What follows belongs to an exercise in optimizing a design on an open flow for small area and a short achievable clock period; a production flow would make more cautious choices.
Where RTL was checked, it was by simulation tests only, not by an equivalence proof against the original.
The series may have gaps, and a smaller design here may also do less where the tests do not look.
Only the layout flow was run in runs 3 to 9; the RTL was not checked for function there.

===== flow/constraint.sdc =====
create_clock -name core_clock -period 5.5 [get_ports {clk}]
set_input_delay 1.1000 -clock core_clock [delete_from_list [all_inputs] [get_ports {clk}]]
set_output_delay 1.1000 -clock core_clock [all_outputs]
set_load 0.01 [all_outputs]

===== flow/design.v =====
module viterbi_add_select #(
    parameter ZA = 0,
    parameter ZB = 0
) (
    input             clk,
    input      [11:0] m0,       
    input      [11:0] m1,       
    input      [8:0]  bA,
    input      [8:0]  bB,
    input             go,       
    input             hold,     
    output reg        du,       
    output reg        dd,       
    output reg [11:0] mu,       
    output reg [11:0] md        
);
wire [11:0] i0 = {m0[11:8] + 4'd1, m0[7:0]};    
wire [11:0] i1 = {m1[11:8] + 4'd1, m1[7:0]};    
wire [11:0] u0 = ZA ? i0 : m0 + {3'd0, bA};
wire [11:0] u1 = ZB ? i1 : m1 + {3'd0, bB};
wire [11:0] d0 = ZB ? i0 : m0 + {3'd0, bB};
wire [11:0] d1 = ZA ? i1 : m1 + {3'd0, bA};
wire [11:0] tu = u0 - u1;
wire [11:0] td = d0 - d1;
wire        cu = ~tu[11];
wire        cd = ~td[11];
wire su0 = go & ~cu;
wire su1 = go &  cu;
wire sd0 = go & ~cd;
wire sd1 = go &  cd;
always @(posedge clk) begin
    du <= cu;
    dd <= cd;
    mu <= ({12{su0}} & u0) | ({12{su1}} & u1) | ({12{hold}} & mu);
    md <= ({12{sd0}} & d0) | ({12{sd1}} & d1) | ({12{hold}} & md);
end
endmodule
module viterbi_data_forward(
    input         clk,
    input         rst,
    input  [7:0]  LLR0,
    input  [7:0]  LLR1,
    input         data_in_v,
    output [63:0] back_info,
    output        back_info_v
);
localparam [63:0] ATAB = {
    2'd3, 2'd2, 2'd3, 2'd2, 2'd0, 2'd1, 2'd0, 2'd1,
    2'd0, 2'd1, 2'd0, 2'd1, 2'd3, 2'd2, 2'd3, 2'd2,
    2'd1, 2'd0, 2'd1, 2'd0, 2'd2, 2'd3, 2'd2, 2'd3,
    2'd2, 2'd3, 2'd2, 2'd3, 2'd1, 2'd0, 2'd1, 2'd0};
wire [8:0] p = {LLR0[7], LLR0} + {LLR1[7], LLR1} + 9'd256;
reg  [7:0] ra, rb, na, nb;
reg  [8:0] rp, np;
reg        v1, v2, clr;
always @(posedge clk) begin
    ra  <= LLR0;
    rb  <= LLR1;
    rp  <= p;
    na  <= ~LLR0;
    nb  <= ~LLR1;
    np  <= ~p;
    v1  <= data_in_v & ~rst;
    v2  <= v1 & ~rst;
    clr <= rst;
end
wire go   = v1;
wire hold = ~v1 & ~clr;
wire [8:0] bm [0:7];
assign bm[0] = 9'd256;
assign bm[1] = {~ra[7], ra[7], ra[6:0]};
assign bm[2] = {~rb[7], rb[7], rb[6:0]};
assign bm[3] = rp;
assign bm[4] = 9'd256;
assign bm[5] = ~{~na[7], na[7], na[6:0]};
assign bm[6] = ~{~nb[7], nb[7], nb[6:0]};
assign bm[7] = ~np;
wire [11:0] m [0:63];
genvar i;
generate
    for (i = 0; i < 32; i = i + 1) begin : bf
        localparam integer A = ATAB[2*i +: 2];
        localparam integer B = 3 - A;
        localparam integer C = (i >= 16) ? 4 : 0;    
        viterbi_add_select #(.ZA(A == 0), .ZB(B == 0)) u (
            .clk  (clk),
            .m0   (m[2*i]),
            .m1   (m[2*i+1]),
            .bA   (bm[C+A]),
            .bB   (bm[C+B]),
            .go   (go),
            .hold (hold),
            .du   (back_info[i]),
            .dd   (back_info[i+32]),
            .mu   (m[i]),
            .md   (m[i+32])
        );
    end
endgenerate
assign back_info_v = v2;
endmodule

===== flow/run.sh =====
#!/bin/bash
# synth_recipe.tcl (not shown) runs the flow's synth.tcl, then flattens the netlist and writes it again
# the make line also repeats each setting of config.mk as NAME=value (left out here)
make -C /OpenROAD-flow-scripts/flow DESIGN_CONFIG=/design/flow/config.mk WORK_HOME=/design/flow/orfs CLKGATE_MAP_FILE= SYNTH_SCRIPT=/design/flow/synth_recipe.tcl finish

===== flow/config.mk =====
export PLATFORM = sky130hd
export DESIGN_NAME = viterbi_data_forward
export DESIGN_NICKNAME = viterbi_data_forward
export VERILOG_FILES = /design/flow/design.v
export SDC_FILE = /design/flow/constraint.sdc
export NUM_CORES = 8
export LEC_CHECK = 0
export CAP_MARGIN = 20
export CORE_MARGIN = 2
export CORE_UTILIZATION = 40
export SLEW_MARGIN = 20

**Run 1: logic cells by family**

Scale: 1.5 px per um.
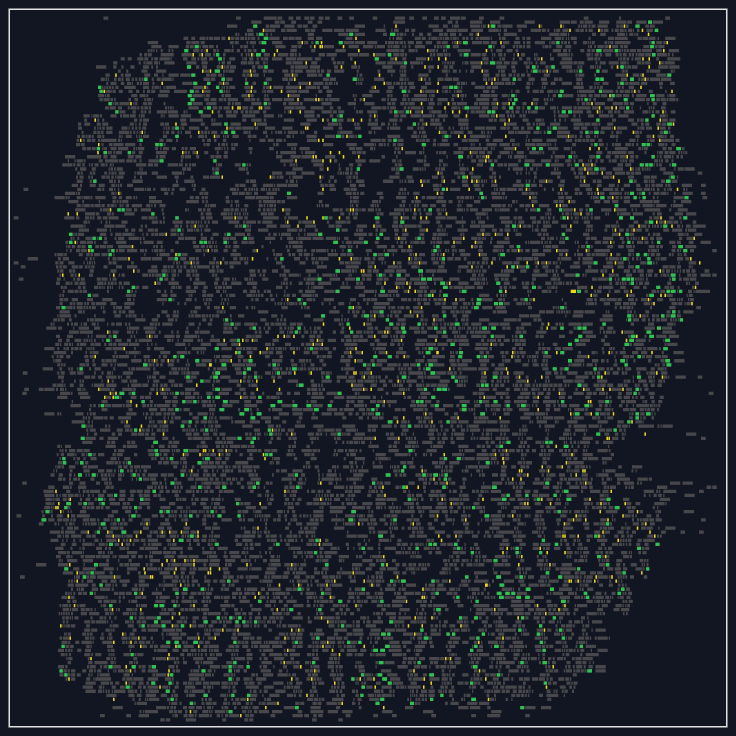
inverters: marked yellow, cells 718, where all over the die. AND-OR and OR-AND gates: marked green, cells 726, where all over the die.

**Run 1: met2 routing**

Scale: 1 px per um.
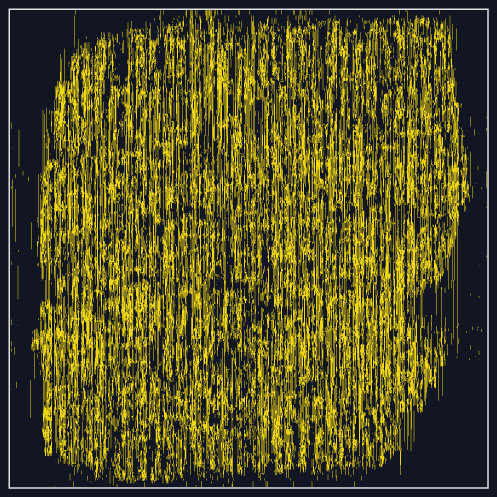
10447 nets have wire on it. The wires run mostly vertical. The layer carries 150 mm of wire.

**Run 1: the whole layout, all layers**

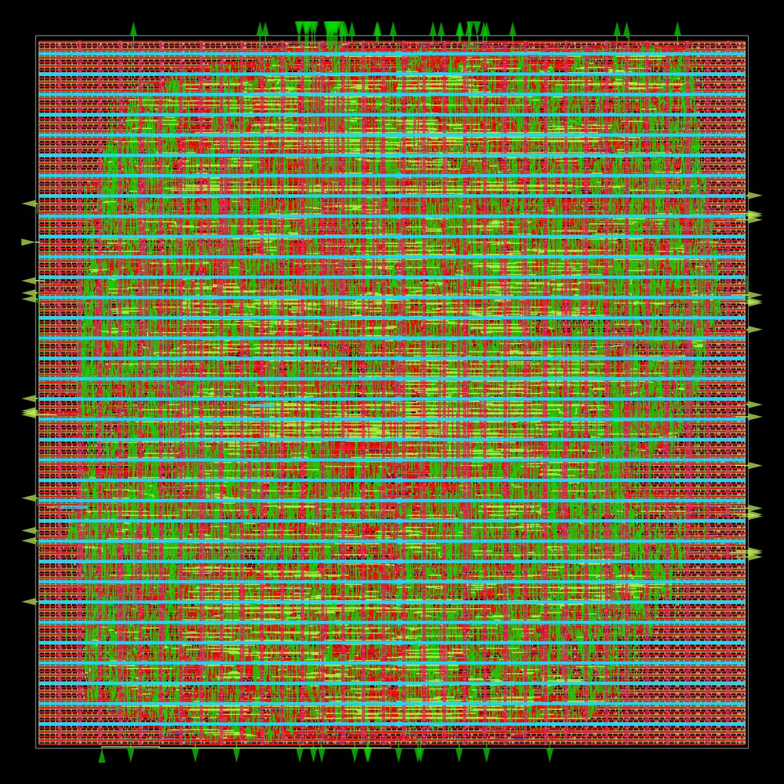
Final Core Density: 44.5%
DRT Wirelength: 359000 um

==> flow_summary.toml, run 1 <==
[outcome]
status = "complete, no violations"

[layout]
final_common_cell = "ha_1"
final_cell_mix = "ha_1 (1551), dfxtp_1 (874), nand2_1 (738), inv_1 (706), nor2_1 (702)"
fin_cells = 13851
drive_gt1_share_pct = 6.26
synthToLayoutAreaGrowth_pct = 10.6

[synth]
synth_fp_nets = 12368
synth_compound_gate_area_share_pct = 23.0
synth_edf_count = 0
synth_top_family_by_area = "adder cells"
ys_seq_elements = 885
synth_common_cells = "ha_1 (1551), dfxtp_1 (885), nand2_1 (739), inv_1 (709), nor2_1 (704)"
synth-seq-area-share_pct = 19.8
synth.area.mux_share_pct = 3.34
synth_cells = 10701
async_reset_ff_share_pct = 0
yosys.area.top_type_share_pct = 21.7

[timing]
setup_viol = 0
fin_setup_tns_ns = 0
fin_crit_ns = 5.26
fin_skew_ns = 0.0766
timing.fmax_mhz = 190
min_period_over_period_pct = 95.7

[placed_design]
hpwlAfterDp_um = 283000
finalWeightedCongestion = 0.975

[setup_path]
endpoint_kind = "flop"
regToRegSetupSlack_ns = 0.24
worstSetupStartpointType = "flop"
path_class = "reg -> reg"

[hold_path]
min_from = "bf[28].u.md[0]$_DFF_P_"

[floorplanning]
die_x_um = 477
rows = 173

[route]
ant_nets = 0
drc = 0
via_count = 83089
viasPerCell = 6.00
wl_per_cell_um = 25.9

[global_routing]
grt_pass1_wl_um = 520000
grt.total_usage_pct = 30.4
overflow = 0
first_global_vias = 78770

[cts]
clkTransAtPathRegs_ns = 0.06
max-clock-path-buffers = 3
cts_tree = "done"
cts_num_sinks = 885
cts_setup_buffers = 0
[run 1: path summary, 6_finish.rpt]
kind                       endpoint  cells past startpoint
max          bf[30].u.mu[6]$_DFF_P_                     21
min          bf[28].u.md[0]$_DFF_P_                      2
max reg2reg  bf[30].u.mu[6]$_DFF_P_                     21
min reg2reg  bf[28].u.md[0]$_DFF_P_                      2
[run 1: critical path, stage by stage, from the launching register on]
cell and delay (ns):
dfxtp_1 0.31, inv_1 0.05, buf_4 0.40, ha_1 0.29
inv_1 0.07, fa_1 0.40, nor2b_1 0.16, o31a_1 0.16
o21a_1 0.14, nor2_1 0.06, xnor2_1 0.31, ha_1 0.34
a21oi_1 0.18, o21ai_0 0.12, a31o_2 0.25, a21oi_1 0.13
o21ai_0 0.17, xnor2_1 0.24, xnor2_4 0.51, mux2i_1 0.44
buf_4 0.27, o21ai_1 0.08
[run 1: stage by stage]
stage / hold WS, ns / util [%]
finish: 0.491 / 44.5
global route: 0.512 / 44.5
CTS: 0.490 / 44.5
detailed placement: 0.482 / 42.6
global placement: 0.483 / 42.6
floorplan: 0.439 / -
[run 1: final cells by class]
type	count	area, um^2	share of cell area [%]
multi-input combinational	8712	67500	68.1
sequential	885	17700	17.9
tap	2975	3720	3.76
timing repair buffer	340	3270	3.30
clock buffer	148	3090	3.12
inverter	718	2710	2.73
clock inverter	68	1080	1.09
antenna	5	12.5	0.0126
[run 1: layer usage]
layer	vias up	track usage [%]	routed length, um
met3	598	5.16	30500
met5	-	0	29
met4	4	12.7	16100
li1	39186	-	-
met1	40210	42.6	162000
met2	3091	45.7	150000
[run 1: registers in the layout (all words and copies together) (netlist names)]
name,cells
bf.u.md,384
bf.u.mu,384
bf.u.dd,32
bf.u.du,32
np,9
rp,9
na,8
nb,8
ra,8
rb,8
clr,1
v1,1
v2,1
**Run 1: the metal 4 layer**

Scale: 1 px per um.
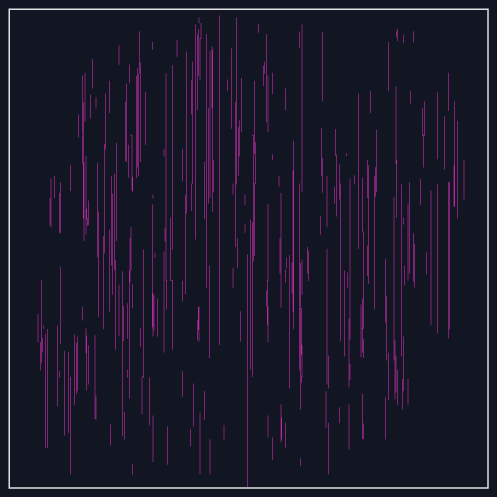

--- run 2 (diff from run 1) ---
--- a/flow/config.mk
+++ b/flow/config.mk
@@ -8,4 +8,5 @@
 export CAP_MARGIN = 20
 export CORE_MARGIN = 2
 export CORE_UTILIZATION = 40
+export SETUP_SLACK_MARGIN = 1.0
 export SLEW_MARGIN = 20
**Run 2: the metal 4 layer**

Scale: 1 px per um.
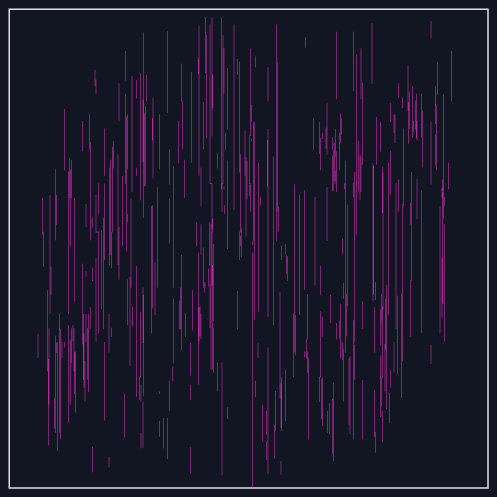
The layer holds 5.4% of the routed length. The longest straight run is 235 um.

==> run 2 against run 1 <==
- still clean on timing, DRC and antenna
- final cell count up 2.9%
- design area up 8.7%
- highest routed layer unchanged
- via count up 3.6%
- clock-buffer cell count up 2
- utilization up 3.9 points
- routed wire length up 2.6%
- critical endpoint is now bf[18].u.mu[0]$_DFF_P_
- worst hold slack better by 0.0087 ns
- sequential share of layout area down 1.4 points
- register-to-register slack better by 0.74 ns
==> flow_summary.toml, run 2 <==
[setup_path]
r2r_end = "bf[18].u.mu[0]$_DFF_P_"
path_class = "reg -> reg"
rr_worst_depth = 27
worstSetupStartpointType = "flop"

[timing]
timing.fmax_mhz = 221
whs_ns = 0.500
fin_crit_ns = 4.52
fin_setup_tns_ns = 0

[route]
viasPerCell = 6.04

[synth]
synth_cells = 10701
async_reset_ff_share_pct = 0
ys_seq_elements = 885
synth_common_cells = "ha_1 (1551), dfxtp_1 (885), nand2_1 (739), inv_1 (709), nor2_1 (704)"

[outcome]
status = "complete, no violations"

[layout]
synthToLayoutAreaGrowth_pct = 20.3
final_common_cell = "ha_1"
postLayoutCoreUtil_pct = 48.4
drive_gt1_share_pct = 15.9

[floorplanning]
rows = 173

[cts]
cts_num_sinks = 885
clkTransAtPathRegs_ns = 0.06

[placed_design]
hpwlAfterDp_um = 281000

[global_routing]
grt_pass1_wl_um = 524000
overflow = 0
first_global_vias = 80261
**Run 2: the whole layout, all layers**

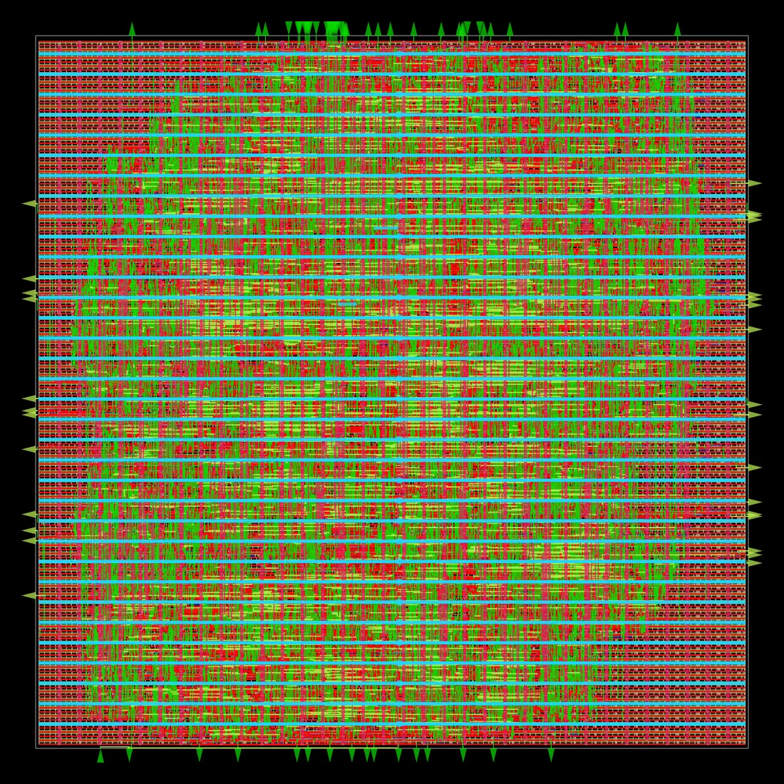
fin cells: 14.3k
DRT Wirelength: 369000 um
Die W: 477 um
num ports: 84

-- run 2: cell count changes in the layout (fill, tap and decap cells not counted), sizes merged, moves of 4 or more --
cell	delta
clkinv	-4
xnor2	+4
buf	+378
xnor3	+10
clkinvlp	+11
inv	-8
clkbuf	+8
-- run 2: critical path, cell delays in order, from the launching register on --
cell and delay [ns]:
dfxtp_2 0.31, inv_2 0.06, buf_12 0.13, buf_12 0.15, buf_12 0.13, buf_6 0.10
ha_4 0.13, inv_2 0.03, fa_2 0.38, nor2b_4 0.12, o21ai_2 0.07, buf_4 0.14
buf_6 0.11, buf_6 0.11, buf_6 0.10, buf_6 0.10, buf_6 0.10, nand2_4 0.08
xnor2_4 0.09, ha_4 0.28, o211ai_1 0.08, or3_1 0.37, a21oi_2 0.21, xnor2_1 0.16
xnor3_2 0.38, buf_6 0.19, mux2i_4 0.19, o21ai_2 0.07
-- run 2: metal layers --
metal  vias to the layer above  share of wire [%]  global-route usage (%)  routed length, um
met5                         -             0.0062                       0                 23
met4                         4                5.4                    14.3              19800
met3                       756                8.6                    5.03              31800
met2                      3392                 42                    45.7             155000
met1                     41876                 44                    42.4             162000
li1                      40026                  -                       -                  -
-- run 2: area by class of cell --
| cell class | count | area, um^2 |
|---|---|---|
| Multi-Input combinational cell | 8727 | 72200 |
| Tap cell | 2975 | 3720 |
| Fill cell | 21225 | 115000 |
| Antenna cell | 8 | 20.0 |
| Sequential cell | 885 | 17800 |
| Clock buffer | 150 | 3230 |
| Clock inverter | 64 | 987 |
| Timing Repair Buffer | 724 | 7060 |
| Inverter | 718 | 2770 |
-- run 2: logic make-up (layout without fill, tap and decap cells) --
logic type                 Yosys count  count (layout)  synth area share, %
other                                0               8                    0
muxes                              295             295                 3.34
buffers and inverters             1104            1656                 5.02
AOI/OAI and AO/OA                 3035            3035                 23.0
DFF                                885             885                 19.8
adders and majority gates         1648            1648                 23.8
and+or+nand+nor                   2688            2689                 14.0
xor gates and xnor gates          1046            1060                 11.0
-- run 2: timing repair --
| action | in CTS | in global routing |
|---|---|---|
| resized for setup | 306 | 902 |
| setup endpoints to repair | 679 | 680 |
| buffers inserted | 141 | 232 |
| gates cloned | 10 | 24 |
| pin swaps | 77 | 329 |
| hold endpoints to repair | 0 | 0 |
--- run 3 (diff from run 2) ---
==> flow/design.v (replaced) <==
module viterbi_add_select(
    input             clk,
    input      [11:0] m0,       
    input      [11:0] m1,       
    input      [8:0]  bA,
    input      [8:0]  bB,
    input             go,       
    input             hold,     
    output reg        du,       
    output reg        dd,       
    output reg [11:0] mu,       
    output reg [11:0] md        
);
wire [11:0] u0 = m0 + {3'd0, bA};
wire [11:0] u1 = m1 + {3'd0, bB};
wire [11:0] d0 = m0 + {3'd0, bB};
wire [11:0] d1 = m1 + {3'd0, bA};
wire [11:0] tu = u0 - u1;
wire [11:0] td = d0 - d1;
wire        cu = ~tu[11];
wire        cd = ~td[11];
wire su0 = go & ~cu;
wire su1 = go &  cu;
wire sd0 = go & ~cd;
wire sd1 = go &  cd;
always @(posedge clk) begin
    du <= cu;
    dd <= cd;
    mu <= ({12{su0}} & u0) | ({12{su1}} & u1) | ({12{hold}} & mu);
    md <= ({12{sd0}} & d0) | ({12{sd1}} & d1) | ({12{hold}} & md);
end
endmodule
module viterbi_data_forward(
    input         clk,
    input         rst,
    input  [7:0]  LLR0,
    input  [7:0]  LLR1,
    input         data_in_v,
    output [63:0] back_info,
    output        back_info_v
);
localparam [63:0] ATAB = {
    2'd3, 2'd2, 2'd3, 2'd2, 2'd0, 2'd1, 2'd0, 2'd1,
    2'd0, 2'd1, 2'd0, 2'd1, 2'd3, 2'd2, 2'd3, 2'd2,
    2'd1, 2'd0, 2'd1, 2'd0, 2'd2, 2'd3, 2'd2, 2'd3,
    2'd2, 2'd3, 2'd2, 2'd3, 2'd1, 2'd0, 2'd1, 2'd0};
wire [7:0] pa = LLR0[7] ? 8'd0 : LLR0;
wire [7:0] na = LLR0[7] ? -LLR0 : 8'd0;
wire [7:0] pb = LLR1[7] ? 8'd0 : LLR1;
wire [7:0] nb = LLR1[7] ? -LLR1 : 8'd0;
reg  [8:0] bm0, bm1, bm2, bm3;
reg        v1, v2, clr;
always @(posedge clk) begin
    bm0 <= na + nb;
    bm1 <= pa + nb;
    bm2 <= na + pb;
    bm3 <= pa + pb;
    v1  <= data_in_v & ~rst;
    v2  <= v1 & ~rst;
    clr <= rst;
end
wire go   = v1;
wire hold = ~v1 & ~clr;
wire [8:0] bm [0:3];
assign bm[0] = bm0;
assign bm[1] = bm1;
assign bm[2] = bm2;
assign bm[3] = bm3;
wire [11:0] m [0:63];
genvar i;
generate
    for (i = 0; i < 32; i = i + 1) begin : bf
        localparam integer A = ATAB[2*i +: 2];
        localparam integer B = 3 - A;
        viterbi_add_select u (
            .clk  (clk),
            .m0   (m[2*i]),
            .m1   (m[2*i+1]),
            .bA   (bm[A]),
            .bB   (bm[B]),
            .go   (go),
            .hold (hold),
            .du   (back_info[i]),
            .dd   (back_info[i+32]),
            .mu   (m[i]),
            .md   (m[i+32])
        );
    end
endgenerate
assign back_info_v = v2;
endmodule
--- a/flow/config.mk
+++ b/flow/config.mk
@@ -8,5 +8,4 @@
 export CAP_MARGIN = 20
 export CORE_MARGIN = 2
 export CORE_UTILIZATION = 40
-export SETUP_SLACK_MARGIN = 1.0
 export SLEW_MARGIN = 20
**Run 3: clock distribution**

Scale: 1.5 px per um.
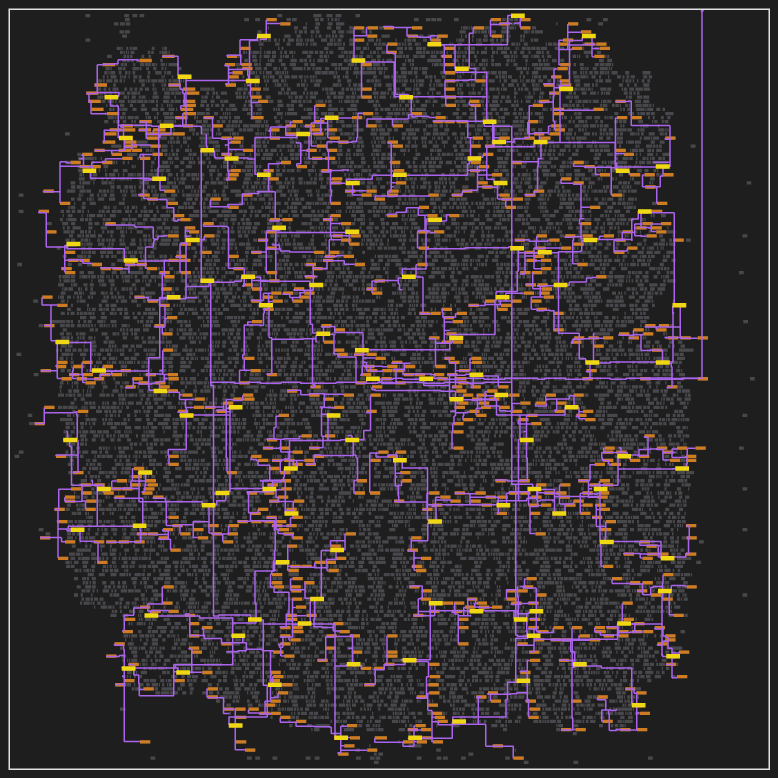
cells driving clock nets: marked yellow, count 114. clock wires: marked purple, length 16100 um. flip-flops: marked orange, count 870.
Position of the flops: all over the die.

==> run 3 against run 2 <==
- global-route usage fell by 4.3 points
- sequential cell count is 15 lower
- highest routed layer is now met4
- still clean on timing, DRC and antenna
- area after synthesis increased by 12%
- worst hold slack worse by 0.013 ns
- utilization fell by 4.4 points
- critical path type unchanged
- first-iteration DRC count fell by 15%
- sequential share of layout area fell by 0.61 points
- die area rose by 12%
- clock-buffer cell count down 8
- synthesized cell count grew 12%
==> flow_summary.toml, run 3 <==
[timing]
fin_skew_ns = 0.0496
timing.fmax_mhz = 190
min_period_over_period_pct = 95.5

[setup_path]
r2r_end = "bf[29].u.md[1]$_DFF_P_"
regToRegSetupSlack_ns = 0.25
endpoint_kind = "flop"
rr_worst_depth = 15

[route]
drc = 0
top_layer_used = "met4"
wl_per_cell_um = 22.3
viasPerCell = 5.70
met1_length_um = 155000
ant_nets = 0

[hold_path]
min_to = "bf[26].u.mu[2]$_DFF_P_"
min_from = "bf[26].u.mu[2]$_DFF_P_"
min_path_cells = 2

[synth]
yosys.area.top_type_share_pct = 22.3
synth_edf_count = 0
synth-seq-area-share_pct = 17.3

[layout]
final_cell_mix = "ha_1 (1791), o21ai_0 (920), nand2_1 (892), xnor2_1 (852), dfxtp_1 (834)"
ff_latch_area_mm2 = 0.0175
multi_input_area_mm2 = 0.0793
synthToLayoutAreaGrowth_pct = 9.57
final_common_cell = "ha_1"
drive_gt1_share_pct = 5.22
fill_cells = 24924

[cts]
clkTransAtPathRegs_ns = 0.06
cts_tree = "done"

[global_routing]
first_global_vias = 83317
overflow = 0
grt_pass1_wl_um = 516000
grt_util_met2_pct = 42.0
grt.total_usage_pct = 26.1
met3_usage_pct = 3.05

[floorplanning]
die_x_um = 506
rows = 184

[outcome]
status = "complete, no violations"
**Run 3: the metal 4 layer**

Scale: 1 px per um.
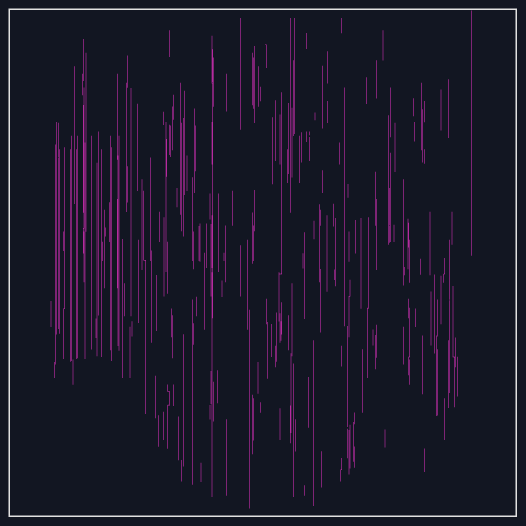
The wires run mostly vertical. The layer carries 17000 um of wire. The layer holds 4.9% of the routed length. The longest straight run is 245 um.

-- run 3: critical path, cell delays in order, from the launching register on --
cell and delay, ns:
dfxtp_4 0.64, buf_4 0.40, ha_1 0.33, inv_1 0.07
o21ai_1 0.12, a2111oi_1 0.60, o22ai_1 0.23, xnor2_1 0.24
ha_1 0.28, a2111oi_0 0.50, o21ai_0 0.16, a211oi_1 0.25
nor2_1 0.11, xor3_4 0.60, mux2i_1 0.44, o21ai_0 0.13
-- run 3: metrics by stage --
step                std cells  instance area [um^2]  setup slack, ns  setup TNS [ns]
floorplan               12019                101000            0.180               0
global placement        15272                106000            0.220               0
detailed placement      15272                106000            0.203               0
CTS                     15482                110000            0.207               0
global route            15484                110000          -0.0122         -0.0122
finish                  15489                110000            0.250               0
-- run 3: layout make-up --
cell class | count | share of cell area (%)
Antenna cell | 6 | 0.0136
Clock buffer | 142 | 2.84
Clock inverter | 68 | 0.822
Inverter | 625 | 2.13
Multi-Input combinational cell | 10138 | 71.9
Sequential cell | 870 | 15.9
Tap cell | 3348 | 3.80
Timing Repair Buffer | 292 | 2.56
-- run 3: timing repair --
| action | 4_1_cts | 5_1_grt |
|---|---|---|
| resized for setup | 0 | 20 |
| buffers inserted | 0 | 1 |
| setup endpoints to repair | 0 | 89 |
-- run 3: how the worst max path moves through the flow --
stage                         startpoint                      end  slack [ns]  depth (start not counted)
after detailed placement  bm3[2]$_DFF_P_   bf[29].u.md[1]$_DFF_P_        0.20                         15
after CTS                 bm1[0]$_DFF_P_    bf[7].u.mu[1]$_DFF_P_        0.21                         18
final                     bm3[2]$_DFF_P_   bf[29].u.md[1]$_DFF_P_        0.25                         15
after global placement    bm3[2]$_DFF_P_   bf[29].u.md[1]$_DFF_P_        0.22                         15
after floorplan           bm0[1]$_DFF_P_   bf[10].u.mu[8]$_DFF_P_        0.18                         18
after global routing      bm3[0]$_DFF_P_  bf[10].u.mu[10]$_DFF_P_       -0.01                         20
-- run 3: logic make-up after synthesis --
logic type | count (synthesis) | synth area share, %
xor+xnor | 1362 | 12.3
flops | 870 | 17.3
compound gates | 3516 | 23.2
buf+inv | 1011 | 4.22
simple gates | 2855 | 13.3
mux | 482 | 4.79
fa+ha+maj | 1923 | 24.9
**Run 3: the whole layout, all layers**

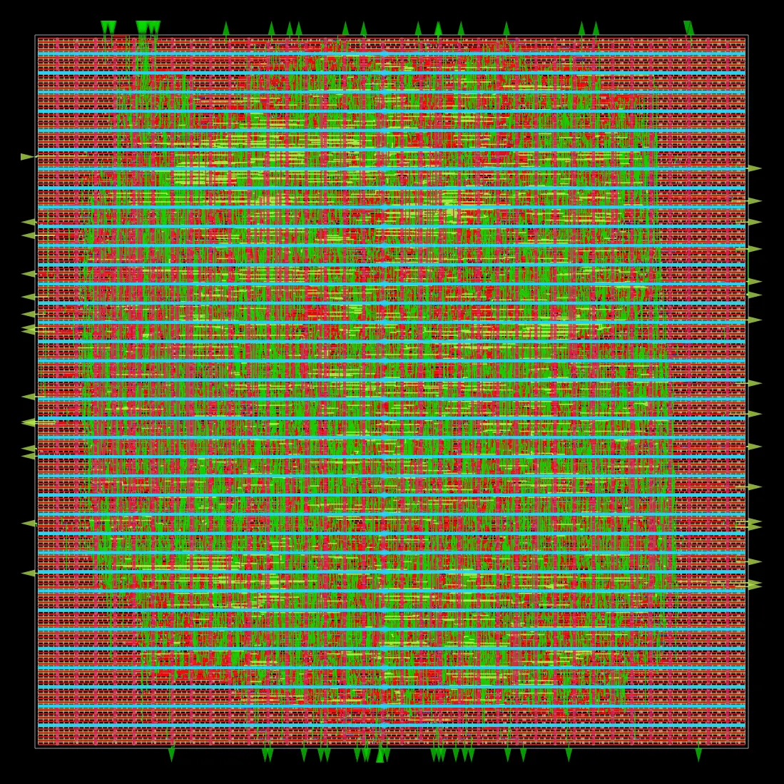

--- run 4 (diff from run 3) ---
--- a/flow/config.mk
+++ b/flow/config.mk
@@ -8,4 +8,5 @@
 export CAP_MARGIN = 20
 export CORE_MARGIN = 2
 export CORE_UTILIZATION = 40
+export SETUP_SLACK_MARGIN = 0.6
 export SLEW_MARGIN = 20
**Run 4: the whole layout, all layers**

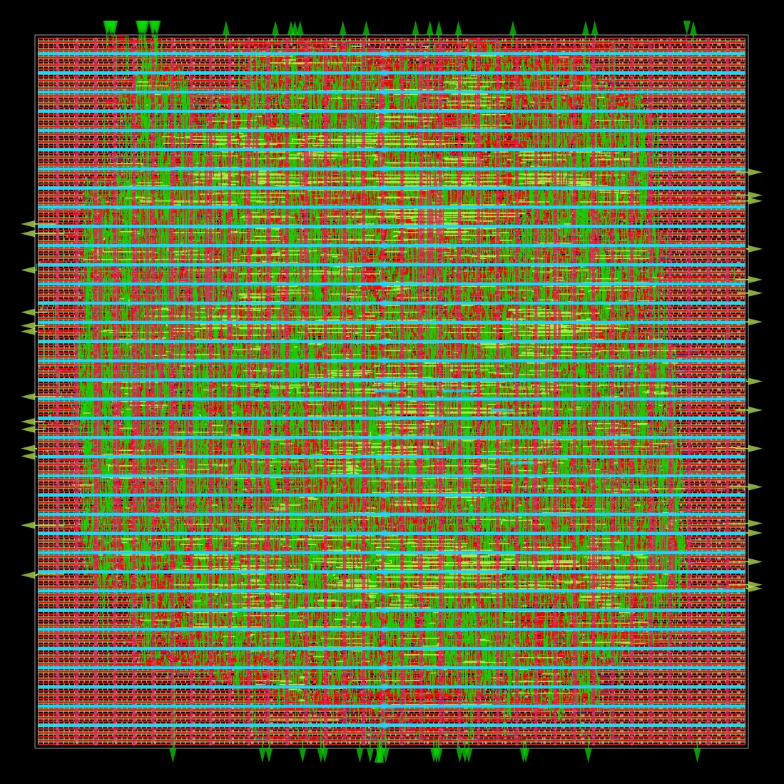
post-route cell area: 0.116 mm^2
fin cells: 15.8k
Die Area: 0.256 mm^2
Die W: 506 um
DRT Wirelength: 359000 um

==> run 4 against run 3 <==
- utilization rose by 2.2 points
- first-iteration DRC count rose by 5.1%
- non-clock buffer count rose by 323
- via count rose by 2.7%
- critical path depth rose by 7
- area after synthesis did not move
- critical endpoint is now bf[10].u.mu[10]$_DFF_P_
- clock-buffer cell count rose by 11
- clock skew fell by 0.022 ns
- design area rose by 5.0%
- still clean
- sequential share of layout area fell by 0.76 points
==> flow_summary.toml, run 4 <==
[outcome]
status = "complete, no violations"

[global_routing]
overflow = 0
grt_pass1_wl_um = 524000
first_global_vias = 83662
grt.total_usage_pct = 26.5

[setup_path]
crit_path_frequent_cell = "xnor2_2"
worstPathCellList = "buf_6 -> buf_12 -> buf_8 -> ha_4 -> fa_2 -> a211oi_2 -> nor2_2 -> o31a_1 -> o21a_1 -> nor2_4 -> xnor2_2 -> ha_2 -> a211o_1 -> a2111oi_4 -> o2111a_2 -> nor3_4 -> xnor2_2 -> xnor2_2 -> xnor2_4 -> buf_6 -> and3_4 -> a211o_1"
worst_path_max_delay_cell = "dfxtp_4"
endpoint_kind = "flop"
worstSetupStartpointType = "flop"
max_stage_delay_ns = 0.44
path_class = "reg -> reg"

[timing]
timing.fmax_mhz = 204
fin_skew_ns = 0.0275
setup_viol = 0
min_period_over_period_pct = 89.2
fin_setup_tns_ns = 0
fin_crit_ns = 4.90
fin_ws_ns = 0.596

[route]
drc = 0
wl_met3_um = 22900
dr_wl_met2_um = 160000
wl_per_cell_um = 22.7
met1_length_um = 160000
ant_nets = 0

[layout]
postLayoutCoreUtil_pct = 46.2
reg.largest.list = "bf.u.md: 384 flops, bf.u.mu: 384 flops"
final_cell_mix = "ha_1 (1778), o21ai_0 (899), nand2_1 (892), dfxtp_1 (833), xnor2_1 (820)"
final_common_cell = "ha_1"
drive_gt1_share_pct = 9.98

[floorplanning]
rows = 184

[synth]
synth_common_cells = "ha_1 (1791), o21ai_0 (920), nand2_1 (893), xnor2_1 (874), dfxtp_1 (870)"
ys_seq_elements = 870
yosys.area.top_type_share_pct = 22.3
synth_fp_nets = 13961
synth-seq-area-share_pct = 17.3
synth_edf_count = 0
ys.flop_type = "dfxtp_1"
async_reset_ff_share_pct = 0
synth_cells = 12019

[cts]
max-clock-path-buffers = 3
cts_tree = "done"
clkTransAtPathRegs_ns = 0.06
cts_num_sinks = 870

[placed_design]
finalWeightedCongestion = 0.970
placed_cell_area_mm2 = 0.106
dpl_worst_slack_ns = 0.317
hpwlAfterDp_um = 274000
placed_cells = 15324
**Run 4: the metal 4 layer**

Scale: 1 px per um.
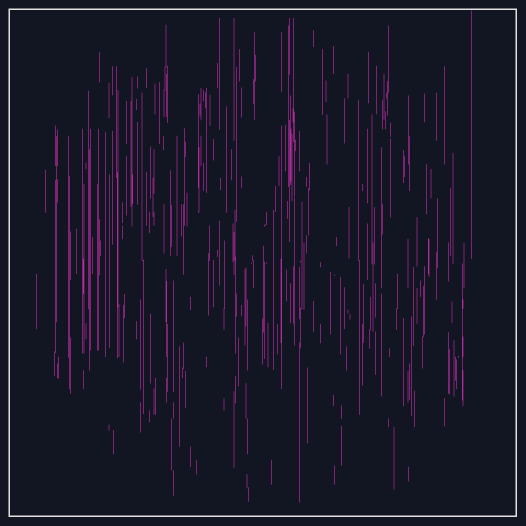
The layer holds 4.7% of the routed length. The layer carries 16700 um of wire. 193 nets have wire on it. The longest straight run is 263 um. The wires run mostly vertical.
Via Count: 90.6k

## run 4: cell types whose count changed in the layout (fill, tap and decap cells not counted), sizes merged, moves of 2 or more
cell | before | now
buf | 209 | 527
xnor2 | 901 | 921
clkbuf | 142 | 155
clkinv | 28 | 20
clkinvlp | 15 | 12
bufinv | 18 | 16
clkdlybuf4s15 | 0 | 2
## run 4: metal layers
layer	global-route usage, %	up-vias
met3	2.81	620
met2	42.9	2599
li1	-	44404
met1	36.0	43015
met5	0	-
met4	10.6	8
## run 4: area by class of cell
class | count | area [um^2]
clock buffer | 153 | 3230
multi-input combinational | 10159 | 81800
fill | 24418 | 135000
clock inverter | 54 | 738
inverter | 625 | 2360
timing repair buffer | 615 | 5890
antenna | 7 | 17.5
sequential | 870 | 17600
tap | 3348 | 4190
## run 4: repair_timing
| item | in CTS | in global routing |
|---|---|---|
| gates resized for setup | 87 | 386 |
| gates cloned | 9 | 28 |
| pin swaps | 40 | 188 |
| hold endpoints to repair | 0 | 0 |
| endpoints found under the setup margin | 404 | 673 |
| buffers inserted | 95 | 161 |
## run 4: worst max-delay path: cells and delay by family, from the launching register on
| kind | cells | cell delay, ns |
|---|---|---|
| AOI/OAI and AO/OA | 7 | 1.87 |
| xor gates and xnor gates | 4 | 0.73 |
| adders and majority gates | 3 | 0.73 |
| buffers and inverters | 4 | 0.57 |
| DFF | 1 | 0.44 |
| and+or+nand+nor | 4 | 0.43 |
## run 4: kinds of logic (layout without fill, tap and decap cells)
kind of cell,Yosys count,count (layout),share of synthesized area [%]
simple gates,2855,2855,13.3
flops,870,870,17.3
xor+xnor,1362,1383,12.3
compound gates,3516,3516,23.2
fa+ha+maj,1923,1923,24.9
other cells,0,7,0
buf+inv,1011,1447,4.22
mux,482,482,4.79
## run 4: path summary, 6_finish.rpt
path	start	to	slack (ns)	cells after the start
worst max-delay path	bm3[0]$_DFF_P_	bf[10].u.mu[10]$_DFF_P_	0.60	22
worst min-delay path	bf[21].u.mu[0]$_DFF_P_	bf[21].u.mu[0]$_DFF_P_	0.49	2
worst max register to register	bm3[0]$_DFF_P_	bf[10].u.mu[10]$_DFF_P_	0.60	22
worst min register to register	bf[21].u.mu[0]$_DFF_P_	bf[21].u.mu[0]$_DFF_P_	0.49	2
--- run 5 (diff from run 4) ---
--- a/flow/design.v
+++ b/flow/design.v
@@ -4,6 +4,7 @@
     input      [11:0] m1,       
     input      [8:0]  bA,
     input      [8:0]  bB,
+    input      [9:0]  k,        
     input             go,       
     input             hold,     
     output reg        du,       
@@ -15,8 +16,9 @@
 wire [11:0] u1 = m1 + {3'd0, bB};
 wire [11:0] d0 = m0 + {3'd0, bB};
 wire [11:0] d1 = m1 + {3'd0, bA};
-wire [11:0] tu = u0 - u1;
-wire [11:0] td = d0 - d1;
+wire [11:0] kx = {{2{k[9]}}, k};
+wire [11:0] tu = m0 - m1 - kx;
+wire [11:0] td = m0 - m1 + kx;
 wire        cu = ~tu[11];
 wire        cd = ~td[11];
 wire su0 = go & ~cu;
@@ -49,12 +51,17 @@
 wire [7:0] pb = LLR1[7] ? 8'd0 : LLR1;
 wire [7:0] nb = LLR1[7] ? -LLR1 : 8'd0;
 reg  [8:0] bm0, bm1, bm2, bm3;
+reg  [9:0] k0, k1, k2, k3;
 reg        v1, v2, clr;
 always @(posedge clk) begin
     bm0 <= na + nb;
     bm1 <= pa + nb;
     bm2 <= na + pb;
     bm3 <= pa + pb;
+    k0  <= (pa + pb) - (na + nb);
+    k1  <= (na + pb) - (pa + nb);
+    k2  <= (pa + nb) - (na + pb);
+    k3  <= (na + nb) - (pa + pb);
     v1  <= data_in_v & ~rst;
     v2  <= v1 & ~rst;
     clr <= rst;
@@ -66,6 +73,11 @@
 assign bm[1] = bm1;
 assign bm[2] = bm2;
 assign bm[3] = bm3;
+wire [9:0] kk [0:3];
+assign kk[0] = k0;
+assign kk[1] = k1;
+assign kk[2] = k2;
+assign kk[3] = k3;
 wire [11:0] m [0:63];
 genvar i;
 generate
@@ -78,6 +90,7 @@
             .m1   (m[2*i+1]),
             .bA   (bm[A]),
             .bB   (bm[B]),
+            .k    (kk[A]),
             .go   (go),
             .hold (hold),
             .du   (back_info[i]),
--- a/flow/config.mk
+++ b/flow/config.mk
@@ -8,5 +8,4 @@
 export CAP_MARGIN = 20
 export CORE_MARGIN = 2
 export CORE_UTILIZATION = 40
-export SETUP_SLACK_MARGIN = 0.6
 export SLEW_MARGIN = 20
==> run 5 against run 4 <==
- register-to-register slack lost 0.17 ns
- non-clock buffer count down 206
- utilization shrank 2.0 points
- worst hold slack better by 0.019 ns
- area after synthesis up 12%
- clock-buffer cell count is 11 higher
- first-iteration DRC count up 59%
- via count is 15% higher
- global-route usage up 5.0 points
==> flow_summary.toml, run 5 <==
[synth]
synth_cells = 13581
synth-seq-area-share_pct = 16.1
async_reset_ff_share_pct = 0

[cts]
max-clock-path-buffers = 3
clkTransAtPathRegs_ns = 0.06

[setup_path]
worstPathCellList = "inv_1 -> fa_1 -> a21o_1 -> a21oi_1 -> o21ai_0 -> a21oi_1 -> o21bai_1 -> a21oi_1 -> o21bai_1 -> a21oi_1 -> xnor2_1 -> ha_1 -> nand2_1 -> or4_1 -> o21ai_0 -> xor2_2 -> buf_4 -> mux2i_1 -> o22ai_1"
worst_path_max_delay_cell = "or4_1"
endpoint_kind = "flop"
crit_buf_inv = 2
crit_path_frequent_cell = "a21oi_1"

[route]
ant_nets = 0
drc = 0

[floorplanning]
die_x_um = 535
rows = 195

[outcome]
status = "complete, no violations"

[timing]
fin_ws_ns = 0.425
timing.fmax_mhz = 197

[global_routing]
first_global_vias = 96523
overflow = 0

[placed_design]
placed_cell_area_mm2 = 0.120
placed_cells = 17325
hpwlAfterDp_um = 355000

[layout]
reg.largest.list = "bf.u.md: 384 flops, bf.u.mu: 384 flops"
## run 5: changes by cell type after synthesis, moves of 116 or more
cell      before   now
nand2b_1     228    92
nor3_1       114   301
nand2_1      893   777
o21bai_1     126   334
xnor2_1      874  1180
nand3_1      215   436
a22o_1       168    36
inv_1        624   972
o21ai_0      920   649
nor2_1       764   886
o311ai_0      37   245
a21oi_1      775   968
o22ai_1       37   328
ha_1        1791  2237
## run 5: final timing paths
kind	from	end	cells after the start
worst max-delay path	bf[27].u.mu[1]$_DFF_P_	bf[13].u.mu[1]$_DFF_P_	19
worst min-delay path	bf[1].u.md[0]$_DFF_P_	bf[1].u.md[0]$_DFF_P_	2
worst max register to register	bf[27].u.mu[1]$_DFF_P_	bf[13].u.mu[1]$_DFF_P_	19
worst min register to register	bf[1].u.md[0]$_DFF_P_	bf[1].u.md[0]$_DFF_P_	2
## run 5: logic make-up after synthesis
logic type | count (synthesis) | share of synthesized area, %
flip-flops | 907 | 16.1
adder cells (fa/ha/maj) | 2405 | 27.8
XOR/XNOR | 1672 | 13.1
buffers and inverters | 1386 | 4.93
AND/OR/NAND/NOR | 3003 | 12.2
AO/OA/AOI/OAI | 3711 | 21.4
multiplexers | 497 | 4.42
## run 5: layout make-up
| cell class | count | area [um^2] | share of cell area, % |
|---|---|---|---|
| Antenna cell | 33 | 82.6 | 0.0664 |
| Clock buffer | 164 | 3600 | 2.90 |
| Clock inverter | 71 | 941 | 0.757 |
| Inverter | 978 | 3680 | 2.96 |
| Multi-Input combinational cell | 11288 | 89600 | 72.0 |
| Sequential cell | 907 | 18300 | 14.7 |
| Tap cell | 3743 | 4680 | 3.77 |
| Timing Repair Buffer | 409 | 3500 | 2.82 |
## run 5: per-layer routing
layer	up-vias	track usage [%]	routed length, um
li1	49393	-	-
met1	49289	41.3	192000
met2	4601	46.6	191000
met3	1091	7.52	50100
met4	46	19.2	32900
met5	-	0	321
**Run 5: clock distribution**

Scale: 1 px per um.
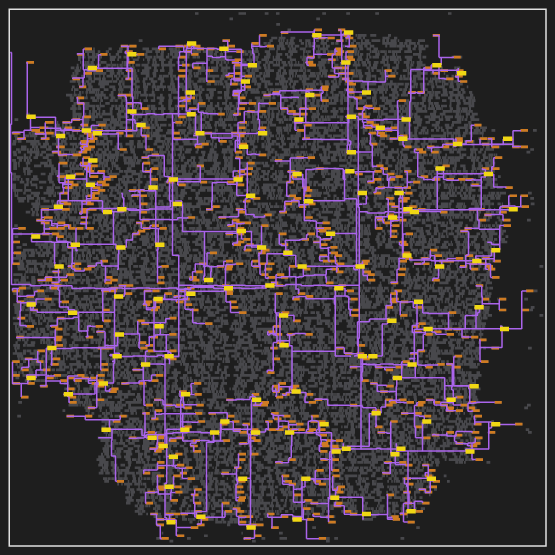
flip-flops: marked orange, count 907. clock wires: marked purple, length 18400 um. cells driving clock nets: marked yellow, count 132.
There are 133 routed clock nets. Position of the flops: all over the die.

**Run 5: the metal 4 layer**

Scale: 1 px per um.
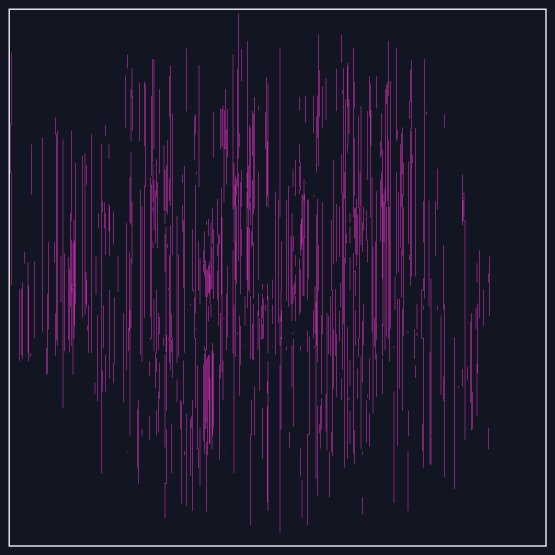
The wires run mostly vertical. 299 nets have wire on it. The layer carries 32.9 mm of wire. The longest straight run is 329 um. The layer holds 7.0% of the routed length.

**Run 5: the whole layout, all layers**

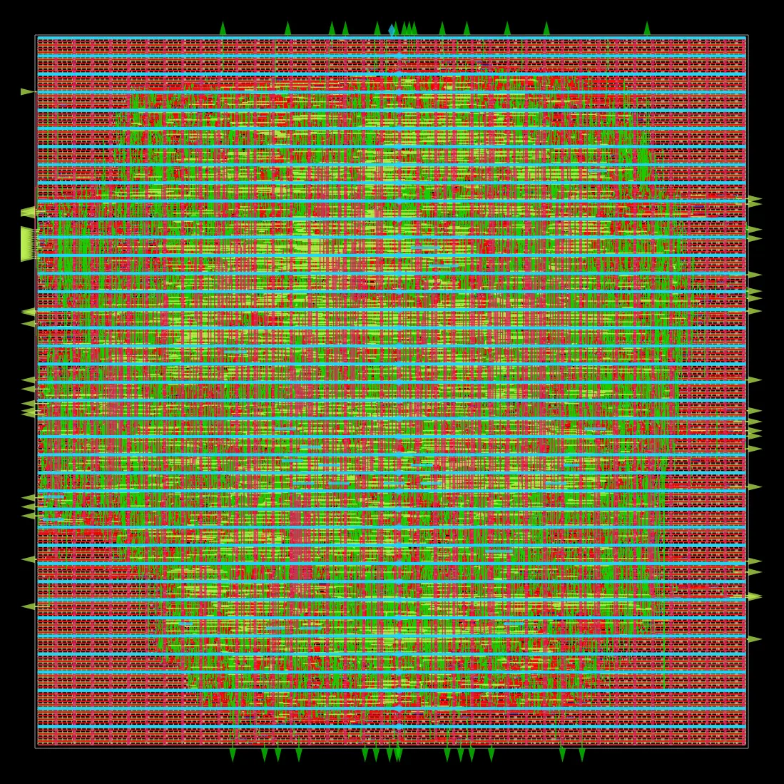

--- run 6 (diff from run 5) ---
==> flow/design.v (replaced) <==
module viterbi_add_select #(
    parameter ZA = 0,
    parameter ZB = 0
) (
    input             clk,
    input      [11:0] m0,       
    input      [11:0] m1,       
    input      [9:0]  bA,       
    input      [9:0]  bB,       
    input             go,       
    input             hold,     
    output reg        du,       
    output reg        dd,       
    output reg [11:0] mu,       
    output reg [11:0] md        
);
wire [11:0] xA = {{2{bA[9]}}, bA};
wire [11:0] xB = {{2{bB[9]}}, bB};
wire [11:0] u0 = ZA ? m0 : m0 + xA;
wire [11:0] u1 = ZB ? m1 : m1 + xB;
wire [11:0] d0 = ZB ? m0 : m0 + xB;
wire [11:0] d1 = ZA ? m1 : m1 + xA;
wire [11:0] tu = u0 - u1;
wire [11:0] td = d0 - d1;
wire        cu = ~tu[11];
wire        cd = ~td[11];
wire su0 = go & ~cu;
wire su1 = go &  cu;
wire sd0 = go & ~cd;
wire sd1 = go &  cd;
always @(posedge clk) begin
    du <= cu;
    dd <= cd;
    mu <= ({12{su0}} & u0) | ({12{su1}} & u1) | ({12{hold}} & mu);
    md <= ({12{sd0}} & d0) | ({12{sd1}} & d1) | ({12{hold}} & md);
end
endmodule
module viterbi_data_forward(
    input         clk,
    input         rst,
    input  [7:0]  LLR0,
    input  [7:0]  LLR1,
    input         data_in_v,
    output [63:0] back_info,
    output        back_info_v
);
localparam [63:0] ATAB = {
    2'd3, 2'd2, 2'd3, 2'd2, 2'd0, 2'd1, 2'd0, 2'd1,
    2'd0, 2'd1, 2'd0, 2'd1, 2'd3, 2'd2, 2'd3, 2'd2,
    2'd1, 2'd0, 2'd1, 2'd0, 2'd2, 2'd3, 2'd2, 2'd3,
    2'd2, 2'd3, 2'd2, 2'd3, 2'd1, 2'd0, 2'd1, 2'd0};
reg  [7:0] ra, rb;
reg  [9:0] rp;
reg        v1, v2, clr;
always @(posedge clk) begin
    ra  <= LLR0;
    rb  <= LLR1;
    rp  <= {LLR0[7], LLR0[7], LLR0} + {LLR1[7], LLR1[7], LLR1};
    v1  <= data_in_v & ~rst;
    v2  <= v1 & ~rst;
    clr <= rst;
end
wire go   = v1;
wire hold = ~v1 & ~clr;
wire [9:0] bm [0:3];
assign bm[0] = 10'd0;
assign bm[1] = {ra[7], ra[7], ra};
assign bm[2] = {rb[7], rb[7], rb};
assign bm[3] = rp;
wire [11:0] m [0:63];
genvar i;
generate
    for (i = 0; i < 32; i = i + 1) begin : bf
        localparam integer A = ATAB[2*i +: 2];
        localparam integer B = 3 - A;
        viterbi_add_select #(.ZA(A == 0), .ZB(B == 0)) u (
            .clk  (clk),
            .m0   (m[2*i]),
            .m1   (m[2*i+1]),
            .bA   (bm[A]),
            .bB   (bm[B]),
            .go   (go),
            .hold (hold),
            .du   (back_info[i]),
            .dd   (back_info[i+32]),
            .mu   (m[i]),
            .md   (m[i+32])
        );
    end
endgenerate
assign back_info_v = v2;
endmodule
**Run 6: the whole layout, all layers**

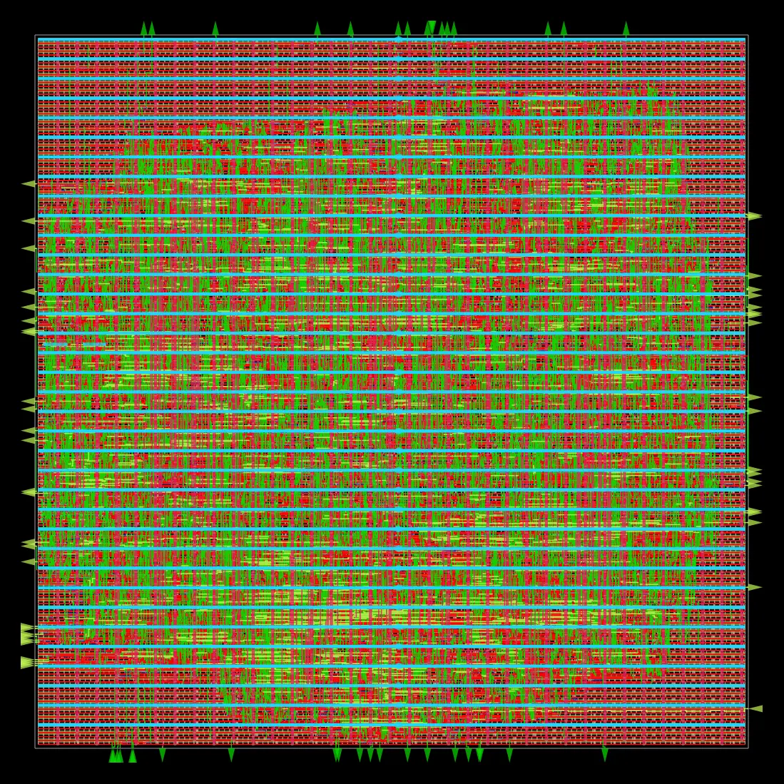
Die Ht: 495 um
Final Core Density: 44.1%
Die Area: 0.245 mm^2
post-route cell area: 0.106 mm^2
fin cells: 15.0k

==> run 6 against run 5 <==
- routed wire length fell by 25%
- die area fell by 14%
- via count fell by 14%
- still clean on timing, DRC and antenna
- non-clock buffer count fell by 111
- largest cell class unchanged
==> flow_summary.toml, run 6 <==
[outcome]
status = "complete, no violations"

[route]
wl_um = 349000
drc = 0
via_count = 89722
wl_per_cell_um = 23.3
viasPerCell = 5.98

[layout]
nClkBuffers = 157
synthToLayoutAreaGrowth_pct = 9.80
multiInputCombCellCount = 9820
buffers = 298
multi_input_area_mm2 = 0.0754
final_cell_mix = "ha_1 (1704), nor2_1 (899), dfxtp_1 (834), nand2_1 (782), xnor2_1 (732)"
reg.largest.list = "bf.u.md: 384 flops, bf.u.mu: 384 flops"
ff_latch_area_mm2 = 0.0173
buf_share_pct = 2.91
drive_gt1_share_pct = 5.29
n_antenna_cell = 3
nFlopsAndLatches = 860
seq_share_pct = 16.3
dominant-cell-class = "multi-input combinational cells"

[timing]
whs_ns = 0.474
worst_slew_pin_slew_ns = 1.16
fin_skew_ns = 0.0383
timing.fmax_mhz = 190
fin_ws_ns = 0.251
min_period_over_period_pct = 95.4
fin_crit_ns = 5.25
slew_violations = 0

[floorplanning]
die_x_um = 495
rows = 180
taps = 3185
ioPinCount = 84

[setup_path]
endpoint_kind = "flop"
path_class = "reg -> reg"
worstSetupStartpointType = "flop"
cp-startpoint = "rb[0]$_DFF_P_"
required_ns = 6.14
r2r-start = "rb[0]$_DFF_P_"

[synth]
synth_cells = 11747
synth_edf_count = 0
async_reset_ff_share_pct = 0
ys_seq_elements = 860
synth-seq-area-share_pct = 17.8
synth_common_cells = "ha_1 (1704), nor2_1 (905), dfxtp_1 (860), nand2_1 (782), xnor2_1 (749)"
synth_cell_types = 91

[placed_design]
placed_cell_area_mm2 = 0.102
hpwlAfterDp_um = 275000
finalWeightedCongestion = 0.966

[global_routing]
grt.total_usage_pct = 27.5
first_global_vias = 85581
overflow = 0
grt_pass1_wl_um = 522000
grt_max_degree = 192

[cts]
cts_tree = "done"
max-clock-path-buffers = 3
h-tree-depth = 3

[hold_path]
min_from = "bf[19].u.md[11]$_DFF_P_"
**Run 6: logic cells by family**

Scale: 1.5 px per um.
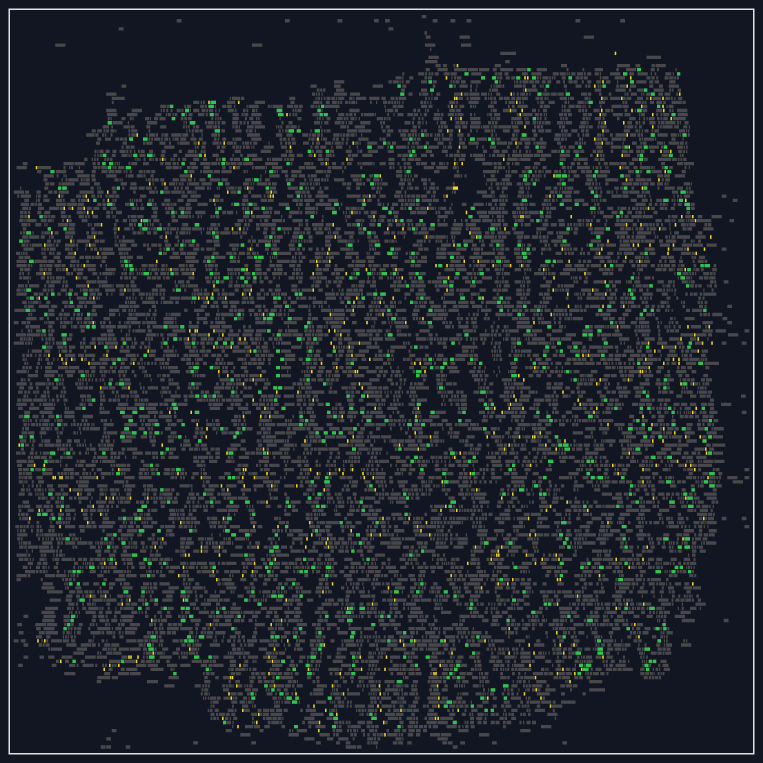
inverters: marked yellow, cells 635, where all over the die. AND-OR and OR-AND gates: marked green, cells 822, where all over the die.
most common cell after layout, fill and taps aside: ha_1
fraction of area in multi-input gates: 71.1%

## run 6: changes by cell type after synthesis, sizes merged, moves of 81 or more
cell,delta
mux2i,-81
o311ai,-167
nand4,+272
inv,-344
ha,-533
o21bai,-217
nor2b,-133
xor2,-98
xnor2,-411
o22ai,-133
nor3,+84
a21oi,-273
## run 6: cells by family after synthesis
kind of cell / Yosys count / synth area share [%]
AO/OA/AOI/OAI: 3055 / 21.4
AND/OR/NAND/NOR: 3335 / 16.4
adder cells (fa/ha/maj): 1801 / 24.1
multiplexers: 462 / 4.86
buffers and inverters: 1067 / 4.53
XOR/XNOR: 1167 / 10.9
flip-flops: 860 / 17.8
## run 6: final timing paths
| check | endpoint | slack [ns] | depth (start not counted) |
|---|---|---|---|
| hold reg to reg | bf[19].u.md[11]$_DFF_P_ | 0.47 | 2 |
| setup reg to reg | bf[26].u.md[8]$_DFF_P_ | 0.25 | 17 |
| setup / recovery | bf[26].u.md[8]$_DFF_P_ | 0.25 | 17 |
| hold / removal | bf[19].u.md[11]$_DFF_P_ | 0.47 | 2 |
## run 6: repair_timing
item / 4_1_cts / 5_1_grt
endpoints found under the setup margin: 3 / 88
gates resized for setup: 3 / 22
setup buffers: 0 / 3
pin swaps: 0 / 1
## run 6: layer usage
layer  vias up  routed length, um  track usage (%)
met5         -                 28                0
met1     42971             156000             37.0
met2      2835             152000             43.7
li1      43292                  -                -
met3       620              22200             3.53
met4         4              18700             12.5
## run 6: worst max-delay path, stage by stage, from the launching register on
cell and delay, ns:
dfxtp_2 0.34, buf_4 0.24, ha_1 0.29, fa_1 0.42, a21o_1 0.20, a211oi_1 0.23, nor2_1 0.11, or4_1 0.45
a31oi_1 0.19, o21bai_1 0.09, xor2_1 0.40, ha_1 0.34, a21o_1 0.18, a31oi_1 0.26, xor2_1 0.20, xnor2_4 0.48
mux2i_1 0.50, o22ai_1 0.15
## run 6: stage by stage
step | instances | TNS [ns]
floorplan | 11747 | 0
global placement | 14793 | 0
detailed placement | 14793 | -0.201
CTS | 15005 | 0
global route | 15011 | 0
finish | 15013 | 0
**Run 6: the metal 4 layer**

Scale: 1 px per um.
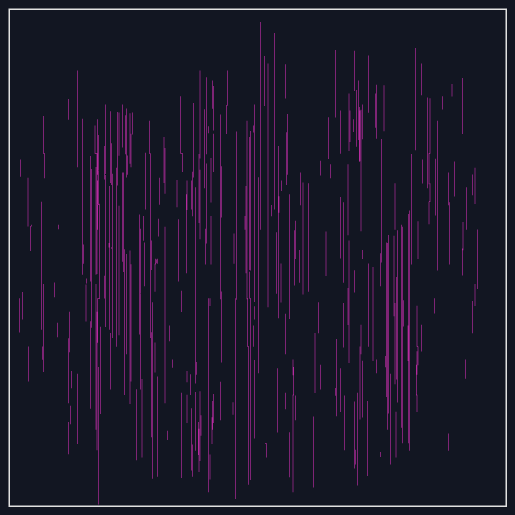

--- run 7 (diff from run 6) ---
--- a/flow/config.mk
+++ b/flow/config.mk
@@ -7,5 +7,6 @@
 export LEC_CHECK = 0
 export CAP_MARGIN = 20
 export CORE_MARGIN = 2
-export CORE_UTILIZATION = 40
+export CORE_UTILIZATION = 65
+export PLACE_DENSITY = 0.75
 export SLEW_MARGIN = 20
**Run 7: the metal 4 layer**

Scale: 1 px per um.
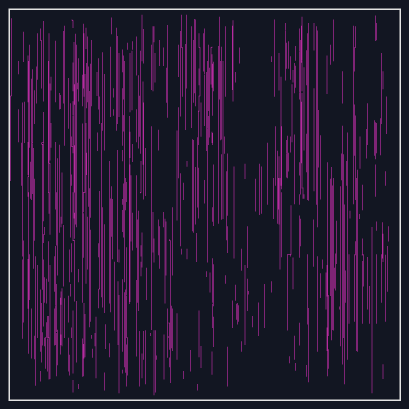
The wires run mostly vertical. The layer carries 26.2 mm of wire. The layer holds 7.9% of the routed length. The longest straight run is 239 um.

==> run 7 against run 6 <==
- still clean
- clock-buffer cell count is 26 lower
- critical path depth is the same
- worst setup slack worse by 0.047 ns
- via count increased by 2.1%
- non-clock buffer count down 22
- area after synthesis unchanged
- first-iteration DRC count up 9.6%
- final cell count decreased by 8.6%
- worst hold slack improved by 0.0070 ns
- largest cell class unchanged
- highest routed layer unchanged
==> flow_summary.toml, run 7 <==
[setup_path]
worstSetupStartpointType = "flop"
worst_path_max_delay_cell = "xnor2_2"
r2r_end = "bf[22].u.mu[2]$_DFF_P_"
max_stage_delay_ns = 0.63
path_class = "reg -> reg"
rr_worst_depth = 17
crit_buf_inv = 2
worstPathCellList = "buf_12 -> ha_1 -> fa_1 -> a21o_1 -> a21oi_1 -> o21bai_1 -> a2111o_1 -> a31o_1 -> a21o_1 -> xor2_1 -> ha_1 -> o41ai_2 -> xnor2_1 -> xnor2_2 -> inv_2 -> or2_0 -> a32o_1"
regToRegSetupSlack_ns = 0.20
cp_top_family = "compound AO/OA/AOI/OAI gates"

[timing]
whs_ns = 0.481
slew_violations = 0
setup_viol = 0
timing.fmax_mhz = 189
min_period_over_period_pct = 96.3

[placed_design]
dpl_worst_slack_ns = -0.0745
hpwlAfterDp_um = 257000
placed_cells = 13521

[layout]
reg.largest.list = "bf.u.md: 384 flops, bf.u.mu: 384 flops"
fill_cells = 11902
final_cell_mix = "ha_1 (1704), nor2_1 (900), dfxtp_1 (834), nand2_1 (782), xnor2_1 (734)"
final_common_cell = "ha_1"
drive_gt1_share_pct = 4.87
synthToLayoutAreaGrowth_pct = 7.59
final_area_mm2 = 0.104
postLayoutCoreUtil_pct = 70.4

[floorplanning]
rows = 141
die-height_um = 389
die_x_um = 389
die_area_mm2 = 0.152

[route]
via_count = 91624
wl_um = 330000
wl_per_cell_um = 24.1
ant_nets = 0
drc = 0

[cts]
cts_setup_buffers = 0
max-clock-path-buffers = 3
h-tree-depth = 3

[synth]
async_reset_ff_share_pct = 0
synth_cells = 11747
synth_fp_nets = 13567
synth_cell_types = 91
yosys.area.top_type_share_pct = 22.1
synth_edf_count = 0

[hold_path]
min_from = "bf[19].u.md[11]$_DFF_P_"
min_path_cells = 2

[global_routing]
overflow = 0
grt.total_usage_pct = 42.2
grt_pass1_wl_um = 503000
grt_max_degree = 175

[outcome]
status = "complete, no violations"
**Run 7: clock distribution**

Scale: 1.5 px per um.
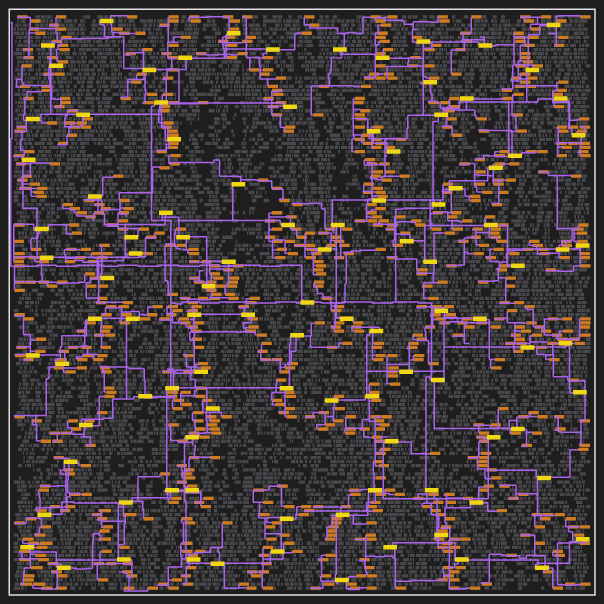
flip-flops: marked orange, count 860. clock wires: marked purple, length 14000 um. cells driving clock nets: marked yellow, count 103.
There are 104 routed clock nets.

==> run 7: changes by cell type in the layout (fill, tap and decap cells not counted), sizes merged, moves of 2 or more <==
cell | before | now
buf | 215 | 193
bufinv | 10 | 21
clkbuf | 157 | 131
clkinv | 30 | 22
clkinvlp | 11 | 13
diode | 3 | 9
==> run 7: metal layers <==
metal	wire, um	global-route usage, %
met1	133000	52.9
met2	141000	65.7
met3	29700	7.93
met4	26200	28.6
met5	23	0
==> run 7: kinds of logic after synthesis <==
logic type	after synthesis	synth area share [%]
flip-flops	860	17.8
XOR/XNOR	1167	10.9
adder cells (fa/ha/maj)	1801	24.1
AND/OR/NAND/NOR	3335	16.4
AO/OA/AOI/OAI	3055	21.4
buffers and inverters	1067	4.53
multiplexers	462	4.86
==> run 7: layout make-up <==
type | instances | area [um^2] | area share, %
clock buffer | 131 | 2860 | 2.75
sequential | 860 | 17300 | 16.6
timing repair buffer | 276 | 2740 | 2.64
tap | 1930 | 2410 | 2.32
inverter | 635 | 2390 | 2.30
multi-input combinational | 9821 | 75300 | 72.5
antenna | 9 | 22.5 | 0.0217
clock inverter | 61 | 917 | 0.882
==> run 7: worst max path at each step <==
stage | from | end | slack [ns] | cells past startpoint
finish | ra[0]$_DFF_P_ | bf[22].u.mu[2]$_DFF_P_ | 0.20 | 17
global route | ra[0]$_DFF_P_ | bf[24].u.mu[5]$_DFF_P_ | 0.01 | 18
CTS | ra[0]$_DFF_P_ | bf[9].u.mu[9]$_DFF_P_ | 0.02 | 16
detailed placement | ra[0]$_DFF_P_ | bf[24].u.mu[5]$_DFF_P_ | -0.07 | 18
global placement | ra[0]$_DFF_P_ | bf[24].u.mu[3]$_DFF_P_ | -0.04 | 18
floorplan | rp[8]$_DFF_P_ | bf[2].u.md[3]$_DFF_P_ | 0.11 | 16
==> run 7: timing repair <==
item	4_1_cts	5_1_grt
setup endpoints to repair	13	164
pin swaps	0	1
gates cloned	0	1
gates resized for setup	2	12
--- run 8 (diff from run 7) ---
--- a/flow/design.v
+++ b/flow/design.v
@@ -49,36 +49,45 @@
     2'd0, 2'd1, 2'd0, 2'd1, 2'd3, 2'd2, 2'd3, 2'd2,
     2'd1, 2'd0, 2'd1, 2'd0, 2'd2, 2'd3, 2'd2, 2'd3,
     2'd2, 2'd3, 2'd2, 2'd3, 2'd1, 2'd0, 2'd1, 2'd0};
-reg  [7:0] ra, rb;
-reg  [9:0] rp;
+wire [9:0] p = {LLR0[7], LLR0[7], LLR0} + {LLR1[7], LLR1[7], LLR1};
+reg  [7:0] ra, rb, na, nb;
+reg  [9:0] rp, np;
 reg        v1, v2, clr;
 always @(posedge clk) begin
     ra  <= LLR0;
     rb  <= LLR1;
-    rp  <= {LLR0[7], LLR0[7], LLR0} + {LLR1[7], LLR1[7], LLR1};
+    rp  <= p;
+    na  <= ~LLR0;
+    nb  <= ~LLR1;
+    np  <= ~p;
     v1  <= data_in_v & ~rst;
     v2  <= v1 & ~rst;
     clr <= rst;
 end
 wire go   = v1;
 wire hold = ~v1 & ~clr;
-wire [9:0] bm [0:3];
+wire [9:0] bm [0:7];
 assign bm[0] = 10'd0;
 assign bm[1] = {ra[7], ra[7], ra};
 assign bm[2] = {rb[7], rb[7], rb};
 assign bm[3] = rp;
+assign bm[4] = 10'd0;
+assign bm[5] = ~{na[7], na[7], na};
+assign bm[6] = ~{nb[7], nb[7], nb};
+assign bm[7] = ~np;
 wire [11:0] m [0:63];
 genvar i;
 generate
     for (i = 0; i < 32; i = i + 1) begin : bf
         localparam integer A = ATAB[2*i +: 2];
         localparam integer B = 3 - A;
+        localparam integer C = (i >= 16) ? 4 : 0;    
         viterbi_add_select #(.ZA(A == 0), .ZB(B == 0)) u (
             .clk  (clk),
             .m0   (m[2*i]),
             .m1   (m[2*i+1]),
-            .bA   (bm[A]),
-            .bB   (bm[B]),
+            .bA   (bm[C+A]),
+            .bB   (bm[C+B]),
             .go   (go),
             .hold (hold),
             .du   (back_info[i]),
--- a/flow/config.mk
+++ b/flow/config.mk
@@ -7,6 +7,5 @@
 export LEC_CHECK = 0
 export CAP_MARGIN = 20
 export CORE_MARGIN = 2
-export CORE_UTILIZATION = 65
-export PLACE_DENSITY = 0.75
+export CORE_UTILIZATION = 40
 export SLEW_MARGIN = 20
**Run 8: met2 routing**

Scale: 1 px per um.
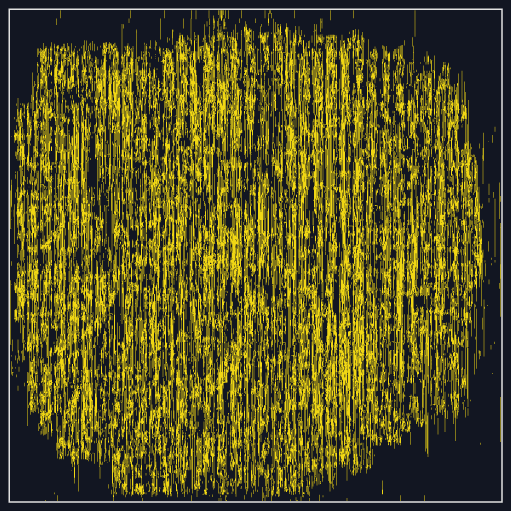
The wires run mostly vertical. The layer carries 163 mm of wire.

**Run 8: the metal 4 layer**

Scale: 1 px per um.
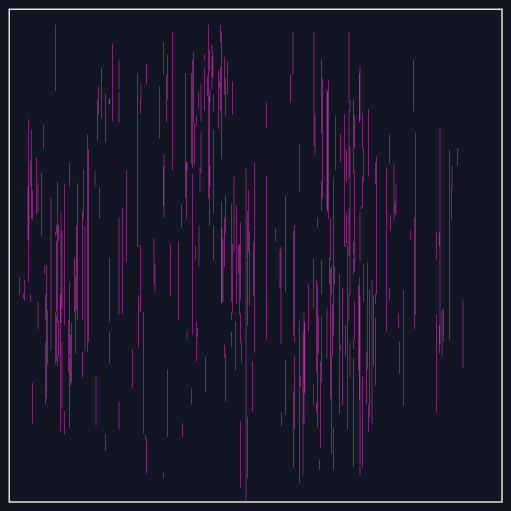
The wires run mostly vertical. The longest straight run is 240 um. 201 nets have wire on it. The layer holds 4.8% of the routed length.

==> run 8 against run 7 <==
- sequential share of layout area rose by 0.17 points
- largest cell class unchanged
- worst setup slack got worse by 0.041 ns
- still clean on timing, DRC and antenna
- highest routed layer is now met4
- clock skew rose by 0.020 ns
==> flow_summary.toml, run 8 <==
[cts]
h-tree-depth = 3
cts_num_sinks = 885
clkTransAtPathRegs_ns = 0.07

[outcome]
status = "complete, no violations"

[placed_design]
hpwlAfterDp_um = 301000
finalWeightedCongestion = 0.981
placed_cell_area_mm2 = 0.101

[timing]
timing.fmax_mhz = 187
slew_violations = 0
fin_crit_ns = 5.34
min_period_over_period_pct = 97.1
setup_viol = 0
fin_skew_ns = 0.0486

[global_routing]
grt_max_degree = 143
first_global_vias = 83328
overflow = 0
grt_util_met1_pct = 39.7
met3_usage_pct = 4.69
grt_pass1_wl_um = 542000
grt.total_usage_pct = 29.7

[setup_path]
endpoint_kind = "flop"
worstSetupStartpointType = "flop"
worst_path_max_delay_cell = "fa_1"
max_stage_delay_ns = 0.47
required_ns = 6.15

[layout]
ff_latch_area_mm2 = 0.0178
multi_input_area_mm2 = 0.0730
final_common_cell = "ha_1"
reg.largest.list = "bf.u.md: 384 flops, bf.u.mu: 384 flops"
synthToLayoutAreaGrowth_pct = 11.4
final_area_mm2 = 0.106
fill_cells = 23173
postLayoutCoreUtil_pct = 44.9
drive_gt1_share_pct = 7.04
final_cell_mix = "ha_1 (1704), dfxtp_1 (862), inv_1 (804), nor2_1 (790), o21ai_0 (770)"

[floorplanning]
ioPinCount = 84
die_x_um = 491
rows = 178
die_area_mm2 = 0.241

[route]
ant_nets = 0
met1_length_um = 164000
wl_um = 372000
wl_per_cell_um = 25.2
top_layer_used = "met4"
drc = 0

[synth]
async_reset_ff_share_pct = 0
synth-seq-area-share_pct = 18.7
synth_cells = 11332
ys.flop_type = "dfxtp_1"
synth_edf_count = 0
ys_seq_elements = 885
synth_cell_types = 93
## run 8: changes by cell type after synthesis, sizes merged, moves of 55 or more
cell    before  now
o21a       164  109
nor2       906  793
nand4      313   29
clkbuf     290  218
nor2b       80  143
nand2b     131  196
o21ai      640  780
nor3       385  267
nand3      361  226
inv        634  810
## run 8: through the flow
stage / worst slack, ns / setup TNS, ns / hold WS (ns) / std cells
floorplan: 0.0165 / 0 / 0.450 / 11332
global placement: 0.00864 / 0 / 0.478 / 14527
detailed placement: 0.0148 / 0 / 0.491 / 14527
CTS: 0.0185 / 0 / 0.500 / 14746
global route: -0.136 / -0.841 / 0.526 / 14764
finish: 0.162 / 0 / 0.500 / 14771
## run 8: worst paths after layout
path	from	end	slack [ns]	cells past startpoint
setup reg to reg	rb[0]$_DFF_P_	bf[15].u.md[1]$_DFF_P_	0.16	20
setup / recovery	rb[0]$_DFF_P_	bf[15].u.md[1]$_DFF_P_	0.16	20
hold reg to reg	bf[1].u.md[2]$_DFF_P_	bf[1].u.md[2]$_DFF_P_	0.50	2
hold / removal	bf[1].u.md[2]$_DFF_P_	bf[1].u.md[2]$_DFF_P_	0.50	2
## run 8: kinds of logic after synthesis
kind of cell | Yosys count | share of synthesized area [%]
compound gates | 3134 | 22.1
xor+xnor | 1150 | 11.2
fa+ha+maj | 1801 | 24.5
buf+inv | 1165 | 5.07
flops | 885 | 18.7
mux | 506 | 5.41
simple gates | 2691 | 13.1
## run 8: worst max-delay path: cells and delay by family, from the launching register on
kind | cells | cell delay (ns)
DFF | 1 | 0.39
xor gates and xnor gates | 3 | 0.58
adders and majority gates | 3 | 0.94
buffers and inverters | 3 | 0.67
muxes | 1 | 0.40
AOI/OAI and AO/OA | 10 | 2.20
## run 8: what timing repair did
| item | 4_1_cts | 5_1_grt |
|---|---|---|
| gates resized for setup | 1 | 44 |
| endpoints found under the setup margin | 2 | 243 |
| setup buffers | 0 | 17 |
| pin swaps | 0 | 8 |
## run 8: cell type report
cell class              instances  area share, %
diodes                          8         0.0189
clock inverters                73          0.958
well taps                    3150           3.72
multi-input cells            9282           69.0
clock buffers                 146           3.04
inverters                     810           2.88
repair buffers                417           3.62
flip-flops and latches        885           16.8
--- run 9 (diff from run 8) ---
--- a/flow/config.mk
+++ b/flow/config.mk
@@ -8,4 +8,5 @@
 export CAP_MARGIN = 20
 export CORE_MARGIN = 2
 export CORE_UTILIZATION = 40
+export SETUP_SLACK_MARGIN = 0.6
 export SLEW_MARGIN = 20
==> run 9 against run 8 <==
- highest routed layer is now met5
- clock skew decreased by 0.0072 ns
- fmax increased by 9.4%
==> flow_summary.toml, run 9 <==
[hold_path]
min_path_cells = 2

[global_routing]
grt_max_degree = 151
grt_pass1_wl_um = 539000
first_global_vias = 84861
overflow = 0

[setup_path]
endpoint_kind = "flop"
r2r-start = "rb[0]$_DFF_P_"
regToRegSetupSlack_ns = 0.62
crit_buf_inv = 3
r2r_end = "bf[15].u.md[10]$_DFF_P_"
cp_top_family = "compound AO/OA/AOI/OAI gates"
rr_worst_depth = 20
worst_path_max_delay_cell = "a2111o_1"
worstPathCellList = "buf_12 -> buf_4 -> ha_2 -> fa_2 -> a21o_1 -> a21oi_2 -> o21bai_1 -> a2111o_1 -> a31o_2 -> a21o_1 -> xor2_2 -> ha_2 -> a2111o_1 -> nor2_2 -> a31oi_2 -> xnor3_1 -> xor2_2 -> buf_6 -> mux2i_2 -> o22ai_1"
max_stage_delay_ns = 0.41

[timing]
timing.fmax_mhz = 205
whs_ns = 0.502
fin_crit_ns = 4.88
worst_slew_pin_slew_ns = 1.15
setup_viol = 0
fin_setup_tns_ns = 0
min_period_over_period_pct = 88.7
slew_violations = 0

[synth]
synth_common_cells = "ha_1 (1704), dfxtp_1 (885), inv_1 (808), nor2_1 (792), o21ai_0 (770)"
synth_edf_count = 0
synth_cells = 11332
ys.flop_type = "dfxtp_1"

[layout]
drive_gt1_share_pct = 10.7
fin_cells = 14907
final_cell_mix = "ha_1 (1672), dfxtp_1 (861), inv_1 (799), nor2_1 (787), nand2_1 (758)"

[floorplanning]
ioPinCount = 84
rows = 178

[cts]
max-clock-path-buffers = 3
cts_tree = "done"

[outcome]
status = "complete, no violations"

[placed_design]
placed_cell_area_mm2 = 0.101
placed_cells = 14519
finalWeightedCongestion = 1.00

[route]
ant_nets = 0
wl_per_cell_um = 24.9
-- run 9: cell counts after synthesis --
No cell type changed its count.
-- run 9: final cells by class --
class | count | area (um^2) | area share (%)
Antenna cell | 6 | 15.0 | 0.0137
Clock buffer | 139 | 3140 | 2.87
Clock inverter | 76 | 1070 | 0.976
Inverter | 810 | 3070 | 2.81
Multi-Input combinational cell | 9288 | 75000 | 68.6
Sequential cell | 885 | 17800 | 16.2
Tap cell | 3150 | 3940 | 3.60
Timing Repair Buffer | 553 | 5330 | 4.87
-- run 9: worst max path at each step --
stage / to / cells past startpoint / start / slack, ns
after global routing: bf[5].u.mu[1]$_DFF_P_ / 20 / rb[0]$_DFF_P_ / 0.43
after CTS: bf[18].u.md[0]$_DFF_P_ / 19 / nb[1]$_DFF_P_ / 0.46
after global placement: bf[23].u.md[8]$_DFF_P_ / 20 / np[0]$_DFF_P_ / 0.12
after floorplan: bf[30].u.md[7]$_DFF_P_ / 19 / nb[7]$_DFF_P_ / 0.47
after detailed placement: bf[12].u.md[1]$_DFF_P_ / 18 / rp[0]$_DFF_P_ / 0.06
final: bf[15].u.md[10]$_DFF_P_ / 20 / rb[0]$_DFF_P_ / 0.62
-- run 9: routing by layer --
layer | GRT usage [%] | routed length [um] | vias to the layer above
met4 | 15.6 | 22900 | 12
met2 | 45.9 | 161000 | 3241
met3 | 4.72 | 29200 | 790
met5 | 0 | 62 | -
met1 | 38.5 | 158000 | 42540
li1 | - | - | 41861
-- run 9: cell families after synthesis --
logic type               Yosys count  synth area share [%]
flip-flops                       885                  18.7
AND/OR/NAND/NOR                 2691                  13.1
adder cells (fa/ha/maj)         1801                  24.5
AO/OA/AOI/OAI                   3134                  22.1
XOR/XNOR                        1150                  11.2
buffers and inverters           1165                  5.07
multiplexers                     506                  5.41
-- run 9: repair_timing --
action,4_1_cts,5_1_grt
gates cloned,7,9
hold buffers,0,0
setup endpoints to repair,514,668
pin swaps,37,110
setup buffers,70,81
resized for setup,129,366
**Run 9: the whole layout, all layers**

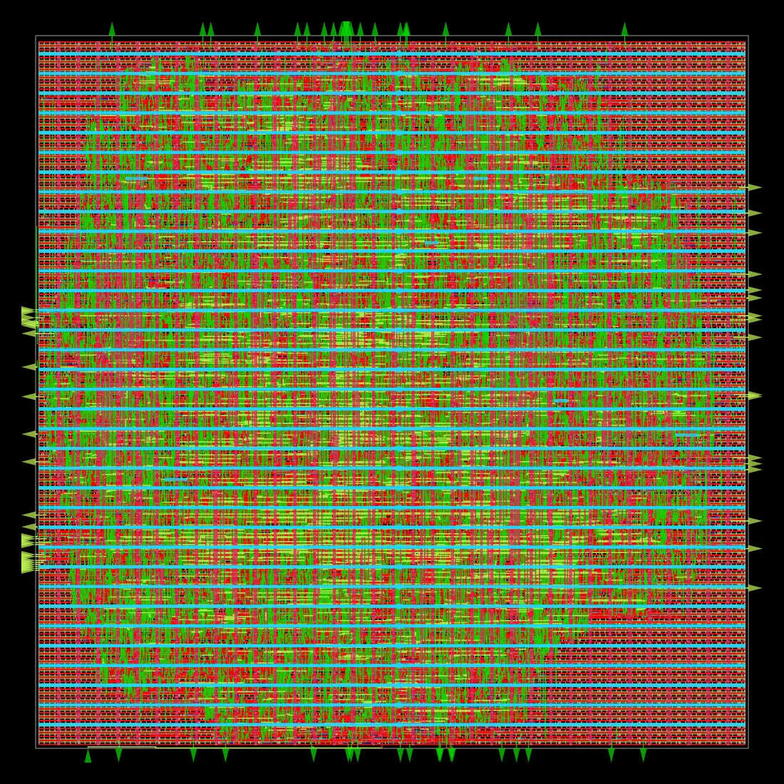
Die Area: 0.241 mm^2
DRT Wirelength: 371000 um
Die W: 491 um
Final Core Density: 46.4%

**Run 9: the metal 4 layer**

Scale: 1 px per um.
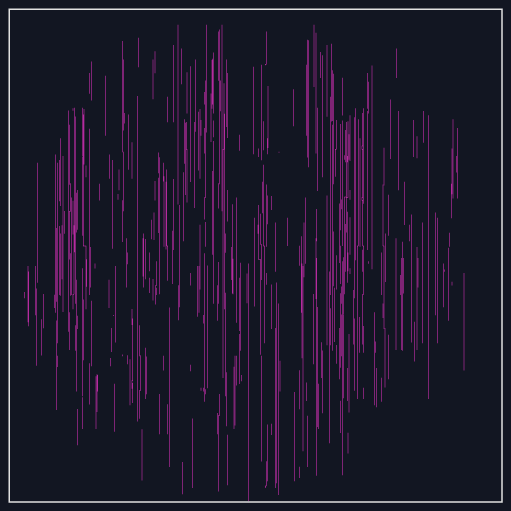
The wires run mostly vertical. The layer holds 6.2% of the routed length. The longest straight run is 325 um. The layer carries 22.9 mm of wire. 247 nets have wire on it.
Via Count: 88.4k

--- run 10 (diff from run 9) ---
==> flow/design.v (replaced) <==
module viterbi_add_select #(
    parameter ZA = 0,
    parameter ZB = 0
) (
    input             clk,
    input      [11:0] m0,       
    input      [11:0] m1,       
    input      [8:0]  bA,
    input      [8:0]  bB,
    input      [9:0]  eu,       
    input      [9:0]  ed,       
    input             go,       
    input             hold,     
    output reg        du,       
    output reg        dd,       
    output reg [11:0] mu,       
    output reg [11:0] md        
);
wire [11:0] i0 = {m0[11:8] + 4'd1, m0[7:0]};    
wire [11:0] i1 = {m1[11:8] + 4'd1, m1[7:0]};    
wire [11:0] u0 = ZA ? i0 : m0 + {3'd0, bA};
wire [11:0] u1 = ZB ? i1 : m1 + {3'd0, bB};
wire [11:0] d0 = ZB ? i0 : m0 + {3'd0, bB};
wire [11:0] d1 = ZA ? i1 : m1 + {3'd0, bA};
wire [11:0] n1 = ~m1;
wire [11:0] xu = {{2{eu[9]}}, eu};
wire [11:0] xd = {{2{ed[9]}}, ed};
wire [11:0] su = m0 ^ n1 ^ xu;
wire [11:0] cu = (m0 & n1) | (m0 & xu) | (n1 & xu);
wire [11:0] sd = m0 ^ n1 ^ xd;
wire [11:0] cd = (m0 & n1) | (m0 & xd) | (n1 & xd);
wire [11:0] tu = su + {cu[10:0], 1'b1};
wire [11:0] td = sd + {cd[10:0], 1'b1};
wire        gu = ~tu[11];
wire        gd = ~td[11];
wire su0 = go & ~gu;
wire su1 = go &  gu;
wire sd0 = go & ~gd;
wire sd1 = go &  gd;
always @(posedge clk) begin
    du <= gu;
    dd <= gd;
    mu <= ({12{su0}} & u0) | ({12{su1}} & u1) | ({12{hold}} & mu);
    md <= ({12{sd0}} & d0) | ({12{sd1}} & d1) | ({12{hold}} & md);
end
endmodule
module viterbi_data_forward(
    input         clk,
    input         rst,
    input  [7:0]  LLR0,
    input  [7:0]  LLR1,
    input         data_in_v,
    output [63:0] back_info,
    output        back_info_v
);
localparam [63:0] ATAB = {
    2'd3, 2'd2, 2'd3, 2'd2, 2'd0, 2'd1, 2'd0, 2'd1,
    2'd0, 2'd1, 2'd0, 2'd1, 2'd3, 2'd2, 2'd3, 2'd2,
    2'd1, 2'd0, 2'd1, 2'd0, 2'd2, 2'd3, 2'd2, 2'd3,
    2'd2, 2'd3, 2'd2, 2'd3, 2'd1, 2'd0, 2'd1, 2'd0};
wire [8:0] p = {LLR0[7], LLR0} + {LLR1[7], LLR1} + 9'd256;
reg  [7:0] ra, rb, na, nb;
reg  [8:0] rp, np;
reg  [9:0] rq, rnq, rpp, rnp;    
reg        v1, v2, clr;
always @(posedge clk) begin
    ra  <= LLR0;
    rb  <= LLR1;
    rp  <= p;
    na  <= ~LLR0;
    nb  <= ~LLR1;
    np  <= ~p;
    rq  <= {LLR0[7], LLR0[7], LLR0} - {LLR1[7], LLR1[7], LLR1};
    rnq <= {LLR1[7], LLR1[7], LLR1} - {LLR0[7], LLR0[7], LLR0};
    rpp <= {LLR0[7], LLR0[7], LLR0} + {LLR1[7], LLR1[7], LLR1};
    rnp <= -({LLR0[7], LLR0[7], LLR0} + {LLR1[7], LLR1[7], LLR1});
    v1  <= data_in_v & ~rst;
    v2  <= v1 & ~rst;
    clr <= rst;
end
wire go   = v1;
wire hold = ~v1 & ~clr;
wire [8:0] bm [0:7];
assign bm[0] = 9'd256;
assign bm[1] = {~ra[7], ra[7], ra[6:0]};
assign bm[2] = {~rb[7], rb[7], rb[6:0]};
assign bm[3] = rp;
assign bm[4] = 9'd256;
assign bm[5] = ~{~na[7], na[7], na[6:0]};
assign bm[6] = ~{~nb[7], nb[7], nb[6:0]};
assign bm[7] = ~np;
wire [9:0] ee [0:3];
assign ee[0] = rnp;
assign ee[1] = rq;
assign ee[2] = rnq;
assign ee[3] = rpp;
wire [11:0] m [0:63];
genvar i;
generate
    for (i = 0; i < 32; i = i + 1) begin : bf
        localparam integer A = ATAB[2*i +: 2];
        localparam integer B = 3 - A;
        localparam integer C = (i >= 16) ? 4 : 0;    
        viterbi_add_select #(.ZA(A == 0), .ZB(B == 0)) u (
            .clk  (clk),
            .m0   (m[2*i]),
            .m1   (m[2*i+1]),
            .bA   (bm[C+A]),
            .bB   (bm[C+B]),
            .eu   (ee[A]),
            .ed   (ee[B]),
            .go   (go),
            .hold (hold),
            .du   (back_info[i]),
            .dd   (back_info[i+32]),
            .mu   (m[i]),
            .md   (m[i+32])
        );
    end
endgenerate
assign back_info_v = v2;
endmodule
--- a/flow/config.mk
+++ b/flow/config.mk
@@ -8,5 +8,5 @@
 export CAP_MARGIN = 20
 export CORE_MARGIN = 2
 export CORE_UTILIZATION = 40
-export SETUP_SLACK_MARGIN = 0.6
+export SETUP_SLACK_MARGIN = 2.6
 export SLEW_MARGIN = 20
==> run 10 against run 9 <==
- still clean on timing, DRC and antenna
- first-iteration DRC count increased by 44%
- worst hold slack lost 0.030 ns
- die area rose by 15%
- critical path depth shrank 6
- register-to-register slack better by 1.5 ns
- final cell count rose by 12%
- critical path type unchanged
- critical endpoint is now bf[28].u.mu[6]$_DFF_P_
- highest routed layer unchanged
==> flow_summary.toml, run 10 <==
[outcome]
status = "complete, no violations"

[synth]
yosys.area.top_type_share_pct = 18.1
synth_cells = 12323
ys.flop_type = "dfxtp_1"
synth_fp_nets = 14704
synth_edf_count = 0
synth-seq-area-share_pct = 16.8
ys_seq_elements = 917
synth_common_cells = "ha_1 (1584), inv_1 (1367), nand2_1 (935), dfxtp_1 (917), fa_1 (778)"

[layout]
drive_gt1_share_pct = 20.6
ff_latch_area_mm2 = 0.0186
final_common_cell = "ha_1"
synthToLayoutAreaGrowth_pct = 27.4
fill_cells = 24273
multi_input_area_mm2 = 0.0933
reg.largest.list = "bf.u.md: 384 flops, bf.u.mu: 384 flops"

[setup_path]
cp-endpoint = "bf[28].u.mu[6]$_DFF_P_"
required_ns = 6.14
r2r_end = "bf[28].u.mu[6]$_DFF_P_"
endpoint_kind = "flop"
worstPathCellList = "clkinvlp_4 -> buf_12 -> buf_16 -> fa_1 -> inv_2 -> ha_4 -> o21ai_2 -> o2bb2ai_2 -> or4b_4 -> nand2_4 -> xor2_4 -> buf_12 -> mux2i_2 -> o21ai_1"
worst_path_max_delay_cell = "or4b_4"
cp-startpoint = "rnq[8]$_DFF_P_"
crit_path_frequent_cell = "buf_12"
max_stage_delay_ns = 0.54
r2r-start = "rnq[8]$_DFF_P_"

[placed_design]
dpl_worst_slack_ns = 0.912

[cts]
ctsHoldBuffers = 0
cts_num_sinks = 917
h-tree-depth = 3
clkTransAtPathRegs_ns = 0.06
max-clock-path-buffers = 3

[global_routing]
first_global_vias = 94175
grt_pass1_wl_um = 674000
grt_max_degree = 174

[timing]
min_period_over_period_pct = 61.6
fin_crit_ns = 3.39
fin_ws_ns = 2.11
fin_skew_ns = 0.0626

[hold_path]
min_path_cells = 2

[route]
drc = 0
viasPerCell = 5.99
wl_per_cell_um = 28.7

[floorplanning]
die-height_um = 526
die_x_um = 526
ioPinCount = 84
==> run 10: cell types whose count changed in the layout (fill, tap and decap cells not counted), sizes merged, moves of 155 or more <==
cell / before / now
fa: 97 / 778
inv: 814 / 1365
buf: 468 / 911
nor2: 793 / 478
nand2: 759 / 937
nand3: 226 / 387
o21a: 109 / 265
nor3: 267 / 112
==> run 10: cells by family after synthesis <==
| group | Yosys count | synth area share, % |
|---|---|---|
| XOR/XNOR | 1128 | 9.64 |
| multiplexers | 448 | 4.12 |
| AND/OR/NAND/NOR | 2584 | 11.2 |
| AO/OA/AOI/OAI | 3104 | 19.3 |
| flip-flops | 917 | 16.8 |
| adder cells (fa/ha/maj) | 2362 | 32.4 |
| buffers and inverters | 1780 | 6.56 |
==> run 10: per-stage QoR <==
stage                     hold slack [ns]  cell area [um^2]  cells  util [%]
after global placement              0.459            117000  15836      43.0
after global routing                0.504            139000  16746      51.3
after detailed placement            0.465            117000  15838      43.0
after CTS                           0.473            134000  16624      49.3
after floorplan                     0.442            111000  12323         -
final                               0.473            139000  16757      51.3
==> run 10: area by class of cell <==
class	instances	area share, %
Antenna cell	22	0.0396
Timing Repair inverter	1	0.0144
Sequential cell	917	13.4
Tap cell	3570	3.21
Clock inverter	78	0.702
Timing Repair Buffer	1010	9.27
Multi-Input combinational cell	9638	67.1
Clock buffer	148	2.37
Inverter	1373	3.92
==> run 10: routing by layer <==
metal	global-route usage [%]	share of wire [%]	wire [um]
met1	44.3	40	191000
met2	48.3	41	195000
met3	8.40	12	55500
met4	21.5	8.1	39100
met5	0	0.12	585
==> run 10: timing repair <==
action,in CTS,in global routing
cloned,71,3
endpoints found under the hold margin,0,0
buffers inserted,489,108
gates resized for setup,1443,750
pin swaps,401,387
setup endpoints to repair,852,831
==> run 10: worst max-delay path: cells and delay by family (launching register included) <==
kind,cells,cell delay (ns)
buffers and inverters,5,0.66
adder cells (fa/ha/maj),2,0.76
flip-flops,1,0.37
multiplexers,1,0.30
AO/OA/AOI/OAI,3,0.25
AND/OR/NAND/NOR,2,0.65
XOR/XNOR,1,0.17
**Run 10: the whole layout, all layers**

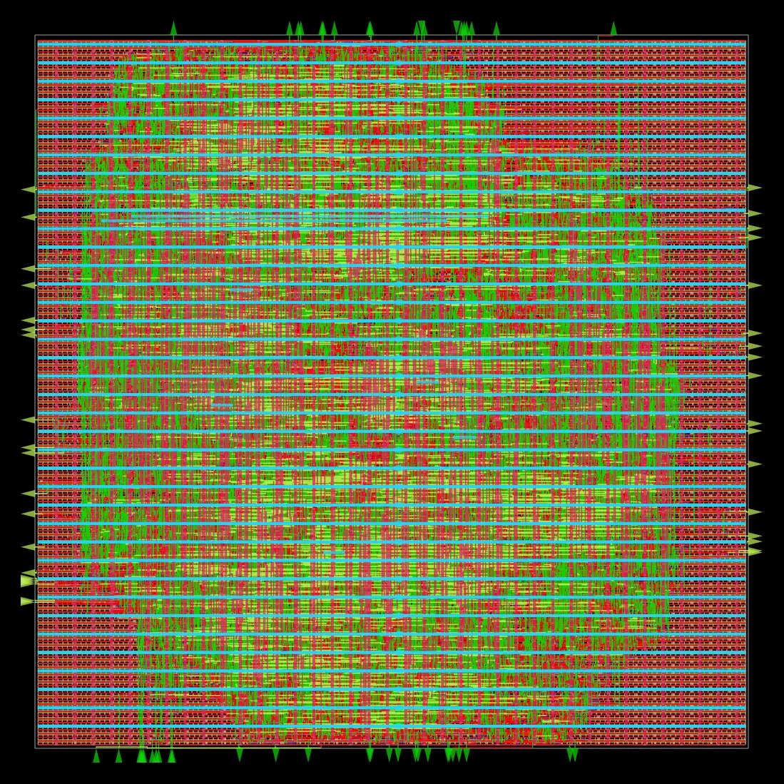
Final Core Density: 51.3%
Die Area: 0.277 mm^2

**Run 10: the metal 4 layer**

Scale: 1 px per um.
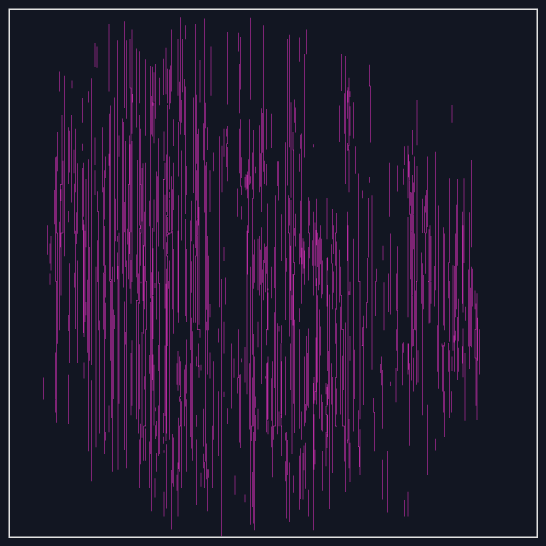
The layer holds 8.1% of the routed length. The wires run mostly vertical. The layer carries 39.1 mm of wire.
Via Count: 100k
DRT Wirelength: 480000 um

--- run 11 (diff from run 10) ---
--- a/flow/config.mk
+++ b/flow/config.mk
@@ -8,5 +8,5 @@
 export CAP_MARGIN = 20
 export CORE_MARGIN = 2
 export CORE_UTILIZATION = 40
-export SETUP_SLACK_MARGIN = 2.6
+export SETUP_SLACK_MARGIN = 3.2
 export SLEW_MARGIN = 20
**Run 11: clock distribution**

Scale: 1 px per um.
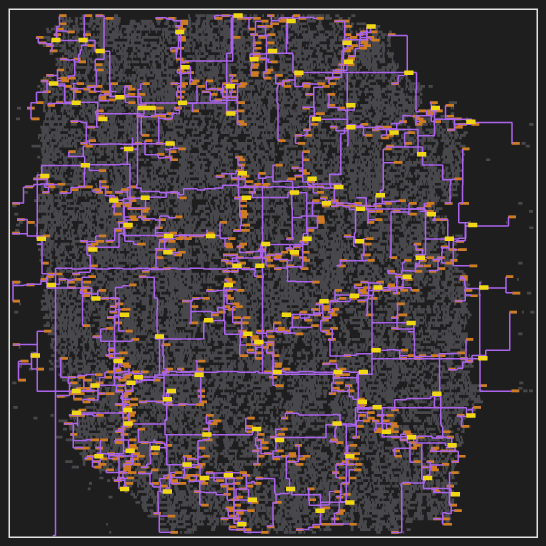
cells driving clock nets: marked yellow, count 119. flip-flops: marked orange, count 917. clock wires: marked purple, length 17500 um.
Position of the flops: all over the die.
clk_skew: 0.0421 ns

**Run 11: the whole layout, all layers**

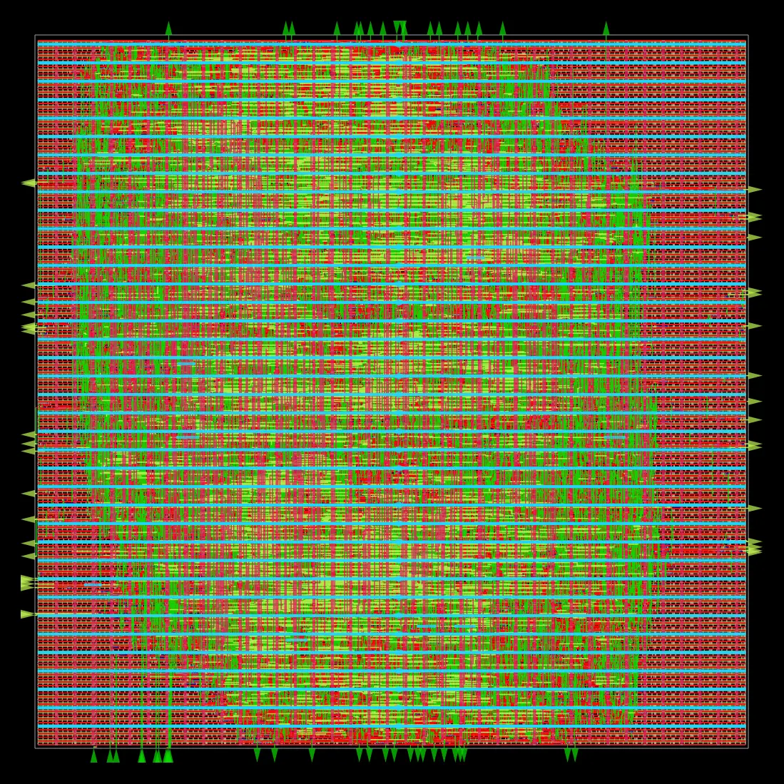
# rows: 191
fin cells: 16.7k

==> run 11 against run 10 <==
- non-clock buffer count fell by 4
- sequential share of layout area rose by 0.19 points
- utilization fell by 0.50 points
- critical path type unchanged
- largest cell class unchanged
- highest routed layer unchanged
==> flow_summary.toml, run 11 <==
[timing]
setup_viol = 0
slew_violations = 0
fin_crit_ns = 3.41
worst_slew_pin_slew_ns = 1.36
min_period_over_period_pct = 61.9
fin_ws_ns = 2.09
fin_setup_tns_ns = 0
timing.fmax_mhz = 293

[global_routing]
overflow = 0
grt_max_degree = 161
first_global_vias = 93694
grt_pass1_wl_um = 670000

[outcome]
status = "complete, no violations"

[cts]
max-clock-path-buffers = 3
cts_num_sinks = 917
h-tree-depth = 3
cts_tree = "done"
clkTransAtPathRegs_ns = 0.06
ctsHoldBuffers = 0
cts_root_buffer = "clkbuf_16"

[route]
wl_per_cell_um = 28.6
via_count = 99901
ant_nets = 0
drc = 0
wl_um = 479000
viasPerCell = 5.97

[synth]
async_reset_ff_share_pct = 0
synth_fp_nets = 14704
synth_edf_count = 0
ys_seq_elements = 917
synth_common_cells = "ha_1 (1584), inv_1 (1367), nand2_1 (935), dfxtp_1 (917), fa_1 (778)"
ys.flop_type = "dfxtp_1"
yosys.area.top_type_share_pct = 18.1
synth-seq-area-share_pct = 16.8
synth_cell_types = 95

[layout]
postLayoutCoreUtil_pct = 50.8
synthToLayoutAreaGrowth_pct = 26.2
final_common_cell = "ha_1"
drive_gt1_share_pct = 20.7
final_cell_mix = "ha_1 (1464), inv_1 (1209), nand2_1 (911), fa_1 (753), dfxtp_1 (722)"
reg.largest.list = "bf.u.md: 384 flops, bf.u.mu: 384 flops"

[floorplanning]
die_x_um = 526
die_area_mm2 = 0.277
ioPinCount = 84
die-height_um = 526

[setup_path]
worstPathCellList = "clkinvlp_4 -> buf_12 -> buf_12 -> fa_1 -> inv_2 -> ha_4 -> a2111oi_4 -> a22oi_1 -> a41oi_2 -> buf_6 -> xnor2_4 -> buf_12 -> buf_4 -> nand3_2 -> o311ai_2"
worstSetupStartpointType = "flop"
cp_top_family = "buffers and inverters"
crit_buf_inv = 7
crit_path_frequent_cell = "buf_12"
worst_path_max_delay_cell = "fa_1"
max_stage_delay_ns = 0.50
endpoint_kind = "flop"
required_ns = 6.17

[placed_design]
dpl_worst_slack_ns = 1.23
hpwlAfterDp_um = 348000
placed_cells = 15852
## run 11: cell counts after synthesis
No cell type changed its count.
## run 11: worst paths after layout
kind | depth (start not counted) | from | end | slack (ns)
worst max register to register | 15 | rpp[8]$_DFF_P_ | bf[0].u.md[1]$_DFF_P_ | 2.09
worst min-delay path | 1 | LLR0[1] | ra[1]$_DFF_P_ | 0.40
worst max-delay path | 15 | rpp[8]$_DFF_P_ | bf[0].u.md[1]$_DFF_P_ | 2.09
worst min register to register | 2 | bf[31].u.md[2]$_DFF_P_ | bf[31].u.md[2]$_DFF_P_ | 0.48
## run 11: stage by stage
step | area (um^2) | hold slack (ns)
after floorplan | 111000 | 0.442
after global placement | 117000 | 0.460
after detailed placement | 117000 | 0.469
after CTS | 133000 | 0.439
after global routing | 138000 | 0.407
final | 138000 | 0.403
## run 11: cell type report
cell class	count	area (um^2)
Timing Repair Buffer	1006	12600
Clock inverter	73	917
Clock buffer	154	3380
Fill cell	24729	133000
Inverter	1373	5480
Antenna cell	12	30.0
Multi-Input combinational cell	9630	92200
Timing Repair inverter	1	16.3
Tap cell	3570	4470
Sequential cell	917	18700
## run 11: cells by family after synthesis
| logic type | after synthesis | synth area share (%) |
|---|---|---|
| AO/OA/AOI/OAI | 3104 | 19.3 |
| XOR/XNOR | 1128 | 9.64 |
| adder cells (fa/ha/maj) | 2362 | 32.4 |
| buffers and inverters | 1780 | 6.56 |
| flip-flops | 917 | 16.8 |
| multiplexers | 448 | 4.12 |
| AND/OR/NAND/NOR | 2584 | 11.2 |
## run 11: layer usage
layer	global-route usage (%)	part of all wire [%]
met5	0	0.021
met4	19.1	7.2
met3	10.0	13
met2	47.4	40
met1	44.4	40
## run 11: repair_timing
item	4_1_cts	5_1_grt
resized for setup	1678	696
buffers inserted	484	94
gates cloned	60	7
setup endpoints to repair	938	909
pin swaps	371	313
--- run 12 (diff from run 11) ---
--- a/flow/config.mk
+++ b/flow/config.mk
@@ -8,5 +8,5 @@
 export CAP_MARGIN = 20
 export CORE_MARGIN = 2
 export CORE_UTILIZATION = 40
-export SETUP_SLACK_MARGIN = 3.2
+export SETUP_SLACK_MARGIN = 2.0
 export SLEW_MARGIN = 20
==> run 12 against run 11 <==
- utilization shrank 4.9 points
- global-route usage shrank 1.7 points
- sequential cell count is the same
- routed wire length shrank 6.2%
==> flow_summary.toml, run 12 <==
[synth]
synth_cell_types = 95
synth_edf_count = 0
async_reset_ff_share_pct = 0
synth_fp_nets = 14704
ys_seq_elements = 917

[timing]
fin_crit_ns = 3.52
worst_slew_pin_slew_ns = 1.22
timing.fmax_mhz = 284
fin_ws_ns = 1.98
whs_ns = 0.473
slew_violations = 0
setup_viol = 0
min_period_over_period_pct = 64.1
fin_setup_tns_ns = 0

[global_routing]
first_global_vias = 89752
overflow = 0
grt.total_usage_pct = 31.6

[layout]
fill_cells = 26260
synthToLayoutAreaGrowth_pct = 14.0
final_cell_mix = "ha_1 (1564), inv_1 (1294), nand2_1 (930), dfxtp_1 (863), fa_1 (778)"
reg.largest.list = "bf.u.md: 384 flops, bf.u.mu: 384 flops"
multi_input_area_mm2 = 0.0858
ff_latch_area_mm2 = 0.0185
final_common_cell = "ha_1"

[cts]
cts_tree = "done"
ctsHoldBuffers = 0
clkTransAtPathRegs_ns = 0.06
cts_root_buffer = "clkbuf_16"
h-tree-depth = 3

[floorplanning]
die-height_um = 526
die_area_mm2 = 0.277
die_x_um = 526
rows = 191

[setup_path]
crit_path_frequent_cell = "buf_4"
path_class = "reg -> reg"
worstPathCellList = "buf_4 -> inv_6 -> buf_6 -> fa_1 -> inv_1 -> ha_1 -> a21oi_1 -> o211ai_1 -> o2111ai_1 -> nand2_1 -> xnor2_2 -> buf_4 -> mux2i_1 -> o21ai_1"
max_stage_delay_ns = 0.54
worstSetupStartpointType = "flop"
required_ns = 6.17
endpoint_kind = "flop"
crit_buf_inv = 5
worst_path_max_delay_cell = "fa_1"

[route]
wl_per_cell_um = 27.6
viasPerCell = 5.92
drc = 0

[outcome]
status = "complete, no violations"

[placed_design]
dpl_worst_slack_ns = 1.21
finalWeightedCongestion = 1.00
## run 12: cell count changes in the layout (fill, tap and decap cells not counted), sizes merged
cell	before	now
buf	973	510
clkdlybuf4s50	3	83
clkbuf	173	150
inv	1359	1370
clkinvlp	34	28
bufbuf	5	1
bufinv	16	19
clkdlybuf4s15	3	0
diode	12	15
clkinv	38	36
dlygate4sd2	2	0
dlymetal6s2s	1	0
xnor2	756	755
## run 12: routing by layer
layer,GRT usage (%),up-vias,wire length (um)
met3,7.33,1058,50500
met1,43.0,46834,187000
met5,0,-,54
met2,45.3,4610,183000
met4,18.5,8,29400
li1,-,44150,-
## run 12: logic make-up after synthesis
| logic type | Yosys count | synth area share, % |
|---|---|---|
| flip-flops | 917 | 16.8 |
| XOR/XNOR | 1128 | 9.64 |
| multiplexers | 448 | 4.12 |
| buffers and inverters | 1780 | 6.56 |
| AND/OR/NAND/NOR | 2584 | 11.2 |
| adder cells (fa/ha/maj) | 2362 | 32.4 |
| AO/OA/AOI/OAI | 3104 | 19.3 |
## run 12: final timing paths
path,slack (ns),depth (start not counted),end,startpoint
worst max-delay path,1.98,14,bf[18].u.mu[8]$_DFF_P_,rnq[1]$_DFF_P_
worst min-delay path,0.47,2,bf[31].u.md[2]$_DFF_P_,bf[31].u.md[2]$_DFF_P_
worst max register to register,1.98,14,bf[18].u.mu[8]$_DFF_P_,rnq[1]$_DFF_P_
worst min register to register,0.47,2,bf[31].u.md[2]$_DFF_P_,bf[31].u.md[2]$_DFF_P_
## run 12: layout make-up
class	instances	share of cell area, %
multi-input cells	9629	68.9
flip-flops and latches	917	14.8
well taps	3570	3.59
diodes	15	0.0301
inverters	1373	4.27
clock buffers	149	2.63
repair buffers	595	4.85
repair inverters	1	0.00703
clock inverters	79	0.841
## run 12: worst register-to-register path, delay by kind of cell (launching register included)
| kind | cells | cell delay [ns] |
|---|---|---|
| fa+ha+maj | 2 | 0.82 |
| compound gates | 4 | 0.63 |
| mux | 1 | 0.29 |
| xor+xnor | 1 | 0.27 |
| flops | 1 | 0.35 |
| buf+inv | 5 | 0.85 |
| simple gates | 1 | 0.13 |
## run 12: what timing repair did
action	in CTS	in global routing
cloned	3	4
setup buffers	153	104
gates resized for setup	86	80
endpoints found under the setup margin	791	369
pin swaps	35	28
**Run 12: the whole layout, all layers**

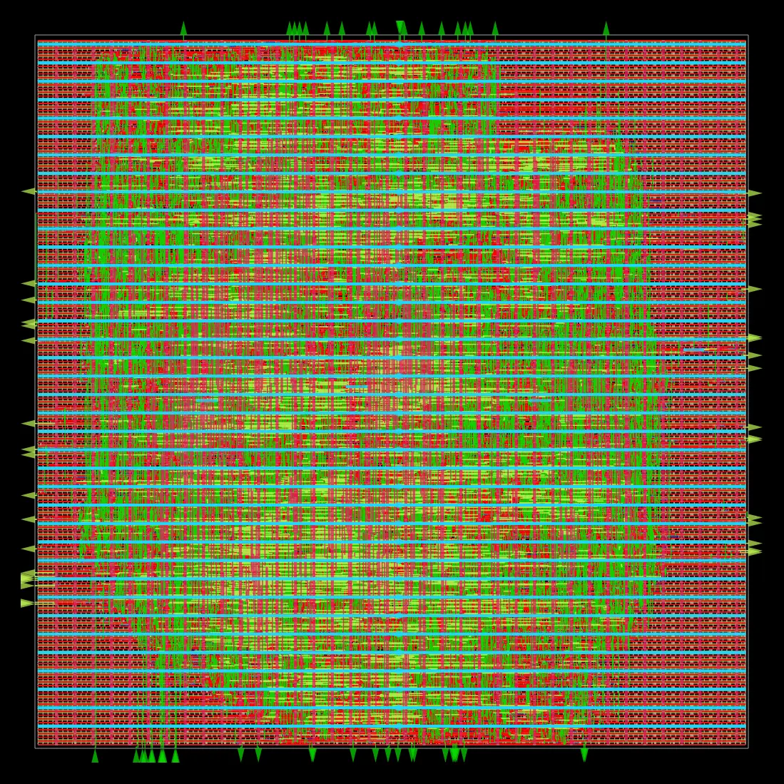
fin cells: 16.3k
post-route cell area: 0.125 mm^2

**Run 12: the metal 4 layer**

Scale: 1 px per um.
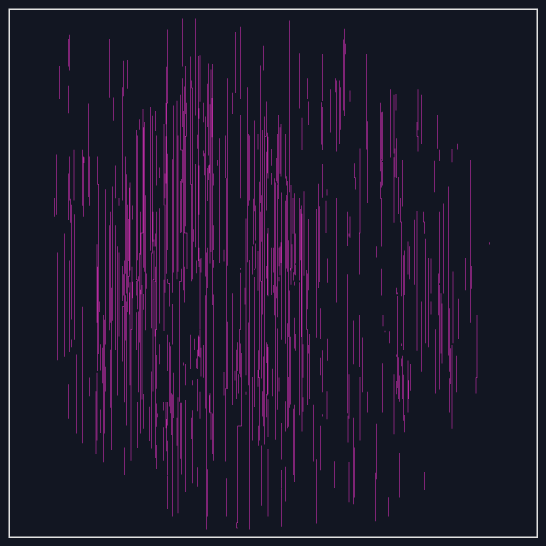
The layer holds 6.6% of the routed length. The layer carries 29.4 mm of wire. The wires run mostly vertical.
DRT Wirelength: 450000 um
Via Count: 96.7k

--- run 13 (diff from run 12) ---
--- a/flow/design.v
+++ b/flow/design.v
@@ -62,6 +62,7 @@
 reg  [7:0] ra, rb, na, nb;
 reg  [8:0] rp, np;
 reg  [9:0] rq, rnq, rpp, rnp;    
+reg  [9:0] iq, inq, ipp, inp;    
 reg        v1, v2, clr;
 always @(posedge clk) begin
     ra  <= LLR0;
@@ -74,6 +75,10 @@
     rnq <= {LLR1[7], LLR1[7], LLR1} - {LLR0[7], LLR0[7], LLR0};
     rpp <= {LLR0[7], LLR0[7], LLR0} + {LLR1[7], LLR1[7], LLR1};
     rnp <= -({LLR0[7], LLR0[7], LLR0} + {LLR1[7], LLR1[7], LLR1});
+    iq  <= ~({LLR0[7], LLR0[7], LLR0} - {LLR1[7], LLR1[7], LLR1});
+    inq <= ~({LLR1[7], LLR1[7], LLR1} - {LLR0[7], LLR0[7], LLR0});
+    ipp <= ~({LLR0[7], LLR0[7], LLR0} + {LLR1[7], LLR1[7], LLR1});
+    inp <= ~(-({LLR0[7], LLR0[7], LLR0} + {LLR1[7], LLR1[7], LLR1}));
     v1  <= data_in_v & ~rst;
     v2  <= v1 & ~rst;
     clr <= rst;
@@ -89,11 +94,15 @@
 assign bm[5] = ~{~na[7], na[7], na[6:0]};
 assign bm[6] = ~{~nb[7], nb[7], nb[6:0]};
 assign bm[7] = ~np;
-wire [9:0] ee [0:3];
+wire [9:0] ee [0:7];
 assign ee[0] = rnp;
 assign ee[1] = rq;
 assign ee[2] = rnq;
 assign ee[3] = rpp;
+assign ee[4] = ~inp;
+assign ee[5] = ~iq;
+assign ee[6] = ~inq;
+assign ee[7] = ~ipp;
 wire [11:0] m [0:63];
 genvar i;
 generate
@@ -107,8 +116,8 @@
             .m1   (m[2*i+1]),
             .bA   (bm[C+A]),
             .bB   (bm[C+B]),
-            .eu   (ee[A]),
-            .ed   (ee[B]),
+            .eu   (ee[C+A]),
+            .ed   (ee[C+B]),
             .go   (go),
             .hold (hold),
             .du   (back_info[i]),
**Run 13: the whole layout, all layers**

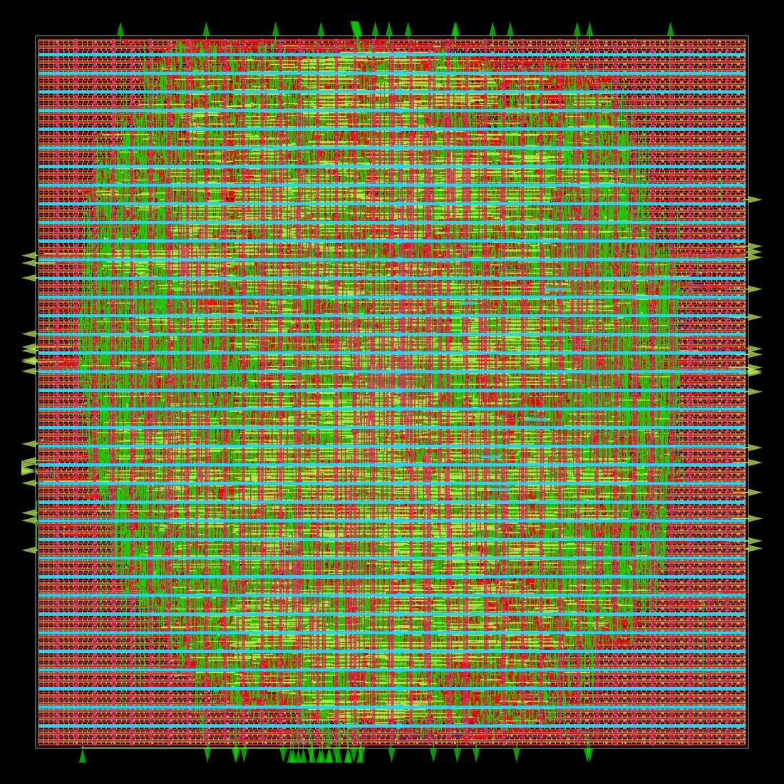
post-route cell area: 0.122 mm^2
fin cells: 15.8k
# rows: 189
Die Ht: 520 um
Die Area: 0.270 mm^2

==> run 13 against run 12 <==
- final cell count down 3.0%
- still clean
- clock skew up 0.019 ns
- via count down 3.1%
- worst setup slack about the same
- sequential cell count up 32
- critical path type unchanged
- largest cell class unchanged
==> flow_summary.toml, run 13 <==
[route]
dr_wl_met2_um = 183000
viasPerCell = 5.92

[setup_path]
required_ns = 6.19
crit_path_frequent_cell = "o21ai_0"
r2r_end = "bf[7].u.md[10]$_DFF_P_"
regToRegSetupSlack_ns = 1.98
path_class = "reg -> reg"
max_stage_delay_ns = 0.74
endpoint_kind = "flop"

[synth]
async_reset_ff_share_pct = 0
synth_edf_count = 0
synth_cells = 11763

[hold_path]
min_path_cells = 2
min_to = "bf[0].u.mu[5]$_DFF_P_"

[layout]
fill_cells = 25548
ff_latch_area_mm2 = 0.0192
final_cell_mix = "ha_1 (1600), inv_1 (1239), dfxtp_1 (853), fa_1 (771), xnor2_1 (746)"
synthToLayoutAreaGrowth_pct = 15.0
drive_gt1_share_pct = 10.2
reg.largest.list = "bf.u.md: 384 flops, bf.u.mu: 384 flops"

[outcome]
status = "complete, no violations"

[cts]
h-tree-depth = 4
clkTransAtPathRegs_ns = 0.06
cts_num_sinks = 949

[placed_design]
placed_cell_area_mm2 = 0.113
finalWeightedCongestion = 1.03
placed_cells = 15313

[timing]
setup_viol = 0
fin_ws_ns = 1.98

[floorplanning]
die_x_um = 520
ioPinCount = 84

[global_routing]
grt_pass1_wl_um = 635000
**Run 13: clock distribution**

Scale: 1 px per um.
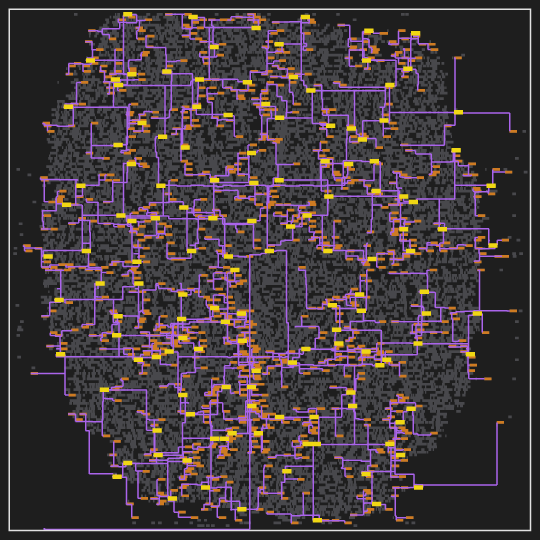
clock wires: marked purple, length 18500 um. cells driving clock nets: marked yellow, count 138. flip-flops: marked orange, count 949.
There are 139 routed clock nets.

-- run 13: cell count changes in the layout (fill, tap and decap cells not counted), moves of 82 or more --
cell      before  now
nand3_2      153   11
o311ai_0       7  115
o21ai_1      358   26
nand2_1      930  595
o21ai_0      410  634
o22ai_1       37  364
a21oi_1      547  629
o311ai_1     205    6
-- run 13: cell families (layout without fill, tap and decap cells) --
kind of cell | Yosys count | after routing | share of synthesized area (%)
simple gates | 2157 | 2157 | 9.70
xor+xnor | 1156 | 1159 | 9.88
other cells | 0 | 12 | 0
fa+ha+maj | 2378 | 2378 | 33.5
buf+inv | 1657 | 2182 | 6.30
compound gates | 2933 | 2933 | 17.8
mux | 533 | 533 | 5.04
flops | 949 | 949 | 17.9
-- run 13: repair_timing --
action | 4_1_cts | 5_1_grt
endpoints found under the hold margin | 0 | 0
setup buffers | 171 | 91
gates cloned | 4 | 5
setup endpoints to repair | 709 | 413
resized for setup | 258 | 261
pin swaps | 44 | 59
-- run 13: final cells by class --
| class | count | area share, % |
|---|---|---|
| timing repair buffer | 647 | 5.22 |
| sequential | 949 | 15.7 |
| inverter | 1295 | 4.11 |
| multi-input combinational | 9160 | 67.6 |
| clock buffer | 176 | 3.16 |
| antenna | 12 | 0.0245 |
| clock inverter | 64 | 0.595 |
| tap | 3533 | 3.61 |
-- run 13: worst max-delay path by stage --
stage | to | start | slack [ns]
2_1_floorplan | bf[21].u.md[10]$_DFF_P_ | ipp[1]$_DFF_P_ | 1.89
3_3_place_gp | bf[10].u.mu[11]$_DFF_P_ | rpp[1]$_DFF_P_ | 1.28
3_5_place_dp | bf[10].u.mu[11]$_DFF_P_ | rpp[1]$_DFF_P_ | 1.22
4_1_cts | bf[14].u.mu[9]$_DFF_P_ | rnp[1]$_DFF_P_ | 1.95
5_1_grt | bf[5].u.md[7]$_DFF_P_ | rq[1]$_DFF_P_ | 1.91
6_report | bf[7].u.md[10]$_DFF_P_ | ra[2]$_DFF_P_ | 1.98
-- run 13: tightest hold or removal path, stage by stage (launching register included) --
cell and delay [ns]:
dfxtp_1 0.34, nand2_1 0.07, mux2i_1 0.05

==> screenshots <==
Logic cells by family.
Scale: 1.5 px per um.
image #1
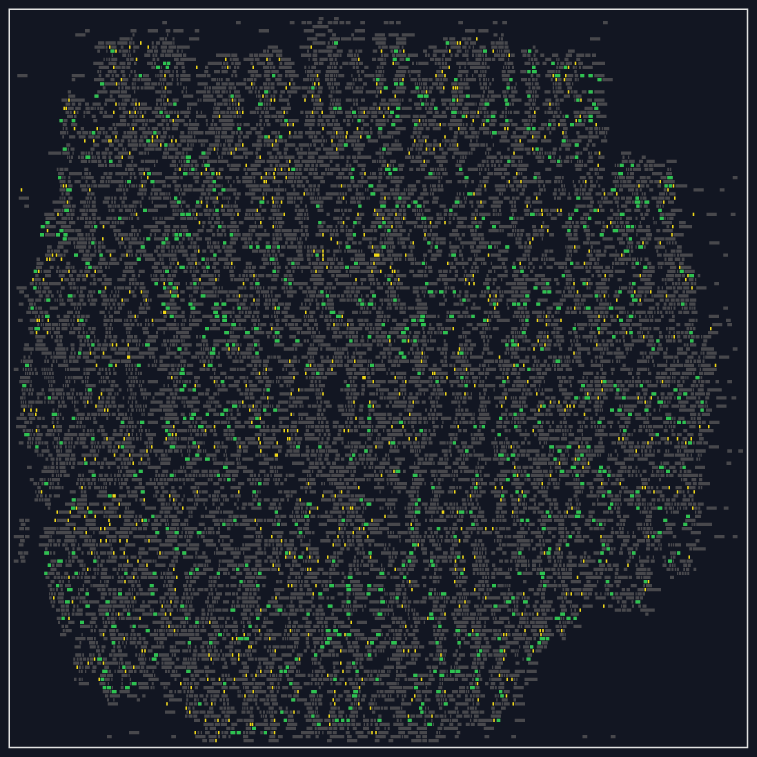
image #2
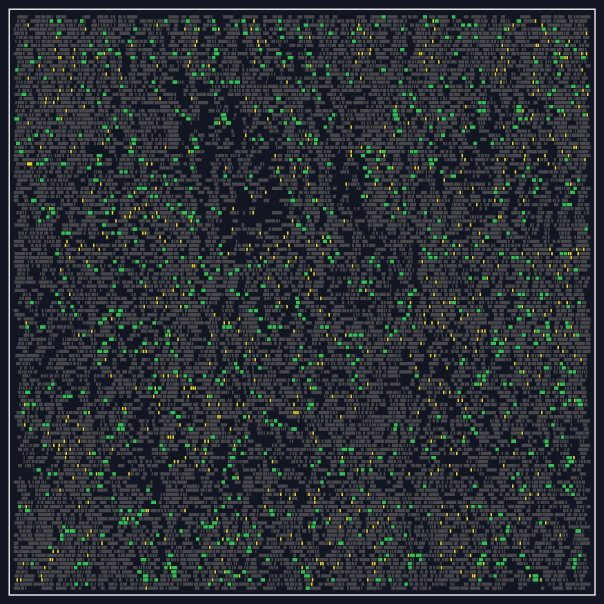
image #3
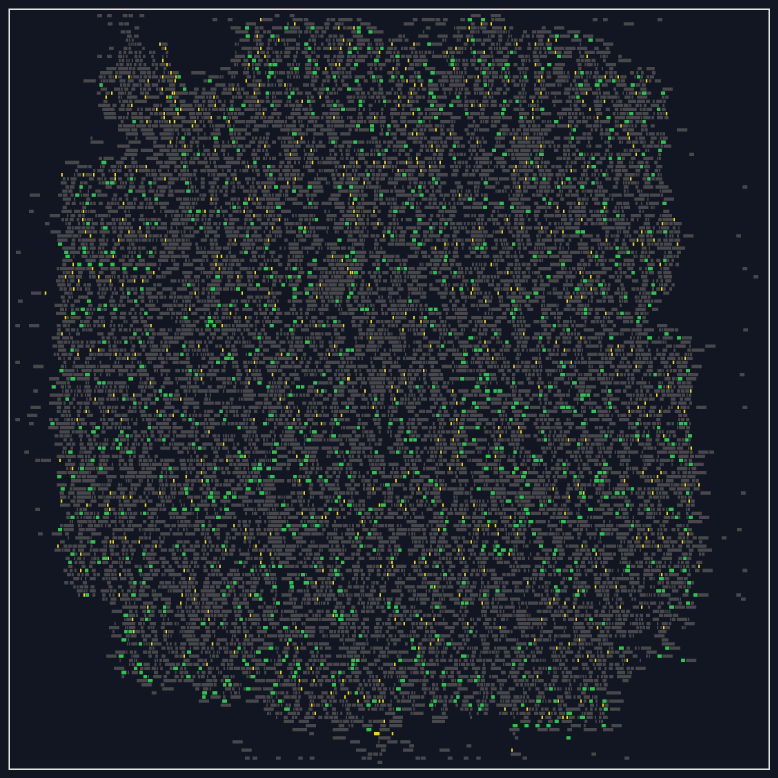
image #4
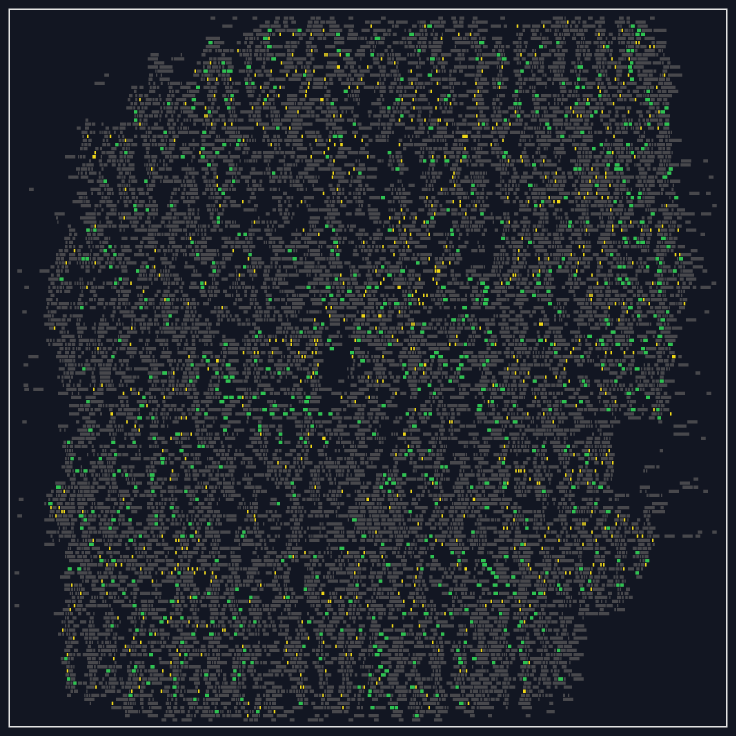
image #4: run 2
image #1: run 9
image #3: run 4
image #2: run 7

## port drivers added, routing unchanged
In the flow no input, the clock included, has a driving cell. The finished layouts below were timed again as built, in two steps. Step 1, drivers: a clkbuf_16 drives clk and a buf_2 each remaining input, both assumed. Step 2 times the ports against the registers' clock, not the clock port: input delays grow and output delays shrink by t, the midpoint of the rising clock arrivals with the driver on. Slacks: no drivers / after step 1 / after step 2; pairs: no drivers / after step 1.
run | t, ns | setup slack, ns | slew at the worst register clock pin (ns) | worst slew at a driven data input, ns | pins driven straight from the clock port
run 1 | 0.885 | 0.236 / 0.236 / 0.236 | 0.07 / 0.07 | 0.04 | 1
run 2 | 0.884 | 0.977 / 0.977 / 0.977 | 0.08 / 0.08 | 0.04 | 1
run 3 | 0.889 | 0.250 / 0.250 / 0.250 | 0.07 / 0.07 | 0.05 | 1
run 4 | 0.879 | 0.596 / 0.596 / 0.596 | 0.07 / 0.07 | 0.05 | 1
run 5 | 0.951 | 0.425 / 0.425 / 0.425 | 0.07 / 0.07 | 0.04 | 1
run 6 | 0.875 | 0.251 / 0.251 / 0.251 | 0.07 / 0.07 | 0.05 | 1
run 7 | 0.829 | 0.203 / 0.203 / 0.203 | 0.07 / 0.07 | 0.04 | 1
run 8 | 0.891 | 0.162 / 0.162 / 0.162 | 0.07 / 0.07 | 0.04 | 1
run 9 | 0.873 | 0.622 / 0.622 / 0.622 | 0.07 / 0.07 | 0.04 | 1
run 10 | 0.906 | 2.110 / 2.110 / 1.903 | 0.08 / 0.08 | 0.05 | 1
run 11 | 0.925 | 2.093 / 2.093 / 2.093 | 0.08 / 0.08 | 0.09 | 1
run 12 | 0.911 | 1.976 / 1.976 / 1.356 | 0.07 / 0.07 | 0.05 | 1
run 13 | 0.916 | 1.976 / 1.976 / 1.233 | 0.07 / 0.07 | 0.13 | 1
After both steps every run listed still meets setup and hold. For run 13, which loses most, drivers alone change the setup slack by 0.000 ns; drivers and shift together by -0.743 ns.
